What follows belongs to an exercise in optimizing a design on an open flow for small area, a short achievable clock period and few clock cycles; a production flow would make more cautious choices.
RTL that was checked went through simulation tests only; none was proved equivalent to the original.
The series may have gaps, and a smaller design here may also do less where the tests do not look.
Only the layout flow was run in runs 4 to 6; the RTL was not checked for function there.
Power is estimated from default activity; no workload was simulated.

### design/flow/design.v
`timescale 1ns / 1ps
`timescale 1ns / 1ps
 `timescale 1ns / 1ps
module ALU(
    input wire [31:0] Operand1,
    input wire [31:0] Operand2,
    input wire [3:0] AluContrl,
    output reg [31:0] AluOut
    );
    wire signed [31:0] Operand1S = $signed(Operand1);
    wire signed [31:0] Operand2S = $signed(Operand2);
    always@(*)
    case(AluContrl)
        4'd0:        AluOut<=Operand1<<(Operand2[4:0]);
        4'd1:        AluOut<=Operand1>>(Operand2[4:0]);
        4'd2:        AluOut<=Operand1S >>> (Operand2[4:0]);
        4'd3:        AluOut<=Operand1 + Operand2; 
        4'd4:        AluOut<=Operand1 - Operand2;
        4'd5:        AluOut<=Operand1 ^ Operand2;
        4'd6:         AluOut<=Operand1 | Operand2;   
        4'd7:        AluOut<=Operand1 & Operand2;
        4'd8:        AluOut<=Operand1S < Operand2S ? 32'd1:32'd0;
        4'd9:       AluOut<=Operand1 < Operand2 ? 32'd1:32'd0;
        4'd10:        AluOut<={ Operand2[31:12],12'b0 };
        default:    AluOut <= 32'hxxxxxxxx;                          
    endcase
endmodule
`timescale 1ns / 1ps
 `timescale 1ns / 1ps
module BranchDecisionMaking(
    input wire [2:0] BranchTypeE,
    input wire [31:0] Operand1,Operand2,
    output reg BranchE
    );
wire signed [31:0] Operand1S = $signed(Operand1);
wire signed [31:0] Operand2S = $signed(Operand2);
    always@(*)
    case(BranchTypeE)
    3'd1:    if(Operand1==Operand2)      BranchE<=1'b1;   
            else                        BranchE<=1'b0;
    3'd2:    if(Operand1!=Operand2)      BranchE<=1'b1;   
            else                        BranchE<=1'b0;   
    3'd3:    if(Operand1S<Operand2S)     BranchE<=1'b1;   
            else                        BranchE<=1'b0;
    3'd4:   if(Operand1<Operand2)       BranchE<=1'b1;   
            else                        BranchE<=1'b0;
    3'd5:    if(Operand1S>=Operand2S)    BranchE<=1'b1;   
            else                        BranchE<=1'b0;
    3'd6:   if(Operand1>=Operand2)      BranchE<=1'b1;   
            else                        BranchE<=1'b0;
    default:                            BranchE<=1'b0;   
    endcase
endmodule
`timescale 1ns / 1ps
 `timescale 1ns / 1ps
module ControlUnit(
    input wire [6:0] Op,
    input wire [2:0] Fn3,
    input wire [6:0] Fn7,
    output wire JalD,
    output wire JalrD,
    output reg [2:0] RegWriteD,
    output wire MemToRegD,
    output reg [3:0] MemWriteD,
    output wire LoadNpcD,
    output reg [1:0] RegReadD,
    output reg [2:0] BranchTypeD,
    output reg [3:0] AluContrlD,
    output wire [1:0] AluSrc2D,
    output wire AluSrc1D,
    output reg [2:0] ImmType        
    );
    assign LoadNpcD = JalD | JalrD;
    assign JalD = (Op==7'b1101111)?1'b1:1'b0;
    assign JalrD = (Op==7'b1100111)?1'b1:1'b0;
    assign MemToRegD = (Op==7'b0000011)?1'b1:1'b0;
    assign AluSrc1D = (Op==7'b0010111)?1'b1:1'b0;
    assign AluSrc2D = ( (Op==7'b0010011)&&(Fn3[1:0]==2'b01) )?(2'b01):(((Op==7'b0110011)||(Op==7'b1100011))?2'b00:2'b10);
    always@(*)
    begin
        case(ImmType)
        3'd0: RegReadD = 2'b11;
        3'd1: RegReadD = 2'b10;
        3'd2: RegReadD = 2'b11;
        3'd3: RegReadD = 2'b11;
        3'd4: RegReadD = 2'b00;
        3'd5: RegReadD = 2'b00;
        default:RegReadD = 2'b00;                                      
        endcase
    end   
    always@(*)
    begin
        if(Op==7'b1100011)       
        begin    
            case(Fn3)
            3'b000:BranchTypeD<=3'd1;     
            3'b001:BranchTypeD<=3'd2;     
            3'b100:BranchTypeD<=3'd3;     
            3'b101:BranchTypeD<=3'd5;     
            3'b110:BranchTypeD<=3'd4;     
            default:BranchTypeD<=3'd6;     
            endcase
        end
        else BranchTypeD <= 3'd0;
    end
    always@(*)
    case(Op)
        7'b0010011:begin    
            RegWriteD<=3'd3;
            MemWriteD<=4'b0000;
            ImmType<=3'd1;
            case(Fn3)
                3'b000:AluContrlD<=4'd3;   
                3'b001:AluContrlD<=4'd0;   
                3'b010:AluContrlD<=4'd8;   
                3'b011:AluContrlD<=4'd9;    
                3'b100:AluContrlD<=4'd5;     
                3'b101:
                    if(Fn7[5]==1)
                        AluContrlD<=4'd2;    
                    else
                        AluContrlD<=4'd1;    
                3'b110:AluContrlD<=4'd6;    
                default:AluContrlD<=4'd7;     
            endcase
        end
        7'b0110011:begin     
            RegWriteD<=3'd3;
            MemWriteD<=4'b0000;
            ImmType<=3'd0;
            case(Fn3)
                3'b000:begin
                    if(Fn7[5]==1)
                        AluContrlD<=4'd4;    
                    else
                        AluContrlD<=4'd3;    
                end
                3'b001:AluContrlD<=4'd0;     
                3'b010:AluContrlD<=4'd8;     
                3'b011:AluContrlD<=4'd9;     
                3'b100:AluContrlD<=4'd5;     
                3'b101:begin
                    if(Fn7[5]==1)
                        AluContrlD<=4'd2;    
                    else
                        AluContrlD<=4'd1;    
                end  
                3'b110:AluContrlD<=4'd6;     
                default:AluContrlD<=4'd7;     
            endcase
        end
        7'b0000011:begin    
            MemWriteD<=4'b0000;
            AluContrlD<=4'd3;
            ImmType<=3'd1;
            case(Fn3)
                3'b000:RegWriteD<=3'd1;     
                3'b001:RegWriteD<=3'd2;     
                3'b010:RegWriteD<=3'd3;     
                3'b100:RegWriteD<=3'd4;     
                default:RegWriteD<=3'd5;     
            endcase
        end
        7'b0100011:begin    
            RegWriteD<=3'b0;
            AluContrlD<=4'd3;
            ImmType<=3'd2; 
            case(Fn3)
                3'b000:MemWriteD<=4'b0001;     
                3'b001:MemWriteD<=4'b0011;     
                default:MemWriteD<=4'b1111;    
            endcase
        end
        7'b0110111:begin     
            RegWriteD<=3'd3;
            MemWriteD<=4'b0000;
            AluContrlD<=4'd10;
            ImmType<=3'd4;     
        end 
        7'b0010111:begin     
            RegWriteD<=3'd3;
            MemWriteD<=4'b0000;
            AluContrlD<=4'd3;
            ImmType<=3'd4;
        end
        7'b1101111:begin     
            RegWriteD<=3'd3;
            MemWriteD<=4'b0000;
            AluContrlD<=4'd3;
            ImmType<=3'd5;       
        end
        7'b1100111:begin     
            RegWriteD<=3'd3;
            MemWriteD<=4'b0000;
            AluContrlD<=4'd3;
            ImmType<=3'd1;         
        end
        7'b1100011:begin     
            RegWriteD<=3'b0;
            MemWriteD<=4'b0000;
            ImmType<=3'd3;
            AluContrlD<=4'd3;   
        end
        default:begin        
            RegWriteD<=3'b0;
            MemWriteD<=4'b0000;
            AluContrlD<=4'd3;
            ImmType<=3'd1;
        end
    endcase
endmodule
`timescale 1ns / 1ps
 `timescale 1ns / 1ps
module DataExt(
    input wire [31:0] IN,
    input wire [1:0] LoadedBytesSelect,
    input wire [2:0] RegWriteW,
    output reg [31:0] OUT
    );
    wire [31:0] LB_IN;
    wire [31:0] LH_IN;
    assign LB_IN = (IN >> (LoadedBytesSelect * 32'h08)) & 32'h000000ff;
    assign LH_IN = (IN >> (LoadedBytesSelect * 32'h08)) & 32'h0000ffff;
    always @(*)
    begin
        case(RegWriteW)
            3'd1:	OUT<={{24{LB_IN[7]}},LB_IN[7:0]};
            3'd2:    OUT<={{16{LH_IN[15]}},LH_IN[15:0]};
            3'd3:    OUT<=IN;
            3'd4:   OUT<={24'b0,LB_IN[7:0]};
            3'd5:   OUT<={16'b0,LH_IN[15:0]};
            default:OUT = 32'hxxxxxxxx;
        endcase
    end
endmodule
`timescale 1ns / 1ps
 `timescale 1ns / 1ps
module ImmOperandUnit(
    input wire [31:7] In,
    input wire [2:0] Type,
    output reg [31:0] Out
    );
    always@(*)
    begin
        case(Type)
            3'd1: Out<={ {21{In[31]}}, In[30:20] };
            3'd2: Out<={ {21{In[31]}}, In[30:25], In[11:7] };
            3'd3: Out<={ {20{In[31]}}, In[7], In[30:25], In[11:8], 1'b0 };
            3'd4: Out<={ In[31:12], 12'b0 };
            3'd5: Out<={ {12{In[31]}}, In[19:12], In[20], In[30:21], 1'b0 };
            default:Out<=32'hxxxxxxxx;
        endcase
    end
endmodule
`timescale 1ns / 1ps
module RegisterFile(
    input wire clk,
    input wire rst,
    input wire WE3,
    input wire [4:0] A1,
    input wire [4:0] A2,
    input wire [4:0] A3,
    input wire [31:0] WD3,
    output wire [31:0] RD1,
    output wire [31:0] RD2
    );
    reg [31:0] RegFile[31:1];
    integer i;
    always@(negedge clk or posedge rst) 
    begin 
        if(rst)                                 for(i=1;i<32;i=i+1) RegFile[i][31:0]<=32'b0;
        else if( (WE3==1'b1) && (A3!=5'b0) )    RegFile[A3]<=WD3;   
    end
    assign RD1= (A1==5'b0)?32'b0:RegFile[A1];
    assign RD2= (A2==5'b0)?32'b0:RegFile[A2];
endmodule
`timescale 1ns / 1ps
module NPC_Generator(
    input wire [31:0] PCF,JalrTarget, BranchTarget, JalTarget,
    input wire BranchE,JalD,JalrE,
    output reg [31:0] PC_In,
    input wire PredictF,
    input wire [31:0] PrNPCF,
    input wire [1:0] PrWrong,
    input wire [31:0] PCE
    );
    always @(*)
    begin
        if(JalrE)
            PC_In <= JalrTarget;
        else if(PrWrong[0])
            PC_In <= BranchTarget;
        else if(PrWrong[1])
            PC_In <= PCE + 4;
        else if(JalD)
            PC_In <= JalTarget;
        else if(PredictF)
            PC_In <= PrNPCF;
        else
            PC_In <= PCF+4;
    end
endmodule
`timescale 1ns / 1ps
module HarzardUnit(
    input wire CpuRst, ICacheMiss, DCacheMiss, 
    input wire BranchE, JalrE, JalD, 
    input wire [4:0] Rs1D, Rs2D, Rs1E, Rs2E, RdE, RdM, RdW,
    input wire [1:0] RegReadE,
    input wire [2:0] MemToRegE, RegWriteM, RegWriteW,
    output reg StallF, FlushF, StallD, FlushD, StallE, FlushE, StallM, FlushM, StallW, FlushW,
    output reg [1:0] Forward1E, Forward2E,
    input wire PredictE,
    input wire [31:0] PrNPCE,
    input wire [31:0] BrNPC,
    output wire [1:0] PrWrong
    );
    assign PrWrong[0] = (BranchE && !PredictE) || (BranchE && PredictE && BrNPC != PrNPCE);
    assign PrWrong[1] = !BranchE && PredictE;
    always @ (*)
        if(CpuRst)
            {StallF,FlushF,StallD,FlushD,StallE,FlushE,StallM,FlushM,StallW,FlushW} <= 10'b0101010101;
        else if(DCacheMiss | ICacheMiss)
            {StallF,FlushF,StallD,FlushD,StallE,FlushE,StallM,FlushM,StallW,FlushW} <= 10'b1010101010;
        else if(PrWrong != 0 | JalrE)
            {StallF,FlushF,StallD,FlushD,StallE,FlushE,StallM,FlushM,StallW,FlushW} <= 10'b0001010000;
        else if(MemToRegE & ((RdE==Rs1D)||(RdE==Rs2D)) )
            {StallF,FlushF,StallD,FlushD,StallE,FlushE,StallM,FlushM,StallW,FlushW} <= 10'b1010010000;
        else if(JalD)
            {StallF,FlushF,StallD,FlushD,StallE,FlushE,StallM,FlushM,StallW,FlushW} <= 10'b0001000000;
        else
            {StallF,FlushF,StallD,FlushD,StallE,FlushE,StallM,FlushM,StallW,FlushW} <= 10'b0000000000;
    always@(*)begin
        if( (RegWriteM!=3'b0) && (RegReadE[1]!=0) && (RdM==Rs1E) &&(RdM!=5'b0) )
            Forward1E<=2'b10;
        else if( (RegWriteW!=3'b0) && (RegReadE[1]!=0) && (RdW==Rs1E) &&(RdW!=5'b0) )
            Forward1E<=2'b01;
        else
            Forward1E<=2'b00;
    end
    always@(*)begin
        if( (RegWriteM!=3'b0) && (RegReadE[0]!=0) && (RdM==Rs2E) &&(RdM!=5'b0) )
            Forward2E<=2'b10;
        else if( (RegWriteW!=3'b0) && (RegReadE[0]!=0) && (RdW==Rs2E) &&(RdW!=5'b0) )
            Forward2E<=2'b01;
        else
            Forward2E<=2'b00;
    end      
endmodule
`timescale 1ns / 1ps
module BHT(
    input wire clk,
    input wire rst,
    input wire [31:0] PCF,
    input wire [31:0] PCE,
    input wire BranchE,
    input wire [31:0] BranchTarget,
    output reg PredictF,
    output wire [31:0] PredictTarget
    );
    localparam LEN = 4;
    localparam SIZE = 1 << LEN;
    reg [31:0] BranchPC [0:SIZE-1];
    reg [31:0] PredictPC [0:SIZE-1];
    reg [1:0] State [0:SIZE-1];
    wire [LEN-1:0] PCF_Index = PCF[LEN+1:2];
    wire [LEN-1:0] PCE_Index = PCE[LEN+1:2];
    assign PredictTarget = PredictPC[PCF_Index];
    always @ (*) begin
        if (State[PCF_Index][1] && (BranchPC[PCF_Index] == PCF))
            PredictF <= 1;
        else
            PredictF <= 0;
    end
    integer i;
    always @ (negedge clk or posedge rst) begin
        if (rst) begin
            for (i = 0; i < SIZE; i = i + 1) begin
                BranchPC[i] <= 0;
                PredictPC[i] <= 0;
                State[i] <= 0;
            end
        end
        else if (BranchE) begin
            BranchPC[PCE_Index] <= PCE;
            PredictPC[PCE_Index] <= BranchTarget;
            if (BranchPC[PCE_Index] == PCE) begin
                case(State[PCE_Index])
                    2'b00: State[PCE_Index] <= 2'b01;
                    2'b01: State[PCE_Index] <= 2'b11;
                    2'b10: State[PCE_Index] <= 2'b11;
                    2'b11: State[PCE_Index] <= 2'b11;
                endcase
            end
            else begin
                State[PCE_Index] <= 2'b10;
            end
        end
        else if (!BranchE && (BranchPC[PCE_Index] == PCE)) begin
            case(State[PCE_Index])
                2'b00: State[PCE_Index] <= 2'b00;
                2'b01: State[PCE_Index] <= 2'b00;
                2'b10: State[PCE_Index] <= 2'b00;
                2'b11: State[PCE_Index] <= 2'b10;
            endcase
        end
    end
endmodule
`timescale 1ns / 1ps
module IFSegReg(
    input wire clk,
    input wire en, clear,
    input wire [31:0] PC_In,
    output reg [31:0] PCF
    );
    always@(posedge clk)
        if(en) begin
            if(clear)
                PCF <= 0;
            else
                PCF <= PC_In;
        end
endmodule
`timescale 1ns / 1ps
module IDSegReg(
    input wire clk,
    input wire clear,
    input wire en,
    input wire [31:0] A,
    output wire [31:0] RD,
    output wire [31:0] IMemAddr,
    input wire [31:0] RD_raw,
    input wire [31:0] PCF,
    output reg [31:0] PCD,
    input wire PredictF,
    output reg PredictD,
    input wire [31:0] PrNPCF,
    output reg [31:0] PrNPCD
    );
    always @ (posedge clk) begin
        if (en) begin
            if (clear) begin
                PredictD <= 0;
                PrNPCD <= 0;
            end
            else begin
                PredictD <= PredictF;
                PrNPCD <= PrNPCF;
            end
        end
    end
    always@(posedge clk)
        if(en)
            PCD <= clear ? 0: PCF;
    assign IMemAddr = A;
    reg stall_ff;
    reg clear_ff;
    reg [31:0] RD_old;
    always @ (posedge clk)
    begin
        stall_ff<=~en;
        clear_ff<=clear;
        RD_old<=RD_raw;
    end
    assign RD = stall_ff ? RD_old : (clear_ff ? 32'b0 : RD_raw );
endmodule
`timescale 1ns / 1ps
module EXSegReg(
    input wire clk,
    input wire en,
    input wire clear,
    input wire [31:0] PCD,
    output reg [31:0] PCE, 
    input wire [31:0] JalNPC,
    output reg [31:0] BrNPC, 
    input wire [31:0] ImmD,
    output reg [31:0] ImmE,
    input wire [4:0] RdD,
    output reg [4:0] RdE,
    input wire [4:0] Rs1D,
    output reg [4:0] Rs1E,
    input wire [4:0] Rs2D,
    output reg [4:0] Rs2E,
    input wire [31:0] RegOut1D,
    output reg [31:0] RegOut1E,
    input wire [31:0] RegOut2D,
    output reg [31:0] RegOut2E,
    input wire JalrD,
    output reg JalrE,
    input wire [2:0] RegWriteD,
    output reg [2:0] RegWriteE,
    input wire MemToRegD,
    output reg MemToRegE,
    input wire [3:0] MemWriteD,
    output reg [3:0] MemWriteE,
    input wire LoadNpcD,
    output reg LoadNpcE,
    input wire [1:0] RegReadD,
    output reg [1:0] RegReadE, 
    input wire [2:0] BranchTypeD,
    output reg [2:0] BranchTypeE,
    input wire [4:0] AluContrlD,
    output reg [4:0] AluContrlE,
    input wire AluSrc1D,
    output reg AluSrc1E,
    input wire [1:0] AluSrc2D,
    output reg [1:0] AluSrc2E,
    input wire PredictD,
    output reg PredictE,
    input wire [31:0] PrNPCD,
    output reg [31:0] PrNPCE
    );
    always@(posedge clk) begin
        if(en)
            if(clear)
                begin
                PCE<=32'b0; 
                BrNPC<=32'b0; 
                ImmE<=32'b0;
                RdE<=32'b0;
                Rs1E<=5'b0;
                Rs2E<=5'b0;
                RegOut1E<=32'b0;
                RegOut2E<=32'b0;
                JalrE<=1'b0;
                RegWriteE<=1'b0;
                MemToRegE<=1'b0;
                MemWriteE<=1'b0;
                LoadNpcE<=1'b0;
                RegReadE<=2'b00;
                BranchTypeE <= 3'b0;
                AluContrlE<=5'b0;
                AluSrc1E<=1'b0; 
                AluSrc2E<=2'b0;
                PredictE <= 0;
                PrNPCE <= 0;
            end else begin
                PCE<=PCD; 
                BrNPC<=JalNPC; 
                ImmE<=ImmD;
                RdE<=RdD;
                Rs1E<=Rs1D;
                Rs2E<=Rs2D;
                RegOut1E<=RegOut1D;
                RegOut2E<=RegOut2D;
                JalrE<=JalrD;
                RegWriteE<=RegWriteD;
                MemToRegE<=MemToRegD;
                MemWriteE<=MemWriteD;
                LoadNpcE<=LoadNpcD;
                RegReadE<=RegReadD;
                BranchTypeE <= BranchTypeD;
                AluContrlE<=AluContrlD;
                AluSrc1E<=AluSrc1D;
                AluSrc2E<=AluSrc2D;         
                PredictE <= PredictD;
                PrNPCE <= PrNPCD;
            end
        end
endmodule
`timescale 1ns / 1ps
module MEMSegReg(
    input wire clk,
    input wire en,
    input wire clear,
    input wire [31:0] AluOutE,
    output reg [31:0] AluOutM, 
    input wire [31:0] ForwardData2,
    output reg [31:0] StoreDataM, 
    input wire [4:0] RdE,
    output reg [4:0] RdM,
    input wire [31:0] PCE,
    output reg [31:0] PCM,
    input wire [2:0] RegWriteE,
    output reg [2:0] RegWriteM,
    input wire MemToRegE,
    output reg MemToRegM,
    input wire [3:0] MemWriteE,
    output reg [3:0] MemWriteM,
    input wire LoadNpcE,
    output reg LoadNpcM
    );
    always@(posedge clk)
        if(en) begin
            AluOutM    <= clear ?     0 : AluOutE;
            StoreDataM <= clear ?     0 : ForwardData2;
            RdM        <= clear ?  5'h0 : RdE;
            PCM        <= clear ?     0 : PCE;
            RegWriteM  <= clear ?  3'h0 : RegWriteE;
            MemToRegM  <= clear ?  1'b0 : MemToRegE;
            MemWriteM  <= clear ?  4'b0 : MemWriteE;
            LoadNpcM   <= clear ?     0 : LoadNpcE;
        end
endmodule
`timescale 1ns / 1ps
module WBSegReg(
    input wire clk,
    input wire en,
    input wire clear,
    input wire [31:0] A,
    input wire [31:0] WD,
    input wire [3:0] WE,
    output wire [31:0] RD,
    output reg [1:0] LoadedBytesSelect,
    output wire [31:0] DMemAddr,
    output wire [3:0] DMemWE,
    output wire [31:0] DMemWD,
    input wire [31:0] RD_raw,
    input wire [31:0] ResultM,
    output reg [31:0] ResultW,
    input wire [4:0] RdM,
    output reg [4:0] RdW,
    input wire [2:0] RegWriteM,
    output reg [2:0] RegWriteW,
    input wire MemToRegM,
    output reg MemToRegW
    );
    always@(posedge clk)
        if(en) begin
            LoadedBytesSelect <= clear ? 2'b00 : A[1:0];
            RegWriteW         <= clear ?  1'b0 : RegWriteM;
            MemToRegW         <= clear ?  1'b0 : MemToRegM;
            ResultW           <= clear ?     0 : ResultM;
            RdW               <= clear ?  5'b0 : RdM;
        end
    wire [3:0] WE_shift = WE<<A[1:0];
    wire [31:0] WD_shift = WD<<(8*A[1:0]);
    assign DMemAddr = A;
    assign DMemWE = WE_shift;
    assign DMemWD = WD_shift;
    reg stall_ff;
    reg clear_ff;
    reg [31:0] RD_old;
    always @ (posedge clk)
    begin
        stall_ff<=~en;
        clear_ff<=clear;
        RD_old<=RD_raw;
    end
    assign RD = stall_ff ? RD_old : (clear_ff ? 32'b0 : RD_raw );
endmodule
`timescale 1ns / 1ps
module RV32Core(
    input wire CPU_CLK,
    input wire CPU_RST,
    output wire [31:0] IMemAddr,
    input wire [31:0] IMemData,
    output wire [31:0] DMemAddr,
    output wire [3:0] DMemWE,
    output wire [31:0] DMemWD,
    input wire [31:0] DMemRD
    );
    wire StallF, FlushF, StallD, FlushD, StallE, FlushE, StallM, FlushM, StallW, FlushW;
    wire [31:0] PC_In;
    wire [31:0] PCF;
    wire [31:0] Instr, PCD;
    wire JalD, JalrD, LoadNpcD, MemToRegD, AluSrc1D;
    wire [2:0] RegWriteD;
    wire [3:0] MemWriteD;
    wire [1:0] RegReadD;
    wire [2:0] BranchTypeD;
    wire [4:0] AluContrlD;
    wire [1:0] AluSrc2D;
    wire [2:0] RegWriteW;
    wire [4:0] RdW;
    wire [31:0] RegWriteData;
    wire [31:0] DM_RD_Ext;
    wire [2:0] ImmType;
    wire [31:0] ImmD;
    wire [31:0] JalNPC;
    wire [31:0] BrNPC; 
    wire [31:0] ImmE;
    wire [6:0] OpCodeD, Funct7D;
    wire [2:0] Funct3D;
    wire [4:0] Rs1D, Rs2D, RdD;
    wire [4:0] Rs1E, Rs2E, RdE;
    wire [31:0] RegOut1D;
    wire [31:0] RegOut1E;
    wire [31:0] RegOut2D;
    wire [31:0] RegOut2E;
    wire JalrE;
    wire [2:0] RegWriteE;
    wire MemToRegE;
    wire [3:0] MemWriteE;
    wire LoadNpcE;
    wire [1:0] RegReadE;
    wire [2:0] BranchTypeE;
    wire [3:0] AluContrlE;
    wire AluSrc1E;
    wire [1:0] AluSrc2E;
    wire [31:0] Operand1;
    wire [31:0] Operand2;
    wire BranchE;
    wire [31:0] AluOutE;
    wire [31:0] AluOutM; 
    wire [31:0] ForwardData1;
    wire [31:0] ForwardData2;
    wire [31:0] PCE;
    wire [31:0] StoreDataM; 
    wire [4:0] RdM;
    wire [31:0] PCM;
    wire [2:0] RegWriteM;
    wire MemToRegM;
    wire [3:0] MemWriteM;
    wire LoadNpcM;
    wire [31:0] DM_RD;
    wire [31:0] ResultM;
    wire [31:0] ResultW;
    wire MemToRegW;
    wire [1:0] Forward1E;
    wire [1:0] Forward2E;
    wire [1:0] LoadedBytesSelect;
    assign {Funct7D, Rs2D, Rs1D, Funct3D, RdD, OpCodeD} = Instr;
    assign JalNPC=ImmD+PCD;
    assign ForwardData1 = Forward1E[1]?(AluOutM):( Forward1E[0]?RegWriteData:RegOut1E );
    assign Operand1 = AluSrc1E?PCE:ForwardData1;
    assign ForwardData2 = Forward2E[1]?(AluOutM):( Forward2E[0]?RegWriteData:RegOut2E );
    assign Operand2 = AluSrc2E[1]?(ImmE):( AluSrc2E[0]?Rs2E:ForwardData2 );
    assign ResultM = LoadNpcM ? (PCM+4) : AluOutM;
    assign RegWriteData = ~MemToRegW?ResultW:DM_RD_Ext;
    wire PredictF, PredictD, PredictE;
    wire [1:0] PrWrong;
    wire [31:0] PrNPCF, PrNPCD, PrNPCE;
    BHT BTB1(
        .clk(CPU_CLK),
        .rst(CPU_RST),
        .PCF(PCF),
        .PCE(PCE),
        .BranchE(BranchE),
        .BranchTarget(BrNPC),
        .PredictF(PredictF),
        .PredictTarget(PrNPCF)
    );
    NPC_Generator NPC_Generator1(
        .PCF(PCF),
        .JalrTarget(AluOutE), 
        .BranchTarget(BrNPC), 
        .JalTarget(JalNPC),
        .BranchE(BranchE),
        .JalD(JalD),
        .JalrE(JalrE),
        .PC_In(PC_In),
        .PredictF(PredictF),
        .PrNPCF(PrNPCF),
        .PrWrong(PrWrong),
        .PCE(PCE)
    );
    IFSegReg IFSegReg1(
        .clk(CPU_CLK),
        .en(~StallF),
        .clear(FlushF), 
        .PC_In(PC_In),
        .PCF(PCF)
    );
    IDSegReg IDSegReg1(
        .clk(CPU_CLK),
        .clear(FlushD),
        .en(~StallD),
        .A(PCF),
        .RD(Instr),
        .IMemAddr(IMemAddr),
        .RD_raw(IMemData),
        .PCF(PCF),
        .PCD(PCD),
        .PredictF(PredictF),
        .PredictD(PredictD),
        .PrNPCF(PrNPCF),
        .PrNPCD(PrNPCD)
    );
    ControlUnit ControlUnit1(
        .Op(OpCodeD),
        .Fn3(Funct3D),
        .Fn7(Funct7D),
        .JalD(JalD),
        .JalrD(JalrD),
        .RegWriteD(RegWriteD),
        .MemToRegD(MemToRegD),
        .MemWriteD(MemWriteD),
        .LoadNpcD(LoadNpcD),
        .RegReadD(RegReadD),
        .BranchTypeD(BranchTypeD),
        .AluContrlD(AluContrlD),
        .AluSrc1D(AluSrc1D),
        .AluSrc2D(AluSrc2D),
        .ImmType(ImmType)
    );
    ImmOperandUnit ImmOperandUnit1(
        .In(Instr[31:7]),
        .Type(ImmType),
        .Out(ImmD)
    );
    RegisterFile RegisterFile1(
        .clk(CPU_CLK),
        .rst(CPU_RST),
        .WE3(|RegWriteW),
        .A1(Rs1D),
        .A2(Rs2D),
        .A3(RdW),
        .WD3(RegWriteData),
        .RD1(RegOut1D),
        .RD2(RegOut2D)
    );
    EXSegReg EXSegReg1(
        .clk(CPU_CLK),
        .en(~StallE),
        .clear(FlushE),
        .PCD(PCD),
        .PCE(PCE), 
        .JalNPC(JalNPC),
        .BrNPC(BrNPC), 
        .ImmD(ImmD),
        .ImmE(ImmE),
        .RdD(RdD),
        .RdE(RdE),
        .Rs1D(Rs1D),
        .Rs1E(Rs1E),
        .Rs2D(Rs2D),
        .Rs2E(Rs2E),
        .RegOut1D(RegOut1D),
        .RegOut1E(RegOut1E),
        .RegOut2D(RegOut2D),
        .RegOut2E(RegOut2E),
        .JalrD(JalrD),
        .JalrE(JalrE),
        .RegWriteD(RegWriteD),
        .RegWriteE(RegWriteE),
        .MemToRegD(MemToRegD),
        .MemToRegE(MemToRegE),
        .MemWriteD(MemWriteD),
        .MemWriteE(MemWriteE),
        .LoadNpcD(LoadNpcD),
        .LoadNpcE(LoadNpcE),
        .RegReadD(RegReadD),
        .RegReadE(RegReadE),
        .BranchTypeD(BranchTypeD),
        .BranchTypeE(BranchTypeE),
        .AluContrlD(AluContrlD),
        .AluContrlE(AluContrlE),
        .AluSrc1D(AluSrc1D),
        .AluSrc1E(AluSrc1E),
        .AluSrc2D(AluSrc2D),
        .AluSrc2E(AluSrc2E),
        .PredictD(PredictD),
        .PredictE(PredictE),
        .PrNPCD(PrNPCD),
        .PrNPCE(PrNPCE)
    	); 
    ALU ALU1(
        .Operand1(Operand1),
        .Operand2(Operand2),
        .AluContrl(AluContrlE),
        .AluOut(AluOutE)
    	);
    BranchDecisionMaking BranchDecisionMaking1(
        .BranchTypeE(BranchTypeE),
        .Operand1(Operand1),
        .Operand2(Operand2),
        .BranchE(BranchE)
        );
    MEMSegReg MEMSegReg1(
        .clk(CPU_CLK),
        .en(~StallM),
        .clear(FlushM),
        .AluOutE(AluOutE),
        .AluOutM(AluOutM), 
        .ForwardData2(ForwardData2),
        .StoreDataM(StoreDataM), 
        .RdE(RdE),
        .RdM(RdM),
        .PCE(PCE),
        .PCM(PCM),
        .RegWriteE(RegWriteE),
        .RegWriteM(RegWriteM),
        .MemToRegE(MemToRegE),
        .MemToRegM(MemToRegM),
        .MemWriteE(MemWriteE),
        .MemWriteM(MemWriteM),
        .LoadNpcE(LoadNpcE),
        .LoadNpcM(LoadNpcM)
    );
    WBSegReg WBSegReg1(
        .clk(CPU_CLK),
        .en(~StallW),
        .clear(FlushW),
        .A(AluOutM),
        .WD(StoreDataM),
        .WE(MemWriteM),
        .RD(DM_RD),
        .LoadedBytesSelect(LoadedBytesSelect),
        .DMemAddr(DMemAddr),
        .DMemWE(DMemWE),
        .DMemWD(DMemWD),
        .RD_raw(DMemRD),
        .ResultM(ResultM),
        .ResultW(ResultW), 
        .RdM(RdM),
        .RdW(RdW),
        .RegWriteM(RegWriteM),
        .RegWriteW(RegWriteW),
        .MemToRegM(MemToRegM),
        .MemToRegW(MemToRegW)
    );
    DataExt DataExt1(
        .IN(DM_RD),
        .LoadedBytesSelect(LoadedBytesSelect),
        .RegWriteW(RegWriteW),
        .OUT(DM_RD_Ext)
    );
    HarzardUnit HarzardUnit1(
        .CpuRst(CPU_RST),
        .BranchE(BranchE),
        .JalrE(JalrE),
        .JalD(JalD),
        .Rs1D(Rs1D),
        .Rs2D(Rs2D),
        .Rs1E(Rs1E),
        .Rs2E(Rs2E),
        .RegReadE(RegReadE),
        .MemToRegE(MemToRegE),
        .RdE(RdE),
        .RdM(RdM),
        .RegWriteM(RegWriteM),
        .RdW(RdW),
        .RegWriteW(RegWriteW),
        .ICacheMiss(1'b0),
        .DCacheMiss(1'b0),
        .StallF(StallF),
        .FlushF(FlushF),
        .StallD(StallD),
        .FlushD(FlushD),
        .StallE(StallE),
        .FlushE(FlushE),
        .StallM(StallM),
        .FlushM(FlushM),
        .StallW(StallW),
        .FlushW(FlushW),
        .Forward1E(Forward1E),
        .Forward2E(Forward2E),
        .PredictE(PredictE),
        .PrNPCE(PrNPCE),
        .BrNPC(BrNPC),
        .PrWrong(PrWrong)
    	);    
endmodule
### design/flow/run.sh
#!/bin/bash
# synth_recipe.tcl (not shown) runs the flow's synth.tcl, then flattens the netlist and writes it again
# the make line also repeats each setting of config.mk as NAME=value (left out here)
make -C /OpenROAD-flow-scripts/flow DESIGN_CONFIG=/design/flow/config.mk WORK_HOME=/design/flow/orfs CLKGATE_MAP_FILE= SYNTH_SCRIPT=/design/flow/synth_recipe.tcl finish
### design/flow/config.mk
export PLATFORM = sky130hd
export DESIGN_NAME = RV32Core
export DESIGN_NICKNAME = RV32Core
export VERILOG_FILES = /design/flow/design.v
export SDC_FILE = /design/flow/constraint.sdc
export NUM_CORES = 4
export LEC_CHECK = 0
export CAP_MARGIN = 20
export CORE_MARGIN = 2
export CORE_UTILIZATION = 30
export SETUP_SLACK_MARGIN = 0.4
export SLEW_MARGIN = 20
### design/flow/constraint.sdc
create_clock -name core_clock -period 17.0 [get_ports {CPU_CLK}]
set_input_delay 3.4000 -clock core_clock [delete_from_list [all_inputs] [get_ports {CPU_CLK}]]
set_output_delay 3.4000 -clock core_clock [all_outputs]
set_load 0.01 [all_outputs]
**Run 1: signal routing as the flow saved it**

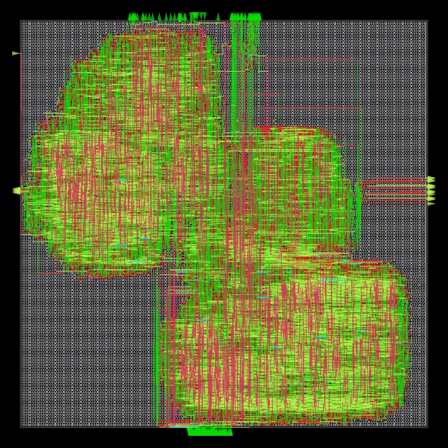
Final Routed Wirelength: 710000 µm
Met2 Wirelength: 284000 µm
wire length per cell after detailed routing: 36.3 µm
via count: 125444

**Run 1: flops by top-level scope**

Other sequential cells in the stronger grey, the rest of the logic in the fainter grey.
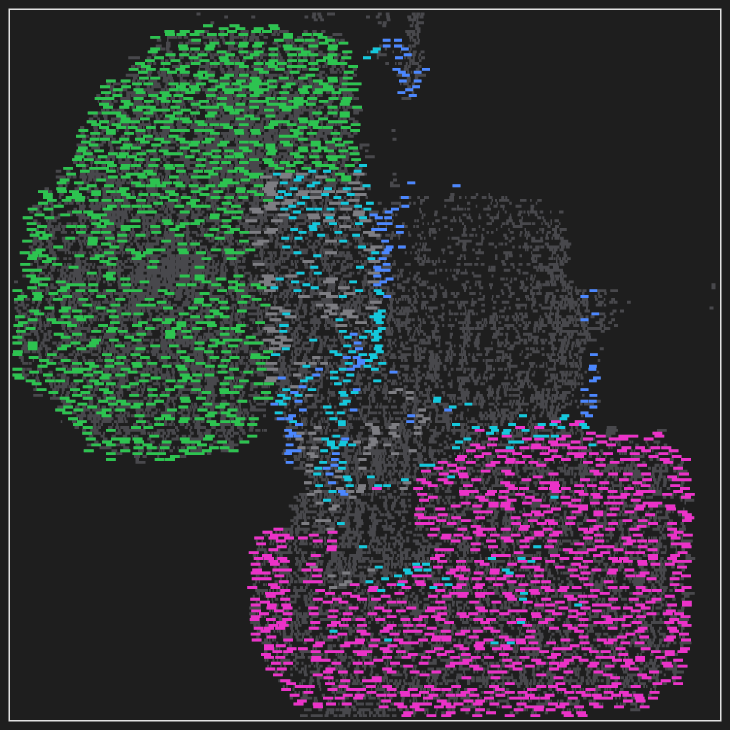
Blue is `MEMSegReg1`, sequential cells 109. Green is `BTB1`, sequential cells 1056. Magenta is `RegisterFile1`, sequential cells 992. Cyan is `EXSegReg1`, sequential cells 229.
Another 175 sequential cells are not coloured.
non-filler instance count after layout: 19542
Post-Route Utilization: 36.3%
Die Outline Area: 440000 µm²

**Run 1: the metal 3 layer**

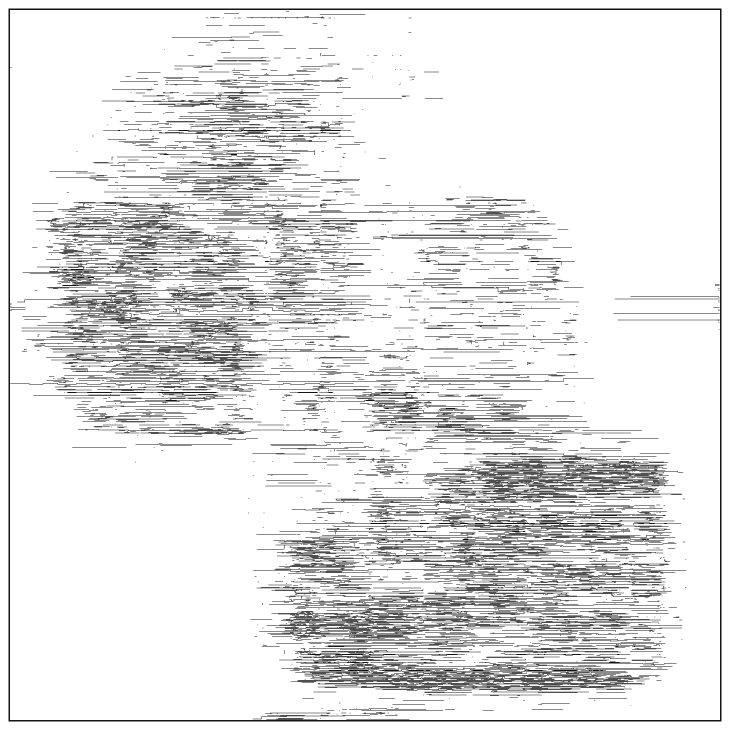
2091 nets have wire on it. The layer carries 100 mm of wire. The longest straight run is 208 µm. The layer holds 14% of the routed length.
routing usage on met3: 11.0%

==> results.rst, run 1 <==
.. list-table::
   :header-rows: 1

   * - Metric
     - Value
   * - Outcome
     - no timing/DRC/antenna violations
   * - Layout overhead on the synthesized area
     - 20.8%
   * - Sequential-cell power consumption
     - 6.41 mW
   * - Clock sink count
     - 2561
   * - Final setup fails
     - 0
   * - Net count of the finished layout
     - 13724
   * - Areal power density over the cells
     - just under 100 nW/µm²
   * - Critical path buffer and inverter count
     - 10
   * - # rows
     - roughly 240
   * - Post-Place Worst Slack
     - -1340 ps
   * - Hold buffer count at CTS
     - 0
   * - GR Util All Layers
     - between 20 and 30%
   * - Share of total power in sequential cells
     - 41.1%
   * - Count of flip-flops with a built-in enable after synthesis
     - 97
   * - Share of flip-flops with an asynchronous set or reset
     - 80.0%
   * - Effective utilization at floorplan
     - between 30% and 40%
   * - Slowest cell on crit path
     - sky130_fd_sc_hd__or4_4
   * - Initial drt markers
     - 21164
   * - Peak supply drop
     - just over 0.00008 V
   * - Most frequent standard cell in the layout excluding fill and tap cells
     - sky130_fd_sc_hd__dfrtn_1
   * - Largest net degree at the start of global routing
     - 157
   * - Clock network fraction of total power
     - 43.3%
   * - Global Route met2 Usage
     - 42.4%
   * - Worst Path Required
     - a little over 9000 ps
   * - Max-slew violation count
     - 0
   * - Cell with the most instances after synthesis
     - sky130_fd_sc_hd__dfrtn_1
   * - Combinational-cell power consumption
     - 2.43 mW
   * - TritonCTS clock tree
     - yes
   * - Number of post-CTS setup repair buffers
     - 35
   * - Sequential element share of the synthesized area
     - 47.9%
   * - Area contributors post-synth
     - sky130_fd_sc_hd__dfrtn_1, sky130_fd_sc_hd__mux2_2, sky130_fd_sc_hd__dfxtp_1
   * - Overall die height
     - around 660 µm
   * - Synth warn
     - 21
   * - Vias in the first global route
     - between 100k and 150k
   * - ANT nets after route
     - 0
   * - Most congested layer reported by global routing
     - met2
   * - Final hold violation count
     - 0
   * - Slack of the critical path
     - 203 ps
   * - Met1 layer usage reported by global route
     - 37.0%
Testbench counts for the RTL of run 1, summed over its fixed seeds: cycles 66,167.
[run 1: final cells by class]
class | instances | area [µm²] | area share, %
Tap cell | 5734 | 7170 | 4.55
Timing Repair Buffer | 1176 | 12300 | 7.79
Clock inverter | 104 | 1400 | 0.889
Clock buffer | 422 | 8650 | 5.49
Antenna cell | 61 | 153 | 0.0969
Inverter | 197 | 766 | 0.486
Multi-Input combinational cell | 9287 | 64700 | 41.0
Sequential cell | 2561 | 62500 | 39.7
[run 1: worst paths after layout]
check	start	end	slack (ps)
setup reg to reg	WBSegReg1.RdW[1]$_SDFF_PP0_	BTB1.PredictPC[1][22]$_DFFE_NP0P_	1080
setup / recovery	DMemRD[15]	BTB1.PredictPC[1][22]$_DFFE_NP0P_	200
hold / removal	IDSegReg1.PCD[30]$_SDFFCE_PP0N_	EXSegReg1.PCE[30]$_SDFF_PP0_	420
hold reg to reg	IDSegReg1.PCD[30]$_SDFFCE_PP0N_	EXSegReg1.PCE[30]$_SDFF_PP0_	420
max in group asynchronous	CPU_RST	RegisterFile1.RegFile[24][30]$_DFFE_NP0P_	4390
min in group asynchronous	CPU_RST	RegisterFile1.RegFile[10][18]$_DFFE_NP0P_	11110
[run 1: worst reg2reg max path: cells and delay by family (launching register included)]
| family | cells | cell delay, ps |
|---|---|---|
| AND/OR/NAND/NOR | 8 | 2910 |
| multiplexers | 2 | 650 |
| flip-flops | 1 | 790 |
| buffers and inverters | 7 | 1570 |
| XOR/XNOR | 1 | 190 |
| adder cells (fa/ha/maj) | 1 | 360 |
| AO/OA/AOI/OAI | 5 | 700 |
[run 1: metrics by stage]
| step | setup TNS (ps) | area, µm² | power [mW] | utilization [%] |
|---|---|---|---|---|
| 2_1_floorplan | -4026090 | 130000 | 7.53 | - |
| 3_3_place_gp | -1319020 | 142000 | 8.78 | 32.8 |
| 3_5_place_dp | -1267330 | 142000 | 8.77 | 32.8 |
| 4_1_cts | 0 | 154000 | 15.4 | 35.4 |
| 5_1_grt | 0 | 158000 | 15.9 | 36.3 |
| 6_report | 0 | 158000 | 15.6 | 36.3 |
[run 1: cell families after synthesis]
family	count (synthesis)	synth area share [%]
muxes	1177	10.1
AOI/OAI and AO/OA	4167	22.0
and+or+nand+nor	3559	12.6
DFF	2561	47.9
adders and majority gates	141	1.37
xor gates and xnor gates	235	1.58
buffers and inverters	1449	4.45
--- run 2 (changed files replaced; the others as in run 1) ---
==> design/flow/design.v <==
`timescale 1ns / 1ps
module ALU(
    input wire [31:0] a,
    input wire [31:0] b,
    input wire sub,            
    input wire sel_sum,        
    input wire sel_sll,
    input wire sel_srl,        
    input wire sra,
    input wire sel_xor,
    input wire sel_or,
    input wire sel_and,
    input wire sel_slt,
    input wire sel_sltu,
    input wire sel_link,
    input wire [31:0] link,
    output wire [31:0] sum,
    output wire lt,
    output wire ltu,
    output wire eq,
    output wire [31:0] out
    );
    wire [31:0] bx = sub ? ~b : b;
    wire [32:0] s = {1'b0, a} + {1'b0, bx} + {32'b0, sub};
    assign sum = s[31:0];
    assign ltu = ~s[32];
    assign lt = (a[31] ^ b[31]) ? a[31] : s[31];
    assign eq = (a == b);
    wire [4:0] sh = b[4:0];
    wire [31:0] sll = a << sh;
    wire [31:0] srl = $signed({sra & a[31], a}) >>> sh;
    assign out = ({32{sel_sum}} & sum)
               | ({32{sel_sll}} & sll)
               | ({32{sel_srl}} & srl)
               | ({32{sel_xor}} & (a ^ b))
               | ({32{sel_or}}  & (a | b))
               | ({32{sel_and}} & (a & b))
               | {31'b0, (sel_slt & lt) | (sel_sltu & ltu)}
               | ({32{sel_link}} & link);
endmodule
`timescale 1ns / 1ps
module RegisterFile(
    input wire clk,
    input wire rst,
    input wire we,
    input wire [4:0] wa,
    input wire [31:0] wd,
    input wire [4:0] ra1,
    input wire [4:0] ra2,
    output wire [31:0] rd1,
    output wire [31:0] rd2
    );
    reg [31:0] rf [1:31];
    reg [31:1] vld;
    always @(posedge clk)
        if (we && wa != 5'd0) rf[wa] <= wd;
    always @(posedge clk or posedge rst)
        if (rst) vld <= 31'b0;
        else if (we && wa != 5'd0) vld[wa] <= 1'b1;
    wire [31:0] v = {vld, 1'b0};
    assign rd1 = (ra1 != 5'd0 && v[ra1]) ? rf[ra1] : 32'b0;
    assign rd2 = (ra2 != 5'd0 && v[ra2]) ? rf[ra2] : 32'b0;
endmodule
`timescale 1ns / 1ps
module RV32Core(
    input wire CPU_CLK,
    input wire CPU_RST,
    output wire [31:0] IMemAddr,
    input wire [31:0] IMemData,
    output wire [31:0] DMemAddr,
    output wire [3:0] DMemWE,
    output wire [31:0] DMemWD,
    input wire [31:0] DMemRD
    );
    wire clk = CPU_CLK;
    wire rst = CPU_RST;
    reg  [12:0] pcF;
    reg         validD;
    reg  [12:0] pcD;
    reg         validE;
    reg  [4:0]  rdE;
    reg         wrE, ldE, stE, brE, jalrE, predE;
    reg  [2:0]  f3E;
    reg  [12:0] altE;
    reg  [31:0] immE, regAE, regBE;
    reg         aR_E, aM_E, aW_E, aAlt_E;
    reg         bR_E, bM_E, bW_E, bImm_E;
    reg         subE, sSum_E, sSll_E, sSrl_E, sraE, sXor_E, sOr_E, sAnd_E, sSlt_E, sSltu_E, sLink_E;
    reg  [31:0] resM, stdM;
    reg  [3:0]  weM;
    reg  [4:0]  rdM;
    reg         wrM, ldM;
    reg  [2:0]  f3M;
    reg  [31:0] resW;
    reg  [4:0]  rdW;
    reg         wrW, ldW;
    reg  [2:0]  f3W;
    reg  [1:0]  a10W;
    assign IMemAddr = {17'b0, pcF, 2'b00};
    wire [31:0] ins = IMemData;
    wire [4:0] op  = ins[6:2];
    wire [2:0] f3  = ins[14:12];
    wire [4:0] rdD  = ins[11:7];
    wire [4:0] rs1D = ins[19:15];
    wire [4:0] rs2D = ins[24:20];
    wire isLUI   = (op == 5'b01101);
    wire isAUIPC = (op == 5'b00101);
    wire isJAL   = (op == 5'b11011);
    wire isJALR  = (op == 5'b11001);
    wire isBR    = (op == 5'b11000);
    wire isLD    = (op == 5'b00000);
    wire isST    = (op == 5'b01000);
    wire isOPI   = (op == 5'b00100);
    wire isOP    = (op == 5'b01100);
    wire use1 = isJALR | isBR | isLD | isST | isOPI | isOP;
    wire use2 = isBR | isST | isOP;
    wire wrD  = (isLUI | isAUIPC | isJAL | isJALR | isLD | isOPI | isOP) & (rdD != 5'd0);
    wire hazE = validE & ldE & ((use1 & (rs1D == rdE)) | (use2 & (rs2D == rdE)));
    wire hazM = ldM & ((use1 & (rs1D == rdM)) | (use2 & (rs2D == rdM)));
    wire stallD = validD & (hazE | hazM);
    wire [31:0] immI = {{20{ins[31]}}, ins[31:20]};
    wire [31:0] immS = {{20{ins[31]}}, ins[31:25], ins[11:7]};
    wire [31:0] immU = {ins[31:12], 12'b0};
    wire [12:0] immBw = {ins[31], ins[31], ins[31], ins[7], ins[30:25], ins[11:9]};
    wire [12:0] immJw = {ins[14:12], ins[20], ins[30:22]};
    wire [12:0] brT  = pcD + immBw;
    wire [12:0] jalT = pcD + immJw;
    wire predD  = isBR & ins[31];                
    wire idRedir = validD & ~stallD & (isJAL | predD);
    wire [12:0] idTarget = isJAL ? jalT : brT;
    wire [31:0] rf1, rf2, wbData;
    RegisterFile RegisterFile1(
        .clk(clk), .rst(rst),
        .we(wrW), .wa(rdW), .wd(wbData),
        .ra1(rs1D), .ra2(rs2D),
        .rd1(rf1), .rd2(rf2));
    wire bypA = wrW & (rdW == rs1D);
    wire bypB = wrW & (rdW == rs2D);
    wire [31:0] regAD = bypA ? wbData : rf1;
    wire [31:0] regBD = bypB ? wbData : rf2;
    wire fA_M = use1 & wrE & validE & (rdE == rs1D);
    wire fA_W = use1 & wrM & (rdM == rs1D) & ~fA_M;
    wire fB_M = use2 & wrE & validE & (rdE == rs2D);
    wire fB_W = use2 & wrM & (rdM == rs2D) & ~fB_M;
    wire useImm = ~(isOP | isBR);
    wire [31:0] immD = isST ? immS : ((isLUI | isAUIPC) ? immU : immI);
    wire [12:0] altD = isAUIPC ? pcD : ((isBR & ~predD) ? brT : pcF);
    wire opx = isOP | isOPI;
    wire [31:0] altX = {17'b0, altE, 2'b00};
    wire [31:0] fwdA = ({32{aR_E}} & regAE) | ({32{aM_E}} & resM) | ({32{aW_E}} & resW) | ({32{aAlt_E}} & altX);
    wire [31:0] fwdB = ({32{bR_E}} & regBE) | ({32{bM_E}} & resM) | ({32{bW_E}} & resW);
    wire [31:0] op2  = bImm_E ? immE : fwdB;
    wire [31:0] sum, aluOut;
    wire lt, ltu, eq;
    ALU ALU1(
        .a(fwdA), .b(op2), .sub(subE),
        .sel_sum(sSum_E), .sel_sll(sSll_E), .sel_srl(sSrl_E), .sra(sraE),
        .sel_xor(sXor_E), .sel_or(sOr_E), .sel_and(sAnd_E),
        .sel_slt(sSlt_E), .sel_sltu(sSltu_E), .sel_link(sLink_E), .link(altX),
        .sum(sum), .lt(lt), .ltu(ltu), .eq(eq), .out(aluOut));
    wire cond = (f3E[2] ? (f3E[1] ? ltu : lt) : eq) ^ f3E[0];
    wire exRedir = validE & ((brE & (cond ^ predE)) | jalrE);
    wire [12:0] exTarget = jalrE ? sum[14:2] : altE;
    wire [31:0] stData = fwdB << {sum[1:0], 3'b000};
    wire [3:0] stMask = (f3E[1:0] == 2'b00) ? 4'b0001 : ((f3E[1:0] == 2'b01) ? 4'b0011 : 4'b1111);
    assign DMemAddr = resM;
    assign DMemWE   = weM;
    assign DMemWD   = stdM;
    wire [31:0] ldS = DMemRD >> {a10W, 3'b000};
    wire [31:0] ldV = f3W[1] ? DMemRD :
                      (f3W[0] ? {{16{~f3W[2] & ldS[15]}}, ldS[15:0]}
                              : {{24{~f3W[2] & ldS[7]}}, ldS[7:0]});
    assign wbData = ldW ? ldV : resW;
    always @(posedge clk or posedge rst)
        if (rst) begin
            pcF    <= 13'd0;
            validD <= 1'b0;
            validE <= 1'b0;
        end else begin
            pcF    <= exRedir ? exTarget : (stallD ? pcD : (idRedir ? idTarget : pcF + 13'd1));
            validD <= ~exRedir & ~idRedir & ~stallD;
            validE <= validD & ~stallD & ~exRedir;
        end
    always @(posedge clk) begin
        pcD <= pcF;
        rdE   <= rdD;
        wrE   <= wrD;
        ldE   <= isLD;
        stE   <= isST;
        brE   <= isBR;
        jalrE <= isJALR;
        predE <= predD;
        f3E   <= f3;
        altE  <= altD;
        immE  <= immD;
        regAE <= regAD;
        regBE <= regBD;
        aM_E  <= fA_M;
        aW_E  <= fA_W;
        aR_E  <= ~fA_M & ~fA_W & ~isLUI & ~isAUIPC;
        aAlt_E <= isAUIPC;
        bM_E  <= fB_M;
        bW_E  <= fB_W;
        bR_E  <= ~fB_M & ~fB_W;
        bImm_E <= useImm;
        subE    <= isBR | (isOP & (f3 == 3'b000) & ins[30]) | (opx & (f3[2:1] == 2'b01));
        sSum_E  <= (opx & (f3 == 3'b000)) | isLD | isST | isLUI | isAUIPC;
        sSll_E  <= opx & (f3 == 3'b001);
        sSrl_E  <= opx & (f3 == 3'b101);
        sraE    <= ins[30];
        sXor_E  <= opx & (f3 == 3'b100);
        sOr_E   <= opx & (f3 == 3'b110);
        sAnd_E  <= opx & (f3 == 3'b111);
        sSlt_E  <= opx & (f3 == 3'b010);
        sSltu_E <= opx & (f3 == 3'b011);
        sLink_E <= isJAL | isJALR;
        resM <= aluOut;
        stdM <= stData;
        weM  <= (validE & stE) ? (stMask << sum[1:0]) : 4'b0000;
        rdM  <= rdE;
        wrM  <= validE & wrE;
        ldM  <= validE & ldE;
        f3M  <= f3E;
        resW <= resM;
        rdW  <= rdM;
        wrW  <= wrM;
        ldW  <= ldM;
        f3W  <= f3M;
        a10W <= resM[1:0];
    end
endmodule
==> design/flow/config.mk <==
export PLATFORM = sky130hd
export DESIGN_NAME = RV32Core
export DESIGN_NICKNAME = RV32Core
export VERILOG_FILES = /design/flow/design.v
export SDC_FILE = /design/flow/constraint.sdc
export NUM_CORES = 4
export LEC_CHECK = 0
export ABC_CLOCK_PERIOD_IN_PS = 5000
export CAP_MARGIN = 20
export CORE_MARGIN = 2
export CORE_UTILIZATION = 30
export SETUP_SLACK_MARGIN = 0.4
export SLEW_MARGIN = 20
**Run 2: signal routing as the flow saved it**

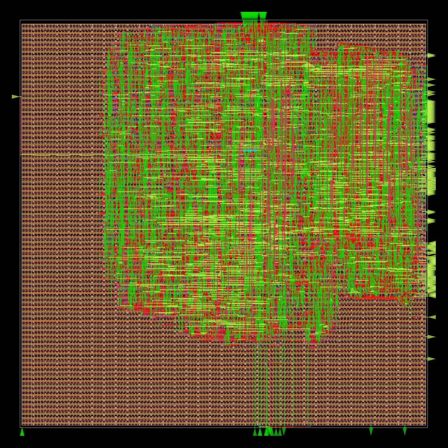
Final Routed Wirelength: 236000 µm
top routing layer in use: met5
Met2 Wirelength: 111000 µm

==> run 2 against run 1 <==
Effect of this change: clock skew is 100 ps lower; clock power fell by 52%; via count decreased by 64%; register-to-register slack improved by 9700 ps; highest routed layer unchanged; combinational power decreased by 28%; critical path type unchanged.
==> results.rst, run 2 <==
.. list-table::
   :header-rows: 1

   * - Metric
     - Value
   * - Multi-input gate share of total cell area
     - 37.8% (was 41.0%)
   * - Total negative slack for setup checks
     - 0 ps (unchanged)
   * - # rows
     - 173 (was 242)
   * - Worst setup path start
     - IMemData[16] (was DMemRD[15])
   * - Post-Route Utilization
     - 34.7% (was 36.3%)
   * - Clock sink count
     - 1313 (was 2561)
   * - Count of flip-flops with a built-in enable after synthesis
     - 992 (was 97)
   * - Worst Hold End
     - f3W[1]$_DFF_P_ (was EXSegReg1.PCE[30]$_SDFF_PP0_)
   * - Non-clock buffering overhead in the final layout
     - 3.19% (was 7.79%)
   * - Share of the final layout cell area in sequential cells
     - 47.2% (was 39.7%)
   * - Buffers excl. clock
     - 273 (was 1176)
   * - Terminus of the critical flop-to-flop path
     - pcF[8]$_DFF_PP0_ (was BTB1.PredictPC[1][22]$_DFFE_NP0P_)
   * - Final Cell Area
     - 77300 µm² (was 158000 µm²)
   * - Effective utilization at floorplan
     - 30.2% (was 30.1%)
   * - Outcome
     - no timing/DRC/antenna violations (unchanged)
   * - Worst Path Required
     - 17580 ps (was 9220 ps)
   * - Placed Area
     - 72400 µm² (was 142000 µm²)
   * - Combined area of the multi-input logic cells
     - 29200 µm² (was 64700 µm²)
   * - Number of post-CTS setup repair buffers
     - 0 (was 35)
   * - Net count of the finished layout
     - 5004 (was 13724)
   * - Sequential element share of the synthesized area
     - 54.1% (was 47.9%)
   * - Layout overhead on the synthesized area
     - 14.8% (was 20.8%)
   * - Final setup fails
     - 0 (unchanged)
   * - Overall die height
     - 478 µm (was 663 µm)
   * - Non-clock inverter total of the final layout
     - 142 (was 197)
   * - Max-slew violation count
     - 0 (unchanged)
   * - Die Outline Area
     - 228000 µm² (was 440000 µm²)
   * - Area contributors post-synth
     - sky130_fd_sc_hd__edfxtp_1, sky130_fd_sc_hd__mux4_2, sky130_fd_sc_hd__dfxtp_1 (was sky130_fd_sc_hd__dfrtn_1, sky130_fd_sc_hd__mux2_2, sky130_fd_sc_hd__dfxtp_1)
   * - Non-filler instance count after layout
     - 7901 (was 19542)
Testbench counts for the RTL of run 2, summed over its fixed seeds: cycles 73,844.
**Run 2: routed metal per tile**

Bar = 100 µm. The die is cut into 24 by 24 equal tiles; white is low, dark blue is high, scaled to the fullest tile. Values are wire area over tile area, all layers added.
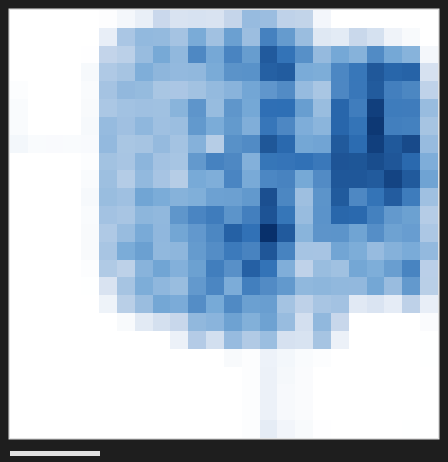
The mean over all tiles is 0.17. 27% of the tiles are over half the peak. The fullest tile reaches 0.59. The emptiest ninth of the die: lower left.
wire length per cell after detailed routing: 29.8 µm
GR Util All Layers: 20.2%
via count: 45188

==> run 2: cell count changes after synthesis, sizes merged, moves of 309 or more <==
cell / delta
nand2: -1214
o21ai: -1128
a22o: -336
a221oi: -309
nor2: -374
mux2: -921
clkbuf: -711
a22oi: -736
dfrtn: -2048
mux4: +560
edfxtp: +895
==> run 2: worst reg2reg max path: stages (launching register included) <==
cell and delay (ps):
sky130_fd_sc_hd__dfxtp_1 420, sky130_fd_sc_hd__inv_2 360, sky130_fd_sc_hd__buf_4 480, sky130_fd_sc_hd__mux2_2 480
sky130_fd_sc_hd__xor2_1 160, sky130_fd_sc_hd__ha_1 380, sky130_fd_sc_hd__o21ai_0 130, sky130_fd_sc_hd__o21ai_0 1010
sky130_fd_sc_hd__a22oi_1 240, sky130_fd_sc_hd__nand4_1 410, sky130_fd_sc_hd__nand4_1 380, sky130_fd_sc_hd__mux2_2 460
sky130_fd_sc_hd__o21a_1 240, sky130_fd_sc_hd__nor3_2 590, sky130_fd_sc_hd__mux2_2 410
==> run 2: kinds of logic (layout without fill, tap and decap cells) <==
| group | count (synthesis) | after routing | share of synthesized area, % |
|---|---|---|---|
| xor+xnor | 122 | 122 | 1.59 |
| mux | 963 | 963 | 25.1 |
| buf+inv | 499 | 680 | 3.01 |
| fa+ha+maj | 131 | 131 | 2.47 |
| compound gates | 859 | 859 | 8.25 |
| flops | 1313 | 1313 | 54.1 |
| simple gates | 838 | 838 | 5.50 |
| other cells | 1 | 20 | 0.00557 |
==> run 2: power by group <==
group | internal [mW] | total (mW) | leakage (nW) | switching (mW)
clock | 1.87 | 3.25 | 2.38 | 1.37
sequential | 3.65 | 3.83 | 12.0 | 0.174
combinational | 0.674 | 1.74 | 12.7 | 1.07
==> run 2: layer usage <==
layer  vias up  GRT usage, %  part of all wire, %
met1     23386          26.4                   39
met3       530          3.74                  8.8
met2      2405          32.5                   47
li1      18865             -                    -
met4         2          9.18                  5.1
met5         -             0               0.0055
==> run 2: metrics by stage <==
| step | hold WS (ps) | worst slack (ps) | power, mW |
|---|---|---|---|
| finish | 331 | 9560 | 8.82 |
| global route | 333 | 9230 | 9.10 |
| CTS | 331 | 9470 | 8.81 |
| detailed placement | 315 | 8660 | 5.60 |
| global placement | 310 | 8610 | 5.58 |
| floorplan | 310 | 10460 | 4.89 |
==> run 2 -> run 3 <==
--- a/design/flow/config.mk
+++ b/design/flow/config.mk
@@ -5,7 +5,6 @@
 export SDC_FILE = /design/flow/constraint.sdc
 export NUM_CORES = 4
 export LEC_CHECK = 0
-export ABC_CLOCK_PERIOD_IN_PS = 5000
 export CAP_MARGIN = 20
 export CORE_MARGIN = 2
 export CORE_UTILIZATION = 30
**Run 3: cells coloured by class**

Fill, decap, tap and diode cells in grey.
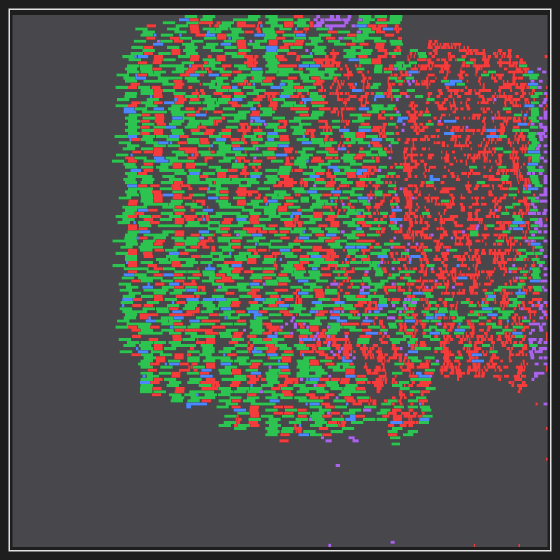
Purple is remaining buffers and delay cells, cells 273, share of their area 3.4%. Blue is clock drivers and dummy loads, cells 265, share of their area 6.7%. Red is combinational and other logic, cells 3074, share of their area 40%. Green is sequential cells, cells 1313, share of their area 50%.
Final Cell Area: 77300 µm²
share of the final layout cell area in sequential cells: 47.2%
# rows: 173

==> run 3 against run 2 <==
Effect of this change: core utilization is the same; design area is the same; global-route usage is the same; area after synthesis is the same; sequential power is essentially flat; wire length is the same; via count is the same; sequential share of layout area is the same; register-to-register slack is essentially flat; clock power is essentially flat; critical path type unchanged; critical endpoint unchanged; largest cell class unchanged; largest power group unchanged.
==> results.rst, run 3 <==
.. list-table::
   :header-rows: 1

   * - Metric
     - Value
   * - Outcome
     - no timing/DRC/antenna violations (unchanged)
   * - Cell with the most instances after synthesis
     - sky130_fd_sc_hd__edfxtp_1 (unchanged)
   * - Critical path buffer and inverter count
     - 4 (unchanged)
   * - Final hold violation count
     - 0 (unchanged)
   * - Layout overhead on the synthesized area
     - 14.8% (unchanged)
   * - Final setup fails
     - 0 (unchanged)
   * - Placed Area
     - 72400 µm² (unchanged)
   * - Post-Place Worst Slack
     - 8660 ps (unchanged)
   * - Psw
     - 2.61 mW (unchanged)
   * - Max-slew violation count
     - 0 (unchanged)
   * - Routing usage on met3
     - 3.74% (unchanged)
   * - Via count
     - 45188 (unchanged)
   * - Terminus of the critical flop-to-flop path
     - pcF[8]$_DFF_PP0_ (unchanged)
   * - Final Routed Wirelength
     - 236000 µm (unchanged)
   * - Vias in the first global route
     - 44502 (unchanged)
   * - Total power
     - 8.82 mW (unchanged)
   * - Largest net degree at the start of global routing
     - 108 (unchanged)
   * - Clock network fraction of total power
     - 36.8% (about the same)
   * - Number of post-CTS setup repair buffers
     - 0 (unchanged)
   * - Die Outline Area
     - 228000 µm² (unchanged)
   * - Share of total power in sequential cells
     - 43.4% (about the same)
   * - Total negative slack for setup checks
     - 0 ps (unchanged)
   * - Hold buffer count at CTS
     - 0 (unchanged)
   * - Effective utilization at floorplan
     - 30.2% (unchanged)
   * - Non-filler instance count after layout
     - 7901 (unchanged)
   * - Slowest cell on crit path
     - sky130_fd_sc_hd__buf_4 (unchanged)
   * - Wire length per cell after detailed routing
     - 29.8 µm (unchanged)
   * - Worst setup path start
     - IMemData[16] (unchanged)
   * - P_int
     - 6.20 mW (unchanged)
   * - Clock sink count
     - 1313 (unchanged)
   * - TritonCTS clock tree
     - yes (unchanged)
   * - Area contributors post-synth
     - sky130_fd_sc_hd__edfxtp_1, sky130_fd_sc_hd__mux4_2, sky130_fd_sc_hd__dfxtp_1 (unchanged)
   * - GR Util All Layers
     - 20.2% (unchanged)
   * - Share of flip-flops with an asynchronous set or reset
     - 3.50% (unchanged)
   * - Startpoint of the worst-slack reg-to-reg timing path
     - bImm_E$_DFF_P_ (unchanged)
   * - Global Route met2 Usage
     - 32.5% (unchanged)
   * - Part of the total power dissipated in combinational logic
     - 19.7% (about the same)
   * - Sequential element share of the synthesized area
     - 54.1% (unchanged)
   * - Count of flip-flops with a built-in enable after synthesis
     - 992 (unchanged)
   * - Areal power density over the cells
     - 114 nW/µm² (unchanged)
   * - Peak supply drop
     - 0.000110 V (unchanged)
   * - Post-Route Utilization
     - 34.7% (unchanged)
   * - FF-to-FF setup slack
     - 10750 ps (about the same)
   * - Worst-case hold slack
     - 331 ps (unchanged)
**Run 3: register map, names as in the netlist**

Bar = 100 µm. Other sequential cells in the stronger grey, the rest of the logic in the fainter grey.
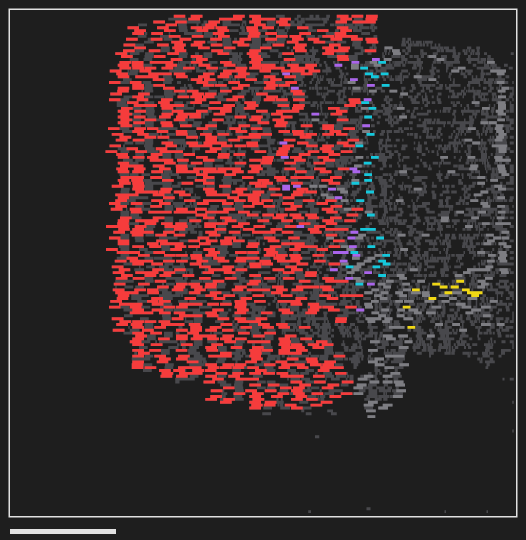
Cyan is `resW`, sequential cells 31. Yellow is `altE`, sequential cells 13, where middle right. Red is `RegisterFile1.rf`, sequential cells 992. Purple is `regAE`, sequential cells 32.
Another 245 sequential cells are not coloured.

run 3: cell counts in the layout (fill, tap and decap cells not counted):
Identical to the previous run, type by type.
run 3: worst register-to-register path: cells and delay by family, from the launching register on:
kind                     cells  cell delay [ps]
AO/OA/AOI/OAI                4             1620
XOR/XNOR                     1              160
adder cells (fa/ha/maj)      1              380
buffers and inverters        2              840
flip-flops                   1              420
multiplexers                 3             1350
AND/OR/NAND/NOR              3             1380
run 3: cell families (layout without fill, tap and decap cells):
kind of cell               Yosys count  count (layout)  share of synthesized area (%)
and+or+nand+nor                    838             838                           5.50
muxes                              963             963                           25.1
AOI/OAI and AO/OA                  859             859                           8.25
buffers and inverters              499             680                           3.01
xor gates and xnor gates           122             122                           1.59
DFF                               1313            1313                           54.1
adders and majority gates          131             131                           2.47
other                                1              20                        0.00557
run 3: metal layers:
layer / up-vias / share of wire (%)
met5: - / 0.0055
met4: 2 / 5.1
met3: 530 / 8.8
met2: 2405 / 47
met1: 23386 / 39
li1: 18865 / -
run 3: power groups by stage:
stage	Clock [mW]	Sequential, mW	Combinational [mW]
2_1_floorplan	0	3.82	1.07
6_report	3.25	3.83	1.74
4_1_cts	3.27	3.82	1.72
3_3_place_gp	0	3.88	1.70
3_5_place_dp	0	3.88	1.71
5_1_grt	3.41	3.84	1.86
run 3: cell type report:
cell class / instances / area (µm²) / share of cell area (%)
Antenna cell: 1 / 2.50 / 0.00324
Multi-Input combinational cell: 2932 / 29200 / 37.8
Clock inverter: 72 / 850 / 1.10
Clock buffer: 193 / 4050 / 5.23
Timing Repair Buffer: 273 / 2470 / 3.19
Sequential cell: 1313 / 36400 / 47.2
Tap cell: 2975 / 3720 / 4.82
Inverter: 142 / 534 / 0.691
run 3: worst min path at each step:
stage,start,endpoint,slack [ps],cells after the start
after floorplan,f3M[0]$_DFF_P_,f3W[0]$_DFF_P_,310,0
after global placement,f3M[1]$_DFF_P_,f3W[1]$_DFF_P_,310,0
after detailed placement,f3M[1]$_DFF_P_,f3W[1]$_DFF_P_,310,0
after CTS,f3M[2]$_DFF_P_,f3W[2]$_DFF_P_,330,0
after global routing,f3M[2]$_DFF_P_,f3W[2]$_DFF_P_,330,0
final,f3M[1]$_DFF_P_,f3W[1]$_DFF_P_,330,0
==> run 3 -> run 4 <==
--- a/design/flow/design.v
+++ b/design/flow/design.v
@@ -77,6 +77,9 @@
     reg  [12:0] pcF;
     reg         validD;
     reg  [12:0] pcD;
+    reg         predFD;      
+    reg         lbValid;
+    reg  [12:0] lbPC, lbTgt;
     reg         validE;
     reg  [4:0]  rdE;
     reg         wrE, ldE, stE, brE, jalrE, predE;
@@ -126,7 +129,8 @@
     wire [12:0] brT  = pcD + immBw;
     wire [12:0] jalT = pcD + immJw;
     wire predD  = isBR & ins[31];                
-    wire idRedir = validD & ~stallD & (isJAL | predD);
+    wire idRedir = validD & ~stallD & (isJAL | (predD & ~predFD));
+    wire hitF = lbValid & (pcF == lbPC);
     wire [12:0] idTarget = isJAL ? jalT : brT;
     wire [31:0] rf1, rf2, wbData;
     RegisterFile RegisterFile1(
@@ -144,7 +148,7 @@
     wire fB_W = use2 & wrM & (rdM == rs2D) & ~fB_M;
     wire useImm = ~(isOP | isBR);
     wire [31:0] immD = isST ? immS : ((isLUI | isAUIPC) ? immU : immI);
-    wire [12:0] altD = isAUIPC ? pcD : ((isBR & ~predD) ? brT : pcF);
+    wire [12:0] altD = isAUIPC ? pcD : ((isBR & ~predD) ? brT : (predFD ? pcD + 13'd1 : pcF));
     wire opx = isOP | isOPI;
     wire [31:0] altX = {17'b0, altE, 2'b00};
     wire [31:0] fwdA = ({32{aR_E}} & regAE) | ({32{aM_E}} & resM) | ({32{aW_E}} & resW) | ({32{aAlt_E}} & altX);
@@ -176,13 +180,20 @@
             pcF    <= 13'd0;
             validD <= 1'b0;
             validE <= 1'b0;
+            lbValid <= 1'b0;
         end else begin
-            pcF    <= exRedir ? exTarget : (stallD ? pcD : (idRedir ? idTarget : pcF + 13'd1));
+            pcF    <= exRedir ? exTarget : (stallD ? pcD : (idRedir ? idTarget : (hitF ? lbTgt : pcF + 13'd1)));
+            if (idRedir & predD & ~exRedir) lbValid <= 1'b1;
             validD <= ~exRedir & ~idRedir & ~stallD;
             validE <= validD & ~stallD & ~exRedir;
         end
     always @(posedge clk) begin
         pcD <= pcF;
+        predFD <= hitF;
+        if (idRedir & predD & ~exRedir) begin
+            lbPC  <= pcD;
+            lbTgt <= brT;
+        end
         rdE   <= rdD;
         wrE   <= wrD;
         ldE   <= isLD;
==> design/flow/flow/run.sh (new file) <==
#!/bin/bash
set -euo pipefail
bash standard.sh SETUP_SLACK_MARGIN=12 finish > standard_flow.log 2>&1
==> design/flow/standard.sh (new file) <==
#!/bin/bash
# synth_recipe.tcl (not shown) runs the flow's synth.tcl, then flattens the netlist and writes it again
# the make line also repeats each setting of config.mk as NAME=value (left out here)
make -C /OpenROAD-flow-scripts/flow DESIGN_CONFIG=/design/flow/config.mk WORK_HOME=/design/flow/orfs CLKGATE_MAP_FILE= SYNTH_SCRIPT=/design/flow/synth_recipe.tcl "${@:-finish}"
--- a/design/flow/config.mk
+++ b/design/flow/config.mk
@@ -5,8 +5,8 @@
 export SDC_FILE = /design/flow/constraint.sdc
 export NUM_CORES = 4
 export LEC_CHECK = 0
-export CAP_MARGIN = 20
+export CAP_MARGIN = 40
 export CORE_MARGIN = 2
 export CORE_UTILIZATION = 30
 export SETUP_SLACK_MARGIN = 0.4
-export SLEW_MARGIN = 20
+export SLEW_MARGIN = 40
removed: design/flow/run.sh
**Run 4: routed metal per tile**

Bar = 100 µm. The die is cut into 24 by 24 equal tiles; white is low, dark blue is high, scaled to the fullest tile. Values are wire area over tile area, all layers added.
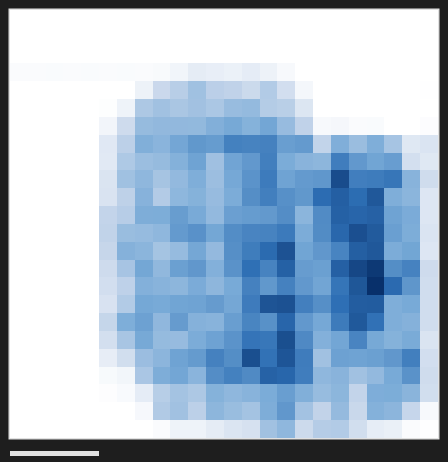
26% of the tiles are over half the peak. The emptiest ninth of the die: upper left. The mean over all tiles is 0.18. The densest ninth of the die: middle right.
GR Util All Layers: 21.2%
via count: 48139
Final Routed Wirelength: 253000 µm

==> run 4 against run 3 <==
Effect of this change: global-route usage grew 1.0 points; combinational power grew 23%; design area grew 7.3%; critical path type unchanged; non-clock buffer count grew 165; first-iteration DRC count grew 1.2%; maximum frequency grew 47%; still clean; critical path depth grew 4; critical endpoint is now RegisterFile1.rf[17][25]$_DFFE_PP_; worst setup slack gained 2400 ps; area after synthesis grew 1.5%.
==> results.rst, run 4 <==
.. list-table::
   :header-rows: 1

   * - Metric
     - Value
   * - Number of cells traversed by the worst hold path
     - 0 (unchanged)
   * - Die Outline Area
     - 232000 µm² (was 228000 µm²)
   * - Switching Fraction
     - 30.5% (was 29.6%)
   * - Area contributors post-synth
     - sky130_fd_sc_hd__edfxtp_1, sky130_fd_sc_hd__mux4_2, sky130_fd_sc_hd__dfxtp_1 (unchanged)
   * - Worst Path Required
     - 17620 ps (was 17580 ps)
   * - TritonCTS clock tree
     - yes (unchanged)
   * - Wire length per cell after detailed routing
     - 30.5 µm (was 29.8 µm)
   * - Post-Route Utilization
     - 36.5% (was 34.7%)
   * - Highest-count cells in the layout ignoring fill and taps
     - sky130_fd_sc_hd__edfxtp_1, sky130_fd_sc_hd__mux4_2, sky130_fd_sc_hd__nand2_1 (was sky130_fd_sc_hd__edfxtp_1, sky130_fd_sc_hd__mux4_2, sky130_fd_sc_hd__mux2i_1)
   * - Post-Place Worst Slack
     - 8910 ps (was 8660 ps)
   * - Overall die height
     - 481 µm (was 478 µm)
   * - Combined area of the multi-input logic cells
     - 31000 µm² (was 29200 µm²)
   * - Cell with the most instances after synthesis
     - sky130_fd_sc_hd__edfxtp_1 (unchanged)
   * - Layout overhead on the synthesized area
     - 21.4% (was 14.8%)
   * - ANT nets after route
     - 0 (unchanged)
   * - Net count of the finished layout
     - 5346 (was 5004)
   * - Total negative slack for setup checks
     - 0 ps (unchanged)
   * - Non-filler instance count after layout
     - 8282 (was 7901)
   * - Startpoint of the worst-slack reg-to-reg timing path
     - bR_E$_DFF_P_ (was bImm_E$_DFF_P_)
   * - Hold path start
     - f3M[2]$_DFF_P_ (was f3M[1]$_DFF_P_)
   * - Final hold violation count
     - 0 (unchanged)
   * - Final Cell Area
     - 83000 µm² (was 77300 µm²)
   * - Initial drt markers
     - 5848 (was 5780)
   * - Areal power density over the cells
     - 112 nW/µm² (was 114 nW/µm²)
   * - Effective utilization at floorplan
     - 30.1% (was 30.2%)
   * - # rows
     - 175 (was 173)
   * - Detailed Routing Iterations Pass 1
     - 7 (was 8)
   * - Clock network fraction of total power
     - 34.9% (was 36.8%)
   * - Count of flip-flops with a built-in enable after synthesis
     - 1018 (was 992)
   * - Sequential Area
     - 37400 µm² (was 36400 µm²)
   * - Outcome
     - no timing/DRC/antenna violations (unchanged)
   * - Max-slew violation count
     - 0 (unchanged)
   * - Vias in the first global route
     - 46830 (was 44502)
   * - Cell chosen for the clock root
     - sky130_fd_sc_hd__clkbuf_16 (unchanged)
   * - P_int
     - 6.48 mW (was 6.20 mW)
   * - Largest net degree at the start of global routing
     - 65 (was 108)
   * - Part of the total power dissipated in combinational logic
     - 23.0% (was 19.7%)
   * - Psw
     - 2.84 mW (was 2.61 mW)
   * - Placed Area
     - 73900 µm² (was 72400 µm²)
   * - Total power
     - 9.32 mW (was 8.82 mW)
   * - Most frequent standard cell in the layout excluding fill and tap cells
     - sky130_fd_sc_hd__edfxtp_1 (unchanged)
   * - Peak supply drop
     - 0.000107 V (was 0.000110 V)
   * - Share of flip-flops with an asynchronous set or reset
     - 3.50% (about the same)
   * - Most instantiated flip-flop cell in the synthesis netlist
     - sky130_fd_sc_hd__edfxtp_1 (unchanged)
   * - Final setup fails
     - 0 (unchanged)
   * - Slack of the critical path
     - 11950 ps (was 9560 ps)
   * - Final weighted congestion in routability-driven placement
     - 0.970 (was 0.967)
   * - Clock sink count
     - 1341 (was 1313)
   * - Sequential element share of the synthesized area
     - 54.5% (was 54.1%)
   * - Share of total power in sequential cells
     - 42.2% (was 43.4%)
   * - Worst-case hold slack
     - 313 ps (was 331 ps)
   * - Synth warn
     - 2 (unchanged)
**Run 4: the metal 3 layer**

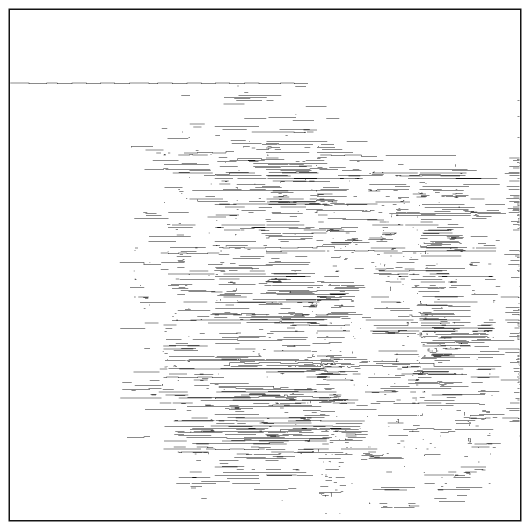
The layer carries 23.2 mm of wire. 767 nets have wire on it. The longest straight run is 145 µm.

-- run 4: worst max-delay path, cell delays in order --
cell,delay (ps)
sky130_fd_sc_hd__dlygate4sd2_1,300
sky130_fd_sc_hd__mux2i_1,110
sky130_fd_sc_hd__nor2_1,200
sky130_fd_sc_hd__a21oi_4,60
sky130_fd_sc_hd__nor3_4,230
sky130_fd_sc_hd__nor2_2,90
sky130_fd_sc_hd__o31ai_4,220
sky130_fd_sc_hd__buf_12,140
sky130_fd_sc_hd__buf_4,120
sky130_fd_sc_hd__a21o_2,300
sky130_fd_sc_hd__o21ai_2,230
sky130_fd_sc_hd__inv_6,250
-- run 4: per-layer routing --
layer / vias up / wire (µm) / track usage, %
met2: 2794 / 118000 / 33.6
met3: 570 / 23200 / 4.30
met1: 24923 / 97400 / 27.4
met4: 6 / 14600 / 10.9
li1: 19846 / - / -
met5: - / 42 / 0
-- run 4: what timing repair did --
item,4_1_cts,5_1_grt
hold buffers,0,0
endpoints found under the setup margin,1054,465
cloned,44,13
gates resized for setup,539,106
buffers inserted,89,37
pin swaps,36,42
-- run 4: worst paths after layout --
path	end	slack (ps)
setup / recovery	RegisterFile1.rf[17][25]$_DFFE_PP_	11950
min in group asynchronous	RegisterFile1.vld[19]$_DFFE_PP0P_	3040
hold / removal	f3W[2]$_DFF_P_	310
max in group asynchronous	pcF[6]$_DFF_PP0_	13480
hold reg to reg	f3W[2]$_DFF_P_	310
setup reg to reg	lbPC[4]$_DFFE_PP_	12060
-- run 4: power groups by stage --
stage          logic [mW]  clock network, mW  registers [mW]
2_1_floorplan        1.18                  0            3.92
3_3_place_gp         1.84                  0            4.01
3_5_place_dp         1.85                  0            4.01
4_1_cts              2.02               3.29            3.92
5_1_grt              2.26               3.41            3.94
6_report             2.14               3.25            3.93
-- run 4: kinds of logic after synthesis --
family	count (synthesis)	share of synthesized area, %
xor gates and xnor gates	152	1.95
muxes	895	23.5
adders and majority gates	131	2.43
and+or+nand+nor	924	5.86
other	1	0.00549
buffers and inverters	500	2.91
DFF	1341	54.5
AOI/OAI and AO/OA	945	8.87
-- run 4: final cells by class --
class	instances	area share, %
sequential	1341	45.0
multi-input combinational	3072	37.4
timing repair buffer	438	6.20
clock buffer	193	4.84
tap	3009	4.54
clock inverter	78	0.995
inverter	133	0.808
timing repair inverter	16	0.139
antenna	2	0.00603
==> run 4 -> run 5 <==
--- a/design/flow/design.v
+++ b/design/flow/design.v
@@ -57,9 +57,18 @@
     always @(posedge clk or posedge rst)
         if (rst) vld <= 31'b0;
         else if (we && wa != 5'd0) vld[wa] <= 1'b1;
-    wire [31:0] v = {vld, 1'b0};
-    assign rd1 = (ra1 != 5'd0 && v[ra1]) ? rf[ra1] : 32'b0;
-    assign rd2 = (ra2 != 5'd0 && v[ra2]) ? rf[ra2] : 32'b0;
+    reg [31:0] r1, r2;
+    integer k;
+    always @(*) begin
+        r1 = 32'b0;
+        r2 = 32'b0;
+        for (k = 1; k < 32; k = k + 1) begin
+            r1 = r1 | ({32{(ra1 == k) & vld[k]}} & rf[k]);
+            r2 = r2 | ({32{(ra2 == k) & vld[k]}} & rf[k]);
+        end
+    end
+    assign rd1 = r1;
+    assign rd2 = r2;
 endmodule
 `timescale 1ns / 1ps
 module RV32Core(
**Run 5: the metal 3 layer**

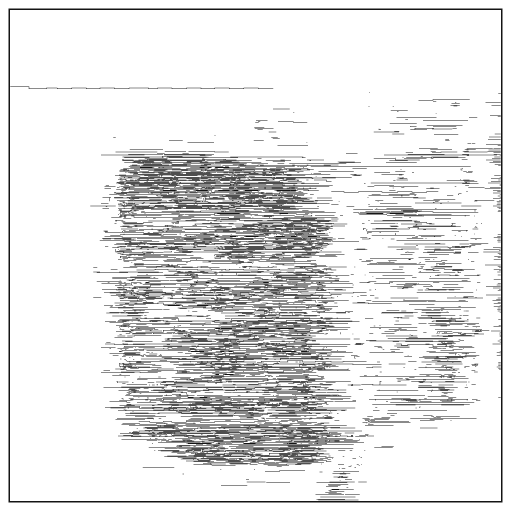
1154 nets have wire on it. The layer carries 54.8 mm of wire. The longest straight run is 208 µm.
routing usage on met3: 13.3%
Final Routed Wirelength: 329000 µm
via count: 57600

==> run 5 against run 4 <==
Effect of this change: synthesized cell count rose by 11%; clock power is essentially flat; total power fell by 5.3%; worst hold slack better by 15 ps; design area down 3.7%; first-iteration DRC count increased by 91%; sequential power about the same; register-to-register slack worse by 130 ps; clock skew up 26 ps; area after synthesis down 6.9%; critical path depth shrank 4; largest power group unchanged.
==> results.rst, run 5 <==
.. list-table::
   :header-rows: 1

   * - Metric
     - Value
   * - Max-slew violation count
     - 0 (unchanged)
   * - Outcome
     - no timing/DRC/antenna violations (unchanged)
   * - Top routing layer in use
     - met5 (unchanged)
   * - Slowest cell on crit path
     - sky130_fd_sc_hd__buf_4 (was sky130_fd_sc_hd__dlygate4sd2_1)
   * - Global Route met2 Usage
     - 41.8% (was 33.6%)
   * - Final weighted congestion in routability-driven placement
     - 1.00 (was 0.970)
   * - Hold buffer count at CTS
     - 0 (unchanged)
   * - Adder-cell share of the synthesized area
     - 2.61% (was 2.43%)
   * - Slack of the critical path
     - 11760 ps (was 11950 ps)
   * - Net count of the finished layout
     - 5886 (was 5346)
   * - Clock network fraction of total power
     - 37.1% (was 34.9%)
   * - Worst-case hold slack
     - 328 ps (was 313 ps)
   * - Switching Fraction
     - 29.9% (was 30.5%)
   * - TritonCTS clock tree
     - yes (unchanged)
   * - ANT nets after route
     - 0 (unchanged)
   * - Number of cells traversed by the worst hold path
     - 0 (unchanged)
   * - Synthesized-area fraction occupied by ao, oa, aoi and oai cells
     - 21.0% (was 8.87%)
   * - GR Util All Layers
     - 28.9% (was 21.2%)
   * - Most instantiated flip-flop cell in the synthesis netlist
     - sky130_fd_sc_hd__edfxtp_1 (unchanged)
   * - Die Outline Area
     - 216000 µm² (was 232000 µm²)
   * - Cell with the most instances after synthesis
     - sky130_fd_sc_hd__edfxtp_1 (unchanged)
   * - Psw
     - 2.64 mW (was 2.84 mW)
   * - Library cell appearing most often on the critical path
     - sky130_fd_sc_hd__buf_4
   * - Most congested layer reported by global routing
     - met2 (unchanged)
   * - Non-filler instance count after layout
     - 8638 (was 8282)
   * - Met1 layer wirelength in the final routing
     - 107000 µm (was 97400 µm)
   * - Most frequent standard cell in the layout excluding fill and tap cells
     - sky130_fd_sc_hd__edfxtp_1 (unchanged)
   * - Initial drt markers
     - 11198 (was 5848)
   * - Final setup fails
     - 0 (unchanged)
**Run 5: cells coloured by class**

Fill, decap, tap and diode cells in grey.
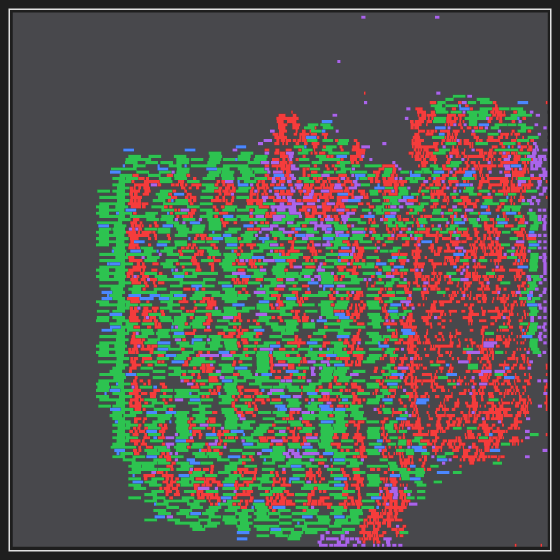
Red is combinational and other logic, cells 3641, share of their area 36%. Green is sequential cells, cells 1341, share of their area 49%. Purple is remaining buffers and delay cells, cells 562, share of their area 8.2%. Blue is clock drivers and dummy loads, cells 262, share of their area 6.4%.
Post-Route Utilization: 37.8%
Final Cell Area: 79900 µm²
core outline area: 211000 µm²
share of the final layout cell area in sequential cells: 46.8%

[run 5: power groups by stage]
| stage | Clock, mW | Combinational, mW | Sequential, mW |
|---|---|---|---|
| 3_5_place_dp | 0 | 1.39 | 3.99 |
| 2_1_floorplan | 0 | 0.868 | 3.90 |
| 3_3_place_gp | 0 | 1.38 | 3.99 |
| 6_report | 3.27 | 1.63 | 3.91 |
| 5_1_grt | 3.39 | 1.72 | 3.92 |
| 4_1_cts | 3.26 | 1.51 | 3.90 |
[run 5: area by class of cell]
class,count,area [µm²],area share (%)
sequential,1341,37400,46.8
inverter,131,523,0.655
tap,2821,3530,4.42
clock inverter,82,1030,1.29
timing repair inverter,2,15.0,0.0188
antenna,11,27.5,0.0345
multi-input combinational,3508,27300,34.2
timing repair buffer,562,6220,7.79
clock buffer,180,3840,4.81
[run 5: logic make-up (layout without fill, tap and decap cells)]
family | Yosys count | in the layout
other | 1 | 30
adder cells (fa/ha/maj) | 131 | 131
XOR/XNOR | 153 | 153
flip-flops | 1341 | 1341
buffers and inverters | 600 | 957
AO/OA/AOI/OAI | 1790 | 1790
AND/OR/NAND/NOR | 1224 | 1232
multiplexers | 182 | 183
[run 5: per-stage QoR]
stage	total power, mW	cell area, µm²
finish	8.82	79900
global route	9.03	79800
CTS	8.68	78100
detailed placement	5.38	70000
global placement	5.36	69600
floorplan	4.77	65900
[run 5: worst paths after layout]
path / start / to / slack [ps]
setup / recovery: IMemData[18] / regAE[30]$_DFF_P_ / 11760
min in group asynchronous: CPU_RST / RegisterFile1.vld[14]$_DFFE_PP0P_ / 3170
setup reg to reg: bR_E$_DFF_P_ / lbTgt[0]$_DFFE_PP_ / 11930
max in group asynchronous: CPU_RST / pcF[4]$_DFF_PP0_ / 13320
hold / removal: f3M[0]$_DFF_P_ / f3W[0]$_DFF_P_ / 330
hold reg to reg: f3M[0]$_DFF_P_ / f3W[0]$_DFF_P_ / 330
[run 5: repair_timing]
| item | 4_1_cts | 5_1_grt |
|---|---|---|
| resized for setup | 635 | 198 |
| cloned | 16 | 11 |
| endpoints found under the setup margin | 950 | 381 |
| pin swaps | 92 | 124 |
| setup buffers | 134 | 87 |
==> run 5 -> run 6 <==
--- a/design/flow/design.v
+++ b/design/flow/design.v
@@ -95,8 +95,8 @@
     reg  [2:0]  f3E;
     reg  [12:0] altE;
     reg  [31:0] immE, regAE, regBE;
-    reg         aR_E, aM_E, aW_E, aAlt_E;
-    reg         bR_E, bM_E, bW_E, bImm_E;
+    reg         aR_E, aM_E, aW_E, aV_E, aAlt_E;
+    reg         bR_E, bM_E, bW_E, bV_E, bImm_E;
     reg         subE, sSum_E, sSll_E, sSrl_E, sraE, sXor_E, sOr_E, sAnd_E, sSlt_E, sSltu_E, sLink_E;
     reg  [31:0] resM, stdM;
     reg  [3:0]  weM;
@@ -108,6 +108,9 @@
     reg         wrW, ldW;
     reg  [2:0]  f3W;
     reg  [1:0]  a10W;
+    reg  [31:0] valR;        
+    reg  [4:0]  rdR;
+    reg         wrR;
     assign IMemAddr = {17'b0, pcF, 2'b00};
     wire [31:0] ins = IMemData;
     wire [4:0] op  = ins[6:2];
@@ -137,31 +140,36 @@
     wire [12:0] immJw = {ins[14:12], ins[20], ins[30:22]};
     wire [12:0] brT  = pcD + immBw;
     wire [12:0] jalT = pcD + immJw;
-    wire predD  = isBR & ins[31];                
+    wire predD  = isBR & (ins[31] | (f3 == 3'b001) | (f3 == 3'b111));
     wire idRedir = validD & ~stallD & (isJAL | (predD & ~predFD));
+    wire backD = isBR & ins[31];
     wire hitF = lbValid & (pcF == lbPC);
     wire [12:0] idTarget = isJAL ? jalT : brT;
     wire [31:0] rf1, rf2, wbData;
     RegisterFile RegisterFile1(
         .clk(clk), .rst(rst),
-        .we(wrW), .wa(rdW), .wd(wbData),
+        .we(wrR), .wa(rdR), .wd(valR),
         .ra1(rs1D), .ra2(rs2D),
         .rd1(rf1), .rd2(rf2));
-    wire bypA = wrW & (rdW == rs1D);
-    wire bypB = wrW & (rdW == rs2D);
-    wire [31:0] regAD = bypA ? wbData : rf1;
-    wire [31:0] regBD = bypB ? wbData : rf2;
+    wire bypA = wrR & (rdR == rs1D);
+    wire bypB = wrR & (rdR == rs2D);
+    wire [31:0] regAD = bypA ? valR : rf1;
+    wire [31:0] regBD = bypB ? valR : rf2;
     wire fA_M = use1 & wrE & validE & (rdE == rs1D);
     wire fA_W = use1 & wrM & (rdM == rs1D) & ~fA_M;
+    wire fA_R = use1 & wrW & (rdW == rs1D) & ~fA_M & ~fA_W;
     wire fB_M = use2 & wrE & validE & (rdE == rs2D);
     wire fB_W = use2 & wrM & (rdM == rs2D) & ~fB_M;
+    wire fB_R = use2 & wrW & (rdW == rs2D) & ~fB_M & ~fB_W;
     wire useImm = ~(isOP | isBR);
     wire [31:0] immD = isST ? immS : ((isLUI | isAUIPC) ? immU : immI);
     wire [12:0] altD = isAUIPC ? pcD : ((isBR & ~predD) ? brT : (predFD ? pcD + 13'd1 : pcF));
     wire opx = isOP | isOPI;
     wire [31:0] altX = {17'b0, altE, 2'b00};
-    wire [31:0] fwdA = ({32{aR_E}} & regAE) | ({32{aM_E}} & resM) | ({32{aW_E}} & resW) | ({32{aAlt_E}} & altX);
-    wire [31:0] fwdB = ({32{bR_E}} & regBE) | ({32{bM_E}} & resM) | ({32{bW_E}} & resW);
+    wire [31:0] fwdA = ({32{aR_E}} & regAE) | ({32{aM_E}} & resM) | ({32{aW_E}} & resW)
+                     | ({32{aV_E}} & valR) | ({32{aAlt_E}} & altX);
+    wire [31:0] fwdB = ({32{bR_E}} & regBE) | ({32{bM_E}} & resM) | ({32{bW_E}} & resW)
+                     | ({32{bV_E}} & valR);
     wire [31:0] op2  = bImm_E ? immE : fwdB;
     wire [31:0] sum, aluOut;
     wire lt, ltu, eq;
@@ -192,14 +200,14 @@
             lbValid <= 1'b0;
         end else begin
             pcF    <= exRedir ? exTarget : (stallD ? pcD : (idRedir ? idTarget : (hitF ? lbTgt : pcF + 13'd1)));
-            if (idRedir & predD & ~exRedir) lbValid <= 1'b1;
+            if (idRedir & backD & ~exRedir) lbValid <= 1'b1;
             validD <= ~exRedir & ~idRedir & ~stallD;
             validE <= validD & ~stallD & ~exRedir;
         end
     always @(posedge clk) begin
         pcD <= pcF;
         predFD <= hitF;
-        if (idRedir & predD & ~exRedir) begin
+        if (idRedir & backD & ~exRedir) begin
             lbPC  <= pcD;
             lbTgt <= brT;
         end
@@ -217,11 +225,13 @@
         regBE <= regBD;
         aM_E  <= fA_M;
         aW_E  <= fA_W;
-        aR_E  <= ~fA_M & ~fA_W & ~isLUI & ~isAUIPC;
+        aV_E  <= fA_R;
+        aR_E  <= ~fA_M & ~fA_W & ~fA_R & ~isLUI & ~isAUIPC;
         aAlt_E <= isAUIPC;
         bM_E  <= fB_M;
         bW_E  <= fB_W;
-        bR_E  <= ~fB_M & ~fB_W;
+        bV_E  <= fB_R;
+        bR_E  <= ~fB_M & ~fB_W & ~fB_R;
         bImm_E <= useImm;
         subE    <= isBR | (isOP & (f3 == 3'b000) & ins[30]) | (opx & (f3[2:1] == 2'b01));
         sSum_E  <= (opx & (f3 == 3'b000)) | isLD | isST | isLUI | isAUIPC;
@@ -247,5 +257,8 @@
         ldW  <= ldM;
         f3W  <= f3M;
         a10W <= resM[1:0];
+        valR <= wbData;
+        rdR  <= rdW;
+        wrR  <= wrW;
     end
 endmodule
==> design/flow/flow/run.sh (replaced) <==
#!/bin/bash
set -euo pipefail
bash standard.sh SETUP_SLACK_MARGIN=12.5 finish > standard_flow.log 2>&1
--- a/design/flow/config.mk
+++ b/design/flow/config.mk
@@ -5,8 +5,8 @@
 export SDC_FILE = /design/flow/constraint.sdc
 export NUM_CORES = 4
 export LEC_CHECK = 0
-export CAP_MARGIN = 40
+export CAP_MARGIN = 20
 export CORE_MARGIN = 2
 export CORE_UTILIZATION = 30
 export SETUP_SLACK_MARGIN = 0.4
-export SLEW_MARGIN = 40
+export SLEW_MARGIN = 20
**Run 6: the metal 3 layer**

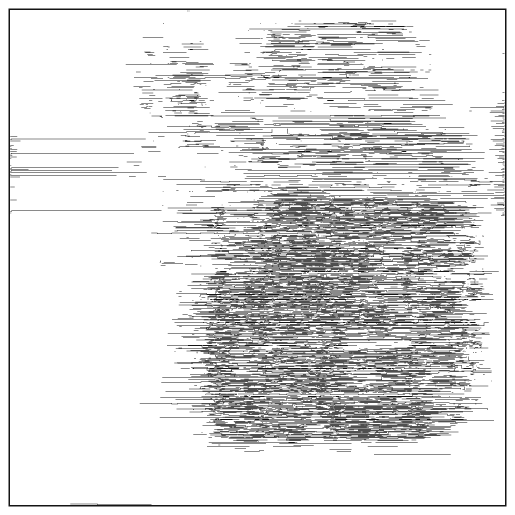
Final Routed Wirelength: 364000 µm
via count: 62847
routing usage on met3: 18.0%

==> run 6 against run 5 <==
Effect of this change: sequential share of layout area fell by 3.0 points; worst hold slack barely moved; wire length rose by 11%; maximum frequency fell by 2.0%; first-iteration DRC count rose by 27%; cell count rose by 6.1%; clock power rose by 2%; area after synthesis rose by 1.7%; highest routed layer unchanged; still clean; via count rose by 9.1%.
==> results.rst, run 6 <==
.. list-table::
   :header-rows: 1

   * - Metric
     - Value
   * - Outcome
     - no timing/DRC/antenna violations (unchanged)
   * - Overall die height
     - 468 µm (was 465 µm)
   * - Switching Fraction
     - 30.2% (was 29.9%)
   * - Post-Place Worst Slack
     - 9330 ps (was 9730 ps)
   * - Total negative slack for setup checks
     - 0 ps (unchanged)
   * - Area contributors post-synth
     - sky130_fd_sc_hd__edfxtp_1, sky130_fd_sc_hd__dfxtp_1, sky130_fd_sc_hd__a22oi_1 (unchanged)
   * - Worst path top cell family by delay
     - simple AND/OR/NAND/NOR gates (unchanged)
   * - Largest net degree at the start of global routing
     - 65 (was 73)
   * - ANT nets after route
     - 0 (unchanged)
   * - Die Outline Area
     - 219000 µm² (was 216000 µm²)
   * - Cell chosen for the clock root
     - sky130_fd_sc_hd__clkbuf_16 (unchanged)
   * - Clock network fraction of total power
     - 36.3% (was 37.1%)
   * - Count of flip-flops with a built-in enable after synthesis
     - 1018 (unchanged)
   * - Net count of the finished layout
     - 6363 (was 5886)
   * - Startpoint of the worst-slack reg-to-reg timing path
     - bR_E$_DFF_P_ (unchanged)
   * - Final setup fails
     - 0 (unchanged)
   * - Cell with the most instances after synthesis
     - sky130_fd_sc_hd__edfxtp_1 (unchanged)
   * - List of cells traversed by the critical path
     - buf_12 -> buf_12 -> clkinvlp_4 -> buf_8 -> nor3_4 -> buf_4 -> and3_4 -> buf_6 -> buf_12 -> a22o_1 -> a221oi_2 -> nand3_2 -> nor3_4 -> a21oi_1 (was buf_4 -> nor2_2 -> and3_4 -> buf_4 -> a22oi_1 -> nand4_1 -> nor3_2 -> a21oi_1)
   * - Worst-case hold slack
     - 328 ps (about the same)
   * - Most frequent standard cell in the layout excluding fill and tap cells
     - sky130_fd_sc_hd__edfxtp_1 (unchanged)
   * - Delay of the slowest cell on the worst path
     - 610 ps (was 590 ps)
   * - Worst setup path start
     - IMemData[23] (was IMemData[18])
   * - Met1 layer wirelength in the final routing
     - 123000 µm (was 107000 µm)
   * - Non-filler instance count after layout
     - 9162 (was 8638)
   * - Layout overhead on the synthesized area
     - 35.0% (was 25.5%)
   * - Hold buffer count at CTS
     - 0 (unchanged)
   * - Max-slew violation count
     - 0 (unchanged)
   * - Total power
     - 9.15 mW (was 8.82 mW)
   * - Placed Area
     - 71000 µm² (was 70000 µm²)
   * - Clock-pin slew reported for the worst setup and hold paths after clock tree synthesis
     - 60 ps (about the same)
   * - Netlist area before placement
     - 64700 µm² (was 63600 µm²)
   * - Most instantiated flip-flop cell in the synthesis netlist
     - sky130_fd_sc_hd__edfxtp_1 (unchanged)
   * - Post-Route Utilization
     - 40.7% (was 37.8%)
   * - Share of total power in sequential cells
     - 44.4% (about the same)
   * - P_int
     - 6.38 mW (was 6.18 mW)
   * - Highest-count cells in the layout ignoring fill and taps
     - sky130_fd_sc_hd__edfxtp_1, sky130_fd_sc_hd__buf_4, sky130_fd_sc_hd__a22oi_1 (was sky130_fd_sc_hd__edfxtp_1, sky130_fd_sc_hd__a22oi_1, sky130_fd_sc_hd__nand2_1)
   * - Peak supply drop
     - 0.000124 V (was 0.000104 V)
   * - Met1 layer usage reported by global route
     - 39.0% (was 33.5%)
   * - Clock sink count
     - 1381 (was 1341)
   * - Psw
     - 2.76 mW (was 2.64 mW)
   * - Wire length on met3
     - 69200 µm (was 54800 µm)
   * - Detailed Routing Iterations Pass 1
     - 13 (unchanged)
   * - Hold path start
     - f3M[1]$_DFF_P_ (was f3M[0]$_DFF_P_)
   * - Number of antenna violations at the first check in global routing
     - 35 (was 15)
   * - Final weighted congestion in routability-driven placement
     - 0.983 (was 1.00)
   * - Part of the total power dissipated in combinational logic
     - 19.3% (was 18.5%)
   * - Core outline area
     - 215000 µm² (was 211000 µm²)
   * - Sequential element share of the synthesized area
     - 58.8% (was 58.6%)
   * - Slack of the critical path
     - 11660 ps (was 11760 ps)
   * - Effective utilization at floorplan
     - 30.2% (was 30.1%)
   * - Worst Path Required
     - 17660 ps (was 17670 ps)
   * - Initial drt markers
     - 14226 (was 11198)
   * - Top routing layer in use
     - met5 (unchanged)
   * - Global Route met2 Usage
     - 42.1% (was 41.8%)
   * - TritonCTS clock tree
     - yes (unchanged)
   * - Share of flip-flops with an asynchronous set or reset
     - 3.40% (was 3.50%)
   * - Final Cell Area
     - 87400 µm² (was 79900 µm²)
   * - Most congested layer reported by global routing
     - met2 (unchanged)
   * - Library cell appearing most often on the critical path
     - sky130_fd_sc_hd__buf_12 (was sky130_fd_sc_hd__buf_4)
**Run 6: routed metal per tile**

Bar = 100 µm. The die is cut into 23 by 23 equal tiles; white is low, dark blue is high, scaled to the fullest tile. Values are wire area over tile area, all layers added.
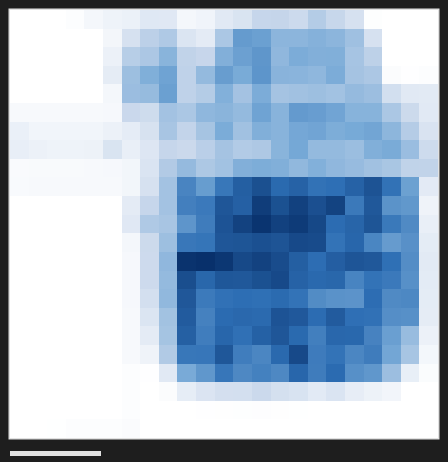
GR Util All Layers: 31.9%
wire length per cell after detailed routing: 39.7 µm

==> run 6: cell count changes after synthesis, moves of 13 or more <==
cell	before	now
sky130_fd_sc_hd__dfxtp_1	276	316
sky130_fd_sc_hd__inv_1	126	110
sky130_fd_sc_hd__clkbuf_1	407	379
sky130_fd_sc_hd__mux2_2	33	12
sky130_fd_sc_hd__nor3_1	100	81
sky130_fd_sc_hd__o21ai_0	185	204
sky130_fd_sc_hd__xor2_1	79	54
sky130_fd_sc_hd__a22oi_1	402	456
sky130_fd_sc_hd__nor4_1	21	34
sky130_fd_sc_hd__nand2_1	355	371
sky130_fd_sc_hd__xnor2_1	74	108
sky130_fd_sc_hd__nand3_1	154	197
sky130_fd_sc_hd__a222oi_1	81	68
sky130_fd_sc_hd__mux2i_1	148	120
==> run 6: power by group through the flow <==
stage	clock (mW)	combinational, mW	sequential (mW)
floorplan	0	0.807	4.04
global route	3.44	1.84	4.07
CTS	3.29	1.60	4.05
finish	3.32	1.76	4.07
global placement	0	1.35	4.13
detailed placement	0	1.35	4.13
==> run 6: logic make-up after synthesis <==
kind of cell	after synthesis	share of synthesized area (%)
AO/OA/AOI/OAI	1859	21.3
buffers and inverters	573	3.48
adder cells (fa/ha/maj)	131	2.57
flip-flops	1381	58.8
AND/OR/NAND/NOR	1305	9.52
XOR/XNOR	162	2.19
multiplexers	135	2.14
other	1	0.00579
==> run 6: path summary, 6_finish.rpt <==
path	end	slack, ps	cells past startpoint
hold / removal	f3W[1]$_DFF_P_	330	0
hold reg to reg	f3W[1]$_DFF_P_	330	0
setup / recovery	regBE[26]$_DFF_P_	11660	14
setup reg to reg	lbPC[6]$_DFFE_PP_	12290	18
max in group asynchronous	pcF[5]$_DFF_PP0_	13190	3
min in group asynchronous	pcF[3]$_DFF_PP0_	3300	3
==> run 6: cell type report <==
class                   count  area (µm²)  share of cell area, %
well taps                2838        3550                   4.06
clock inverters            81         960                   1.10
diodes                     39        97.6                  0.112
multi-input cells        3623       29100                   33.3
clock buffers             183        3900                   4.46
inverters                 117         463                  0.530
flip-flops and latches   1381       38300                   43.8
repair buffers            900       11100                   12.6
==> run 6: what timing repair did <==
action / in CTS / in global routing
gates cloned: 63 / 4
endpoints found under the setup margin: 288 / 236
buffers inserted: 386 / 126
resized for setup: 1527 / 211
pin swaps: 341 / 216
==> run 6 -> run 7 <==
--- a/design/flow/design.v
+++ b/design/flow/design.v
@@ -71,6 +71,47 @@
     assign rd2 = r2;
 endmodule
 `timescale 1ns / 1ps
+module NPC_Generator(
+    input wire [12:0] a,
+    input wire [12:0] b,
+    output wire [12:0] s
+    );
+    wire [12:0] p0 = a ^ b;
+    wire [12:0] g0 = a & b;
+    wire [12:0] g1, p1, g2, p2, g3, p3, g4;
+    genvar i;
+    generate
+        for (i = 0; i < 13; i = i + 1) begin : lvl
+            if (i >= 1) begin
+                assign g1[i] = g0[i] | (p0[i] & g0[i-1]);
+                assign p1[i] = p0[i] & p0[i-1];
+            end else begin
+                assign g1[i] = g0[i];
+                assign p1[i] = p0[i];
+            end
+            if (i >= 2) begin
+                assign g2[i] = g1[i] | (p1[i] & g1[i-2]);
+                assign p2[i] = p1[i] & p1[i-2];
+            end else begin
+                assign g2[i] = g1[i];
+                assign p2[i] = p1[i];
+            end
+            if (i >= 4) begin
+                assign g3[i] = g2[i] | (p2[i] & g2[i-4]);
+                assign p3[i] = p2[i] & p2[i-4];
+            end else begin
+                assign g3[i] = g2[i];
+                assign p3[i] = p2[i];
+            end
+            if (i >= 8)
+                assign g4[i] = g3[i] | (p3[i] & g3[i-8]);
+            else
+                assign g4[i] = g3[i];
+        end
+    endgenerate
+    assign s = p0 ^ {g4[11:0], 1'b0};
+endmodule
+`timescale 1ns / 1ps
 module RV32Core(
     input wire CPU_CLK,
     input wire CPU_RST,
@@ -138,10 +179,11 @@
     wire [31:0] immU = {ins[31:12], 12'b0};
     wire [12:0] immBw = {ins[31], ins[31], ins[31], ins[7], ins[30:25], ins[11:9]};
     wire [12:0] immJw = {ins[14:12], ins[20], ins[30:22]};
-    wire [12:0] brT  = pcD + immBw;
-    wire [12:0] jalT = pcD + immJw;
+    wire [12:0] brT, jalT;
+    NPC_Generator AddB(.a(pcD), .b(immBw), .s(brT));
+    NPC_Generator AddJ(.a(pcD), .b(immJw), .s(jalT));
     wire predD  = isBR & (ins[31] | (f3 == 3'b001) | (f3 == 3'b111));
-    wire idRedir = validD & ~stallD & (isJAL | (predD & ~predFD));
+    wire idRedir = validD & (isJAL | (predD & ~predFD));    
     wire backD = isBR & ins[31];
     wire hitF = lbValid & (pcF == lbPC);
     wire [12:0] idTarget = isJAL ? jalT : brT;
@@ -199,15 +241,16 @@
             validE <= 1'b0;
             lbValid <= 1'b0;
         end else begin
-            pcF    <= exRedir ? exTarget : (stallD ? pcD : (idRedir ? idTarget : (hitF ? lbTgt : pcF + 13'd1)));
-            if (idRedir & backD & ~exRedir) lbValid <= 1'b1;
+            pcF    <= (~exRedir & ~stallD & idRedir) ? idTarget
+                    : (exRedir ? exTarget : (stallD ? pcD : (hitF ? lbTgt : pcF + 13'd1)));
+            if (validD & backD & ~predFD) lbValid <= 1'b1;
             validD <= ~exRedir & ~idRedir & ~stallD;
             validE <= validD & ~stallD & ~exRedir;
         end
     always @(posedge clk) begin
         pcD <= pcF;
         predFD <= hitF;
-        if (idRedir & backD & ~exRedir) begin
+        if (validD & backD & ~predFD) begin
             lbPC  <= pcD;
             lbTgt <= brT;
         end
==> design/flow/flow/run.sh (replaced) <==
#!/bin/bash
set -euo pipefail
bash standard.sh SETUP_SLACK_MARGIN=13 TNS_END_PERCENT=0 finish > standard_flow.log 2>&1
**Run 7: signal routing as the flow saved it**

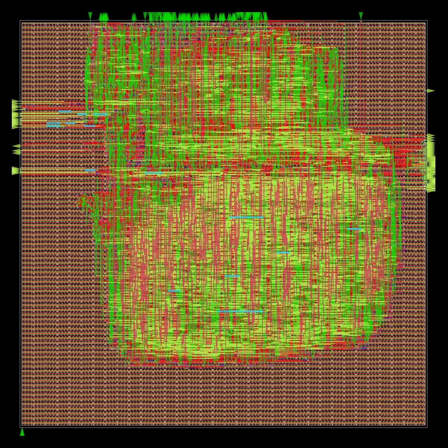
Met2 Wirelength: 129000 µm
via count: 59356
GR Util All Layers: 28.8%
wire length per cell after detailed routing: 38.1 µm
wire length on met3: 59000 µm

==> run 7 against run 6 <==
Effect of this change: critical path depth shrank 3; maximum frequency grew 5.2%; global-route usage shrank 3.1 points; wire length shrank 7.9%; critical endpoint is now regBE[1]$_DFF_P_; via count shrank 5.6%; die area grew 0.90%; sequential share of layout area grew 3.5 points; total power shrank 0.65%; register-to-register slack lost 230 ps; largest cell class unchanged; combinational power is essentially flat.
==> results.rst, run 7 <==
.. list-table::
   :header-rows: 1

   * - Metric
     - Value
   * - Power consumed by the clock network
     - 3.29 mW (was 3.32 mW)
   * - Cell with the most instances after synthesis
     - sky130_fd_sc_hd__edfxtp_1 (unchanged)
   * - P_int
     - 6.33 mW (was 6.38 mW)
   * - Areal power density over the cells
     - 113 nW/µm² (was 105 nW/µm²)
   * - Sequential-cell power consumption
     - 4.05 mW (was 4.07 mW)
   * - Net count of the finished layout
     - 6012 (was 6363)
   * - Final Cell Area
     - 80700 µm² (was 87400 µm²)
   * - Count of flip-flops with a built-in enable after synthesis
     - 1018 (unchanged)
   * - Post-Route Utilization
     - 37.2% (was 40.7%)
   * - Die Outline Area
     - 221000 µm² (was 219000 µm²)
   * - Sequential element share of the synthesized area
     - 58.3% (was 58.8%)
   * - Non-filler instance count after layout
     - 8812 (was 9162)
   * - TritonCTS clock tree
     - yes (unchanged)
   * - Total negative slack for setup checks
     - 0 ps (unchanged)
   * - Highest-count cells in the layout ignoring fill and taps
     - sky130_fd_sc_hd__edfxtp_1, sky130_fd_sc_hd__a22oi_1, sky130_fd_sc_hd__nand2_1 (was sky130_fd_sc_hd__edfxtp_1, sky130_fd_sc_hd__buf_4, sky130_fd_sc_hd__a22oi_1)
   * - Synth warn
     - 2 (unchanged)
   * - Outcome
     - no timing/DRC/antenna violations (unchanged)
   * - Worst-case hold slack
     - 357 ps (was 328 ps)
   * - Clock sink count
     - 1381 (unchanged)
   * - Initial drt markers
     - 12309 (was 14226)
   * - Post-Place Worst Slack
     - 9540 ps (was 9330 ps)
   * - Slack of the critical path
     - 11920 ps (was 11660 ps)
   * - Switching Fraction
     - 30.4% (was 30.2%)
   * - Final hold violation count
     - 0 (unchanged)
   * - Group drawing the most power
     - sequential cells (unchanged)
   * - ANT nets after route
     - 0 (unchanged)
   * - Most frequent standard cell in the layout excluding fill and tap cells
     - sky130_fd_sc_hd__edfxtp_1 (unchanged)
   * - Core outline area
     - 217000 µm² (was 215000 µm²)
   * - Psw
     - 2.76 mW (about the same)
   * - Worst Path Required
     - 17640 ps (was 17660 ps)
   * - Overall die height
     - 471 µm (was 468 µm)
   * - Vias in the first global route
     - 54893 (was 56842)
   * - # rows
     - 171 (was 170)
Testbench counts for the RTL of run 7, summed over its fixed seeds: cycles 70,777.
**Run 7: the metal 3 layer**

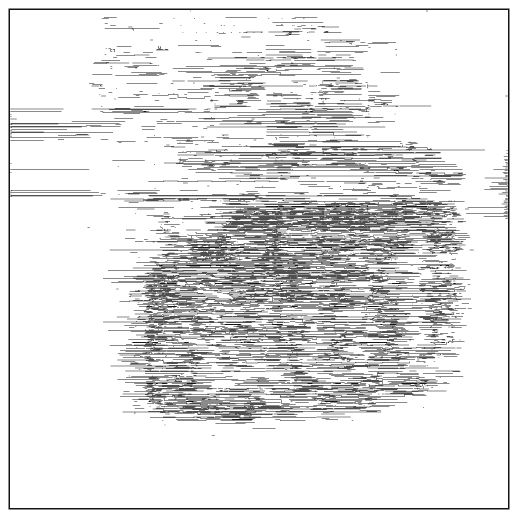
routing usage on met3: 13.0%
Final Routed Wirelength: 335000 µm

[run 7: changes by cell type in the layout (fill, tap and decap cells not counted), moves of 41 or more]
cell | previous run | this run
sky130_fd_sc_hd__mux2i_1 | 119 | 160
sky130_fd_sc_hd__buf_4 | 440 | 277
sky130_fd_sc_hd__a221oi_2 | 214 | 60
sky130_fd_sc_hd__buf_12 | 139 | 77
sky130_fd_sc_hd__a221oi_1 | 71 | 249
sky130_fd_sc_hd__buf_16 | 68 | 14
sky130_fd_sc_hd__buf_6 | 147 | 23
[run 7: final timing paths]
check	startpoint	to	slack, ps	cells past startpoint
max	IMemData[20]	regBE[1]$_DFF_P_	11920	11
min	f3M[2]$_DFF_P_	f3W[2]$_DFF_P_	360	0
max reg2reg	bImm_E$_DFF_P_	pcF[11]$_DFF_PP0_	12060	15
min reg2reg	f3M[2]$_DFF_P_	f3W[2]$_DFF_P_	360	0
max in group asynchronous	CPU_RST	pcF[2]$_DFF_PP0_	13330	3
min in group asynchronous	CPU_RST	lbValid$_DFFE_PP0P_	3110	3
[run 7: cells by family after synthesis]
kind of cell / synth area share (%)
xor+xnor: 2.17
mux: 3.56
flops: 58.3
other cells: 0.00574
buf+inv: 3.48
fa+ha+maj: 2.54
simple gates: 9.53
compound gates: 20.4
[run 7: cell type report]
type	instances	area [µm²]	area share, %
sequential	1381	38200	47.4
clock inverter	95	1030	1.28
inverter	118	452	0.560
clock buffer	175	3840	4.76
multi-input combinational	3610	27200	33.7
antenna	21	52.6	0.0651
tap	2854	3570	4.42
timing repair buffer	558	6340	7.85
[run 7: timing repair]
action / in CTS / in global routing
setup endpoints to repair: 349 / 344
buffers inserted: 180 / 41
pin swaps: 148 / 73
cloned: 18 / 5
gates resized for setup: 910 / 106
endpoints found under the hold margin: 0 / 0
hold buffers: 0 / 0
[run 7: critical path, stage by stage]
cell and delay (ps):
sky130_fd_sc_hd__buf_6 100, sky130_fd_sc_hd__buf_12 130, sky130_fd_sc_hd__and2_4 200, sky130_fd_sc_hd__buf_4 140
sky130_fd_sc_hd__and3_4 170, sky130_fd_sc_hd__buf_12 210, sky130_fd_sc_hd__a22o_1 230, sky130_fd_sc_hd__a221oi_2 200
sky130_fd_sc_hd__nand4_1 190, sky130_fd_sc_hd__nor3_4 530, sky130_fd_sc_hd__a21oi_1 180
==> run 7 -> run 8 <==
==> design/flow/flow/run.sh (replaced) <==
#!/bin/bash
set -euo pipefail
bash standard.sh SETUP_SLACK_MARGIN=12.5 TNS_END_PERCENT=0 finish > standard_flow.log 2>&1
**Run 8: routed metal per tile**

Bar = 100 µm. The die is cut into 24 by 24 equal tiles; white is low, dark blue is high, scaled to the fullest tile. Values are wire area over tile area, all layers added.
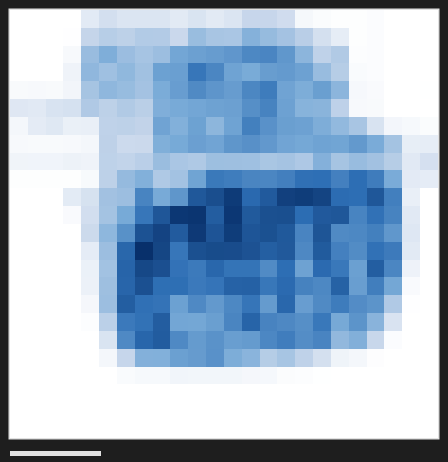
The emptiest ninth of the die: lower left. The densest ninth of the die: centre. The fullest tile reaches 0.90. 33% of the tiles are nearly empty. 34% of the tiles are over half the peak. The mean over all tiles is 0.29.

==> run 8 against run 7 <==
Effect of this change: still clean on timing, DRC and antenna; global-route usage unchanged; worst setup slack unchanged; sequential share of layout area unchanged; largest power group unchanged.
==> results.rst, run 8 <==
.. list-table::
   :header-rows: 1

   * - Metric
     - Value
   * - Library cell appearing most often on the critical path
     - sky130_fd_sc_hd__buf_12 (unchanged)
   * - Final setup fails
     - 0 (unchanged)
   * - Largest net degree at the start of global routing
     - 65 (unchanged)
   * - Share of total power in sequential cells
     - 44.6% (about the same)
   * - Detailed Routing Iterations Pass 1
     - 12 (unchanged)
   * - Worst Path Required
     - 17640 ps (about the same)
   * - Slack of the critical path
     - 11920 ps (unchanged)
   * - Slowest cell on crit path
     - sky130_fd_sc_hd__nor3_4 (unchanged)
   * - Clock sink count
     - 1381 (unchanged)
   * - Outcome
     - no timing/DRC/antenna violations (unchanged)
   * - Share of flip-flops with an asynchronous set or reset
     - 3.40% (unchanged)
   * - Count of flip-flops with a built-in enable after synthesis
     - 1018 (unchanged)
   * - Final weighted congestion in routability-driven placement
     - 0.995 (unchanged)
   * - Worst-case reg-to-reg path depth
     - 15 (unchanged)
   * - Most instantiated flip-flop cell in the synthesis netlist
     - sky130_fd_sc_hd__edfxtp_1 (unchanged)
   * - Post-Route Utilization
     - 37.2% (unchanged)
   * - Area contributors post-synth
     - sky130_fd_sc_hd__edfxtp_1, sky130_fd_sc_hd__dfxtp_1, sky130_fd_sc_hd__a22oi_1 (unchanged)
   * - Final hold violation count
     - 0 (unchanged)
   * - Number of antenna violations at the first check in global routing
     - 21 (unchanged)
   * - Startpoint of the worst-slack reg-to-reg timing path
     - bImm_E$_DFF_P_ (unchanged)
   * - Worst setup path start
     - IMemData[20] (unchanged)
   * - Synth warn
     - 2 (unchanged)
   * - Delay of the slowest cell on the worst path
     - 530 ps (about the same)
   * - Worst path top cell family by delay
     - simple AND/OR/NAND/NOR gates (unchanged)
   * - Number of cells on the critical path
     - 11 (unchanged)
   * - Most frequent standard cell in the layout excluding fill and tap cells
     - sky130_fd_sc_hd__edfxtp_1 (unchanged)
   * - Total negative slack for setup checks
     - 0 ps (unchanged)
**Run 8: register map, names as in the netlist**

Bar = 100 µm. Other sequential cells in the stronger grey, the rest of the logic in the fainter grey.
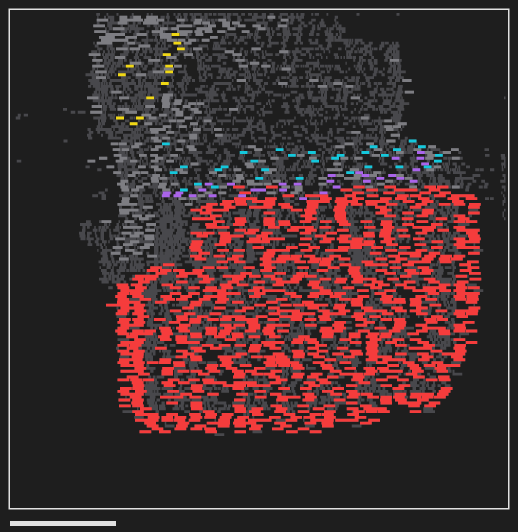
Purple is `regAE`, sequential cells 32. Cyan is `resW`, sequential cells 31. Yellow is `altE`, sequential cells 13. Red is `RegisterFile1.rf`, sequential cells 992.

## run 8: cell counts after synthesis
Identical to the previous run, type by type.
## run 8: cell type report
| class | instances | area, µm² |
|---|---|---|
| fillers | 20650 | 136000 |
| repair buffers | 558 | 6340 |
| diodes | 21 | 52.6 |
| flip-flops and latches | 1381 | 38200 |
| inverters | 118 | 452 |
| clock buffers | 175 | 3840 |
| multi-input cells | 3610 | 27200 |
| clock inverters | 95 | 1030 |
| well taps | 2854 | 3570 |
## run 8: worst min path at each step
stage	startpoint	end	slack (ps)	depth (start not counted)
after detailed placement	f3M[2]$_DFF_P_	f3W[2]$_DFF_P_	340	0
after global routing	f3M[2]$_DFF_P_	f3W[2]$_DFF_P_	350	0
after global placement	ldM$_DFF_P_	ldW$_DFF_P_	340	0
after CTS	f3M[2]$_DFF_P_	f3W[2]$_DFF_P_	350	0
final	f3M[2]$_DFF_P_	f3W[2]$_DFF_P_	360	0
after floorplan	f3M[0]$_DFF_P_	f3W[0]$_DFF_P_	310	0
## run 8: timing repair
action / in CTS / in global routing
gates resized for setup: 910 / 106
setup buffers: 180 / 41
setup endpoints to repair: 284 / 274
pin swaps: 148 / 73
cloned: 18 / 5
hold buffers: 0 / 0
## run 8: layer usage
layer	part of all wire, %	track usage (%)	up-vias
li1	-	-	22557
met1	35	36.9	28777
met2	38	38.9	6350
met3	18	13.0	1642
met4	8.8	18.7	30
met5	0.075	0.498	-
## run 8: kinds of logic after synthesis
| kind of cell | Yosys count | synth area share, % |
|---|---|---|
| AO/OA/AOI/OAI | 1770 | 20.4 |
| flip-flops | 1381 | 58.3 |
| AND/OR/NAND/NOR | 1316 | 9.53 |
| buffers and inverters | 573 | 3.48 |
| multiplexers | 211 | 3.56 |
| XOR/XNOR | 161 | 2.17 |
| adder cells (fa/ha/maj) | 131 | 2.54 |
| other | 1 | 0.00574 |
## run 8: power by group through the flow
stage	sequential [mW]	clock [mW]	combinational, mW
after global routing	4.06	3.42	1.83
final	4.05	3.29	1.75
after detailed placement	4.14	0	1.49
after floorplan	4.06	0	0.866
after CTS	4.04	3.29	1.65
after global placement	4.14	0	1.48
## run 8: per-stage QoR
stage,cell area (µm²),std cells
after floorplan,65500,5562
after global placement,70300,8277
after detailed placement,70300,8277
after CTS,79700,8745
after global routing,80700,8793
final,80700,8812
==> run 8 -> run 9 <==
--- a/design/flow/design.v
+++ b/design/flow/design.v
@@ -47,6 +47,9 @@
     input wire [31:0] wd,
     input wire [4:0] ra1,
     input wire [4:0] ra2,
+    input wire byp1,             
+    input wire byp2,             
+    input wire [31:0] bypd,
     output wire [31:0] rd1,
     output wire [31:0] rd2
     );
@@ -58,13 +61,15 @@
         if (rst) vld <= 31'b0;
         else if (we && wa != 5'd0) vld[wa] <= 1'b1;
     reg [31:0] r1, r2;
+    reg [31:1] rdy;
     integer k;
     always @(*) begin
-        r1 = 32'b0;
-        r2 = 32'b0;
+        r1 = {32{byp1}} & bypd;
+        r2 = {32{byp2}} & bypd;
         for (k = 1; k < 32; k = k + 1) begin
-            r1 = r1 | ({32{(ra1 == k) & vld[k]}} & rf[k]);
-            r2 = r2 | ({32{(ra2 == k) & vld[k]}} & rf[k]);
+            rdy[k] = vld[k] & ~(we & (wa == k));
+            r1 = r1 | ({32{(ra1 == k) & rdy[k]}} & rf[k]);
+            r2 = r2 | ({32{(ra2 == k) & rdy[k]}} & rf[k]);
         end
     end
     assign rd1 = r1;
@@ -187,16 +192,15 @@
     wire backD = isBR & ins[31];
     wire hitF = lbValid & (pcF == lbPC);
     wire [12:0] idTarget = isJAL ? jalT : brT;
-    wire [31:0] rf1, rf2, wbData;
+    wire [31:0] regAD, regBD, wbData;
+    wire bypA = wrR & (rdR == rs1D);
+    wire bypB = wrR & (rdR == rs2D);
     RegisterFile RegisterFile1(
         .clk(clk), .rst(rst),
         .we(wrR), .wa(rdR), .wd(valR),
         .ra1(rs1D), .ra2(rs2D),
-        .rd1(rf1), .rd2(rf2));
-    wire bypA = wrR & (rdR == rs1D);
-    wire bypB = wrR & (rdR == rs2D);
-    wire [31:0] regAD = bypA ? valR : rf1;
-    wire [31:0] regBD = bypB ? valR : rf2;
+        .byp1(bypA), .byp2(bypB), .bypd(valR),
+        .rd1(regAD), .rd2(regBD));
     wire fA_M = use1 & wrE & validE & (rdE == rs1D);
     wire fA_W = use1 & wrM & (rdM == rs1D) & ~fA_M;
     wire fA_R = use1 & wrW & (rdW == rs1D) & ~fA_M & ~fA_W;
**Run 9: register map, names as in the netlist**

Bar = 100 µm. Other sequential cells in the stronger grey, the rest of the logic in the fainter grey.
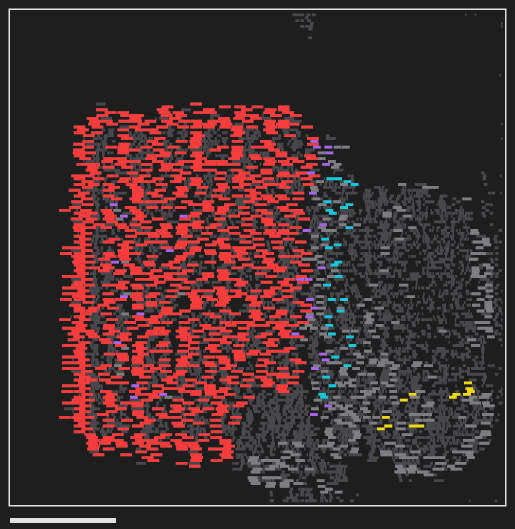
Cyan is `resW`, sequential cells 31. Purple is `regAE`, sequential cells 32. Yellow is `altE`, sequential cells 13, where lower right. Red is `RegisterFile1.rf`, sequential cells 992.
Sequential Area: 38200 µm²
Post-Route Utilization: 35.7%
share of the final layout cell area in sequential cells: 49.9%
sequential-cell power consumption: 4.10 mW

==> run 9 against run 8 <==
Effect of this change: area after synthesis down 0.97%; worst hold slack worse by 28 ps; non-clock buffer count down 189; cell count down 2.6%; clock power up 3%; critical path type unchanged; largest cell class unchanged; highest routed layer unchanged.
==> results.rst, run 9 <==
.. list-table::
   :header-rows: 1

   * - Metric
     - Value
   * - Outcome
     - no timing/DRC/antenna violations (unchanged)
   * - Most instantiated flip-flop cell in the synthesis netlist
     - sky130_fd_sc_hd__edfxtp_1 (unchanged)
   * - TritonCTS clock tree
     - yes (unchanged)
   * - Post-Synth Simple-Gate Area
     - 9.45% (was 9.53%)
   * - Wire length per cell after detailed routing
     - 37.7 µm (was 38.1 µm)
   * - Max-slew violation count
     - 0 (unchanged)
   * - Clock sink count
     - 1381 (unchanged)
   * - Net count of the finished layout
     - 5805 (was 6012)
   * - Share of flip-flops with an asynchronous set or reset
     - 3.40% (unchanged)
   * - Sequential element share of the synthesized area
     - 58.9% (was 58.3%)
   * - Peak supply drop
     - 0.0000992 V (was 0.000111 V)
   * - Worst-case hold slack
     - 329 ps (was 357 ps)
   * - Synthesized-area fraction occupied by ao, oa, aoi and oai cells
     - 21.2% (was 20.4%)
   * - Overall die height
     - 468 µm (was 471 µm)
   * - Share of synthesized area spent on multiplexers
     - 2.50% (was 3.56%)
   * - Fraction of synthesized cell area in xor and xnor cells
     - 2.13% (was 2.17%)
   * - Total negative slack for setup checks
     - 0 ps (unchanged)
   * - Area contributors post-synth
     - sky130_fd_sc_hd__edfxtp_1, sky130_fd_sc_hd__dfxtp_1, sky130_fd_sc_hd__a22oi_1 (unchanged)
   * - Filler cell count in the final layout
     - 20833 (was 20650)
   * - Final setup fails
     - 0 (unchanged)
   * - Effective utilization at floorplan
     - 30.2% (was 30.1%)
   * - Via count
     - 57384 (was 59356)
   * - # rows
     - 170 (was 171)
   * - ANT nets after route
     - 0 (unchanged)
   * - Final hold violation count
     - 0 (unchanged)
   * - Initial drt markers
     - 12008 (was 12309)
   * - Global Route met2 Usage
     - 40.6% (was 38.9%)
   * - Layout overhead on the synthesized area
     - 18.4% (was 23.6%)
   * - Routing usage on met3
     - 12.4% (was 13.0%)
   * - Netlist area before placement
     - 64700 µm² (was 65300 µm²)
Testbench counts for the RTL of run 9, summed over its fixed seeds: cycles 70,777.
**Run 9: signal routing as the flow saved it**

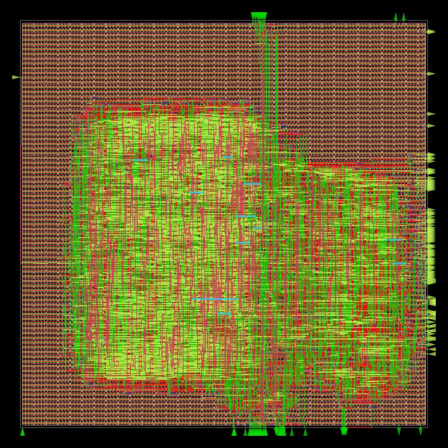
Final Routed Wirelength: 323000 µm
met1 layer wirelength in the final routing: 110000 µm
Met2 Wirelength: 131000 µm

==> run 9: path summary, 6_finish.rpt <==
kind                                  from                          endpoint  slack [ps]  cells after the start
setup / recovery              IMemData[15]                  regAE[7]$_DFF_P_       11730                      8
hold reg to reg             f3M[2]$_DFF_P_                    f3W[2]$_DFF_P_         330                      0
hold / removal              f3M[2]$_DFF_P_                    f3W[2]$_DFF_P_         330                      0
max in group asynchronous          CPU_RST                  pcF[6]$_DFF_PP0_       13220                      2
setup reg to reg           valR[0]$_DFF_P_                 pcF[11]$_DFF_PP0_       11900                     20
min in group asynchronous          CPU_RST  RegisterFile1.vld[9]$_DFFE_PP0P_        3120                      2
==> run 9: critical path, stage by stage <==
cell	delay [ps]
sky130_fd_sc_hd__buf_4	200
sky130_fd_sc_hd__or3b_2	580
sky130_fd_sc_hd__nor3_2	170
sky130_fd_sc_hd__buf_4	820
sky130_fd_sc_hd__a22o_1	270
sky130_fd_sc_hd__a221oi_1	60
sky130_fd_sc_hd__nand3_1	140
sky130_fd_sc_hd__or4_1	280
==> run 9: where the power goes <==
part	switching [mW]	total (mW)	internal, mW
Clock	1.46	3.38	1.93
Combinational	1.17	1.80	0.631
Sequential	0.236	4.10	3.86
==> run 9: per-layer routing <==
layer  wire length, µm  up-vias  part of all wire [%]
li1                  -    22076                     -
met1            110000    27845                    34
met2            131000     5832                    40
met3             55100     1609                    17
met4             27000       22                   8.3
met5               191        -                 0.059
==> run 9: cell type report <==
cell class | count | area share [%]
antenna | 11 | 0.0359
tap | 2838 | 4.64
multi-input combinational | 3586 | 33.7
clock inverter | 70 | 1.17
clock buffer | 200 | 5.36
timing repair buffer | 369 | 4.63
sequential | 1381 | 49.9
inverter | 124 | 0.623
==> run 9: metrics by stage <==
stage	cells	setup slack (ps)	area (µm²)
finish	8579	11730	76600
CTS	8566	12000	76400
global placement	8256	9790	70100
global route	8569	11800	76500
floorplan	5499	11390	64800
detailed placement	8256	9760	70100
==> run 9: repair_timing <==
action                     4_1_cts  5_1_grt
pin swaps                       25        8
setup endpoints to repair      292      266
setup buffers                   33        1
gates resized for setup        492       19
gates cloned                     7        1
hold endpoints to repair         0        0
==> run 9 -> run 10 <==
--- a/design/flow/config.mk
+++ b/design/flow/config.mk
@@ -8,5 +8,7 @@
 export CAP_MARGIN = 20
 export CORE_MARGIN = 2
 export CORE_UTILIZATION = 30
+export CTS_CLUSTER_DIAMETER = 100
+export CTS_CLUSTER_SIZE = 20
 export SETUP_SLACK_MARGIN = 0.4
 export SLEW_MARGIN = 20
**Run 10: signal routing as the flow saved it**

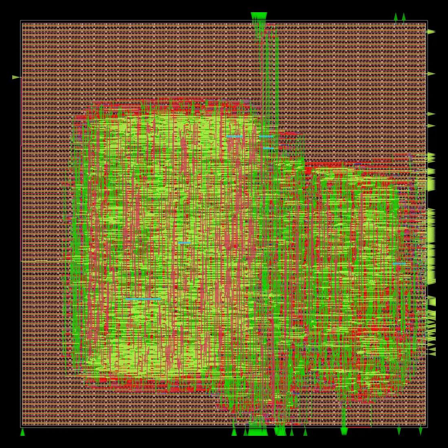
met1 layer wirelength in the final routing: 110000 µm
wire length per cell after detailed routing: 37.9 µm
GR Util All Layers: 28.1%
Final Routed Wirelength: 320000 µm

==> run 10 against run 9 <==
Effect of this change: critical path depth unchanged; total power decreased by 13%; design area is 3.3% lower; core utilization decreased by 1.2 points; sequential share of layout area up 1.7 points; via count is 1.0% lower; non-clock buffer count down 2; cell count down 1.4%; sequential power hardly changed; die area unchanged; largest cell class unchanged; largest power group unchanged.
==> results.rst, run 10 <==
.. list-table::
   :header-rows: 1

   * - Metric
     - Value
   * - Outcome
     - no timing/DRC/antenna violations (unchanged)
   * - # rows
     - 170 (unchanged)
   * - ANT nets after route
     - 0 (unchanged)
   * - Post-Route Utilization
     - 34.5% (was 35.7%)
   * - Share of total power in sequential cells
     - 50.8% (was 44.2%)
   * - Cell chosen for the clock root
     - sky130_fd_sc_hd__clkbuf_16 (unchanged)
   * - Initial drt markers
     - 11856 (was 12008)
   * - Filler cell count in the final layout
     - 21086 (was 20833)
   * - Cell with the most instances after synthesis
     - sky130_fd_sc_hd__edfxtp_1 (unchanged)
   * - Worst path top cell family by delay
     - buffers and inverters (was simple AND/OR/NAND/NOR gates)
   * - Library cell appearing most often on the critical path
     - sky130_fd_sc_hd__buf_4 (unchanged)
   * - TritonCTS clock tree
     - yes (unchanged)
   * - Synth warn
     - 2 (unchanged)
   * - Worst slew slack as a fraction of its limit
     - 21.4% (was 19.9%)
   * - Total power
     - 8.07 mW (was 9.28 mW)
   * - Placed insts
     - 8256 (unchanged)
   * - Core outline area
     - 214000 µm² (unchanged)
   * - Post-Place Worst Slack
     - 9760 ps (unchanged)
   * - Highest-count cells in the layout ignoring fill and taps
     - sky130_fd_sc_hd__edfxtp_1, sky130_fd_sc_hd__a22oi_1, sky130_fd_sc_hd__nand2_1 (unchanged)
   * - Count of flip-flops with a built-in enable after synthesis
     - 1018 (unchanged)
   * - Register bank with the most flops
     - RegisterFile1.rf (unchanged)
   * - Clock network fraction of total power
     - 26.9% (was 36.5%)
   * - Vias in the first global route
     - 52951 (was 53637)
   * - Largest net degree at the start of global routing
     - 61 (unchanged)
   * - Final hold violation count
     - 0 (unchanged)
   * - List of cells traversed by the critical path
     - buf_4 -> or3_4 -> nor3_2 -> buf_4 -> buf_4 -> a221oi_1 -> nand4_1 -> or3_1 (was buf_4 -> or3b_2 -> nor3_2 -> buf_4 -> a22o_1 -> a221oi_1 -> nand3_1 -> or4_1)
   * - P_int
     - 5.44 mW (was 6.42 mW)
   * - Slack of the critical path
     - 11620 ps (was 11730 ps)
   * - Part of the total power dissipated in combinational logic
     - 22.4% (was 19.4%)
   * - Netlist area before placement
     - 64700 µm² (unchanged)
   * - Final Cell Area
     - 74100 µm² (was 76600 µm²)
   * - Clock-pin slew reported for the worst setup and hold paths after clock tree synthesis
     - 90 ps (was 60 ps)
   * - Worst Path Required
     - 17630 ps (was 17690 ps)
   * - Detailed Routing Iterations Pass 1
     - 10 (was 7)
   * - Layout overhead on the synthesized area
     - 14.5% (was 18.4%)
   * - Non-filler instance count after layout
     - 8460 (was 8579)
   * - Final weighted congestion in routability-driven placement
     - 0.999 (unchanged)
   * - Final setup fails
     - 0 (unchanged)
   * - Total negative slack for setup checks
     - 0 ps (unchanged)
   * - Delay of the slowest cell on the worst path
     - 680 ps (was 820 ps)
   * - Die Outline Area
     - 219000 µm² (unchanged)
   * - Areal power density over the cells
     - 109 nW/µm² (was 121 nW/µm²)
   * - Effective utilization at floorplan
     - 30.2% (unchanged)
   * - Switching Fraction
     - 32.5% (was 30.8%)
   * - Sequential element share of the synthesized area
     - 58.9% (unchanged)
   * - Critical path buffer and inverter count
     - 3 (was 2)
   * - Placed Area
     - 70100 µm² (unchanged)
   * - Clock sink count
     - 1381 (unchanged)
   * - Worst-case hold slack
     - 334 ps (was 329 ps)
   * - Slowest cell on crit path
     - sky130_fd_sc_hd__buf_4 (unchanged)
   * - Area contributors post-synth
     - sky130_fd_sc_hd__edfxtp_1, sky130_fd_sc_hd__dfxtp_1, sky130_fd_sc_hd__a22oi_1 (unchanged)
   * - Peak supply drop
     - 0.0000785 V (was 0.0000992 V)
   * - Most instantiated flip-flop cell in the synthesis netlist
     - sky130_fd_sc_hd__edfxtp_1 (unchanged)
   * - Number of antenna violations at the first check in global routing
     - 14 (was 25)
   * - Share of flip-flops with an asynchronous set or reset
     - 3.40% (unchanged)
   * - Net count of the finished layout
     - 5738 (was 5805)
   * - Max-slew violation count
     - 0 (unchanged)
**Run 10: routed metal per tile**

Bar = 100 µm. The die is cut into 23 by 23 equal tiles; white is low, dark blue is high, scaled to the fullest tile. Values are wire area over tile area, all layers added.
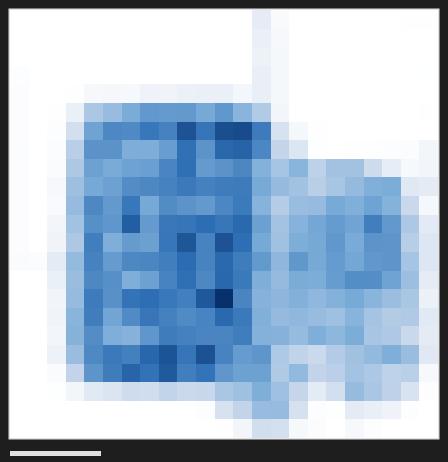
via count: 56787

==> run 10: path summary, 6_finish.rpt <==
check | start | end | slack, ps | cells past startpoint
worst min register to register | f3M[2]$_DFF_P_ | f3W[2]$_DFF_P_ | 330 | 0
worst min-delay path | f3M[2]$_DFF_P_ | f3W[2]$_DFF_P_ | 330 | 0
worst max-delay path | IMemData[15] | regAE[2]$_DFF_P_ | 11620 | 8
min in group asynchronous | CPU_RST | RegisterFile1.vld[9]$_DFFE_PP0P_ | 3140 | 2
worst max register to register | regBE[0]$_DFF_P_ | pcF[6]$_DFF_PP0_ | 11810 | 19
max in group asynchronous | CPU_RST | pcF[8]$_DFF_PP0_ | 13210 | 2
==> run 10: area by class of cell <==
type,instances,area [µm²],area share (%)
timing repair buffer,367,3540,4.78
antenna,15,37.5,0.0507
clock inverter,12,233,0.314
multi-input combinational,3586,25800,34.8
inverter,124,474,0.640
clock buffer,137,2260,3.05
tap,2838,3550,4.79
sequential,1381,38200,51.6
==> run 10: layer usage <==
layer / track usage, % / wire length [µm]
met4: 16.9 / 25600
met5: 0.216 / 103
met1: 34.8 / 110000
met3: 11.3 / 52700
met2: 40.8 / 131000
==> run 10: timing repair <==
action,4_1_cts,5_1_grt
gates cloned,7,0
setup endpoints to repair,292,269
pin swaps,24,3
hold buffers,0,0
resized for setup,449,13
buffers inserted,32,1
==> run 10: cells by family (layout without fill, tap and decap cells) <==
| logic type | after synthesis | after routing | share of synthesized area, % |
|---|---|---|---|
| buf+inv | 535 | 640 | 3.29 |
| compound gates | 1876 | 1877 | 21.2 |
| other cells | 1 | 34 | 0.00580 |
| xor+xnor | 157 | 157 | 2.13 |
| fa+ha+maj | 131 | 131 | 2.57 |
| mux | 148 | 148 | 2.50 |
| flops | 1381 | 1381 | 58.9 |
| simple gates | 1252 | 1254 | 9.45 |
==> run 10: power by group through the flow <==
| stage | sequential [mW] | clock [mW] | combinational [mW] |
|---|---|---|---|
| 2_1_floorplan | 4.11 | 0 | 0.922 |
| 3_3_place_gp | 4.16 | 0 | 1.63 |
| 3_5_place_dp | 4.16 | 0 | 1.64 |
| 4_1_cts | 4.08 | 2.15 | 1.73 |
| 5_1_grt | 4.10 | 2.26 | 1.90 |
| 6_report | 4.10 | 2.17 | 1.80 |

Check on run 10: ideal ports give 11.620 ns setup slack; a clkbuf_16 on the clock port and buf_2 on the inputs give 11.686 ns; moving port delays by the midpoint clock arrival (0.845 ns) as well gives 10.842 ns.
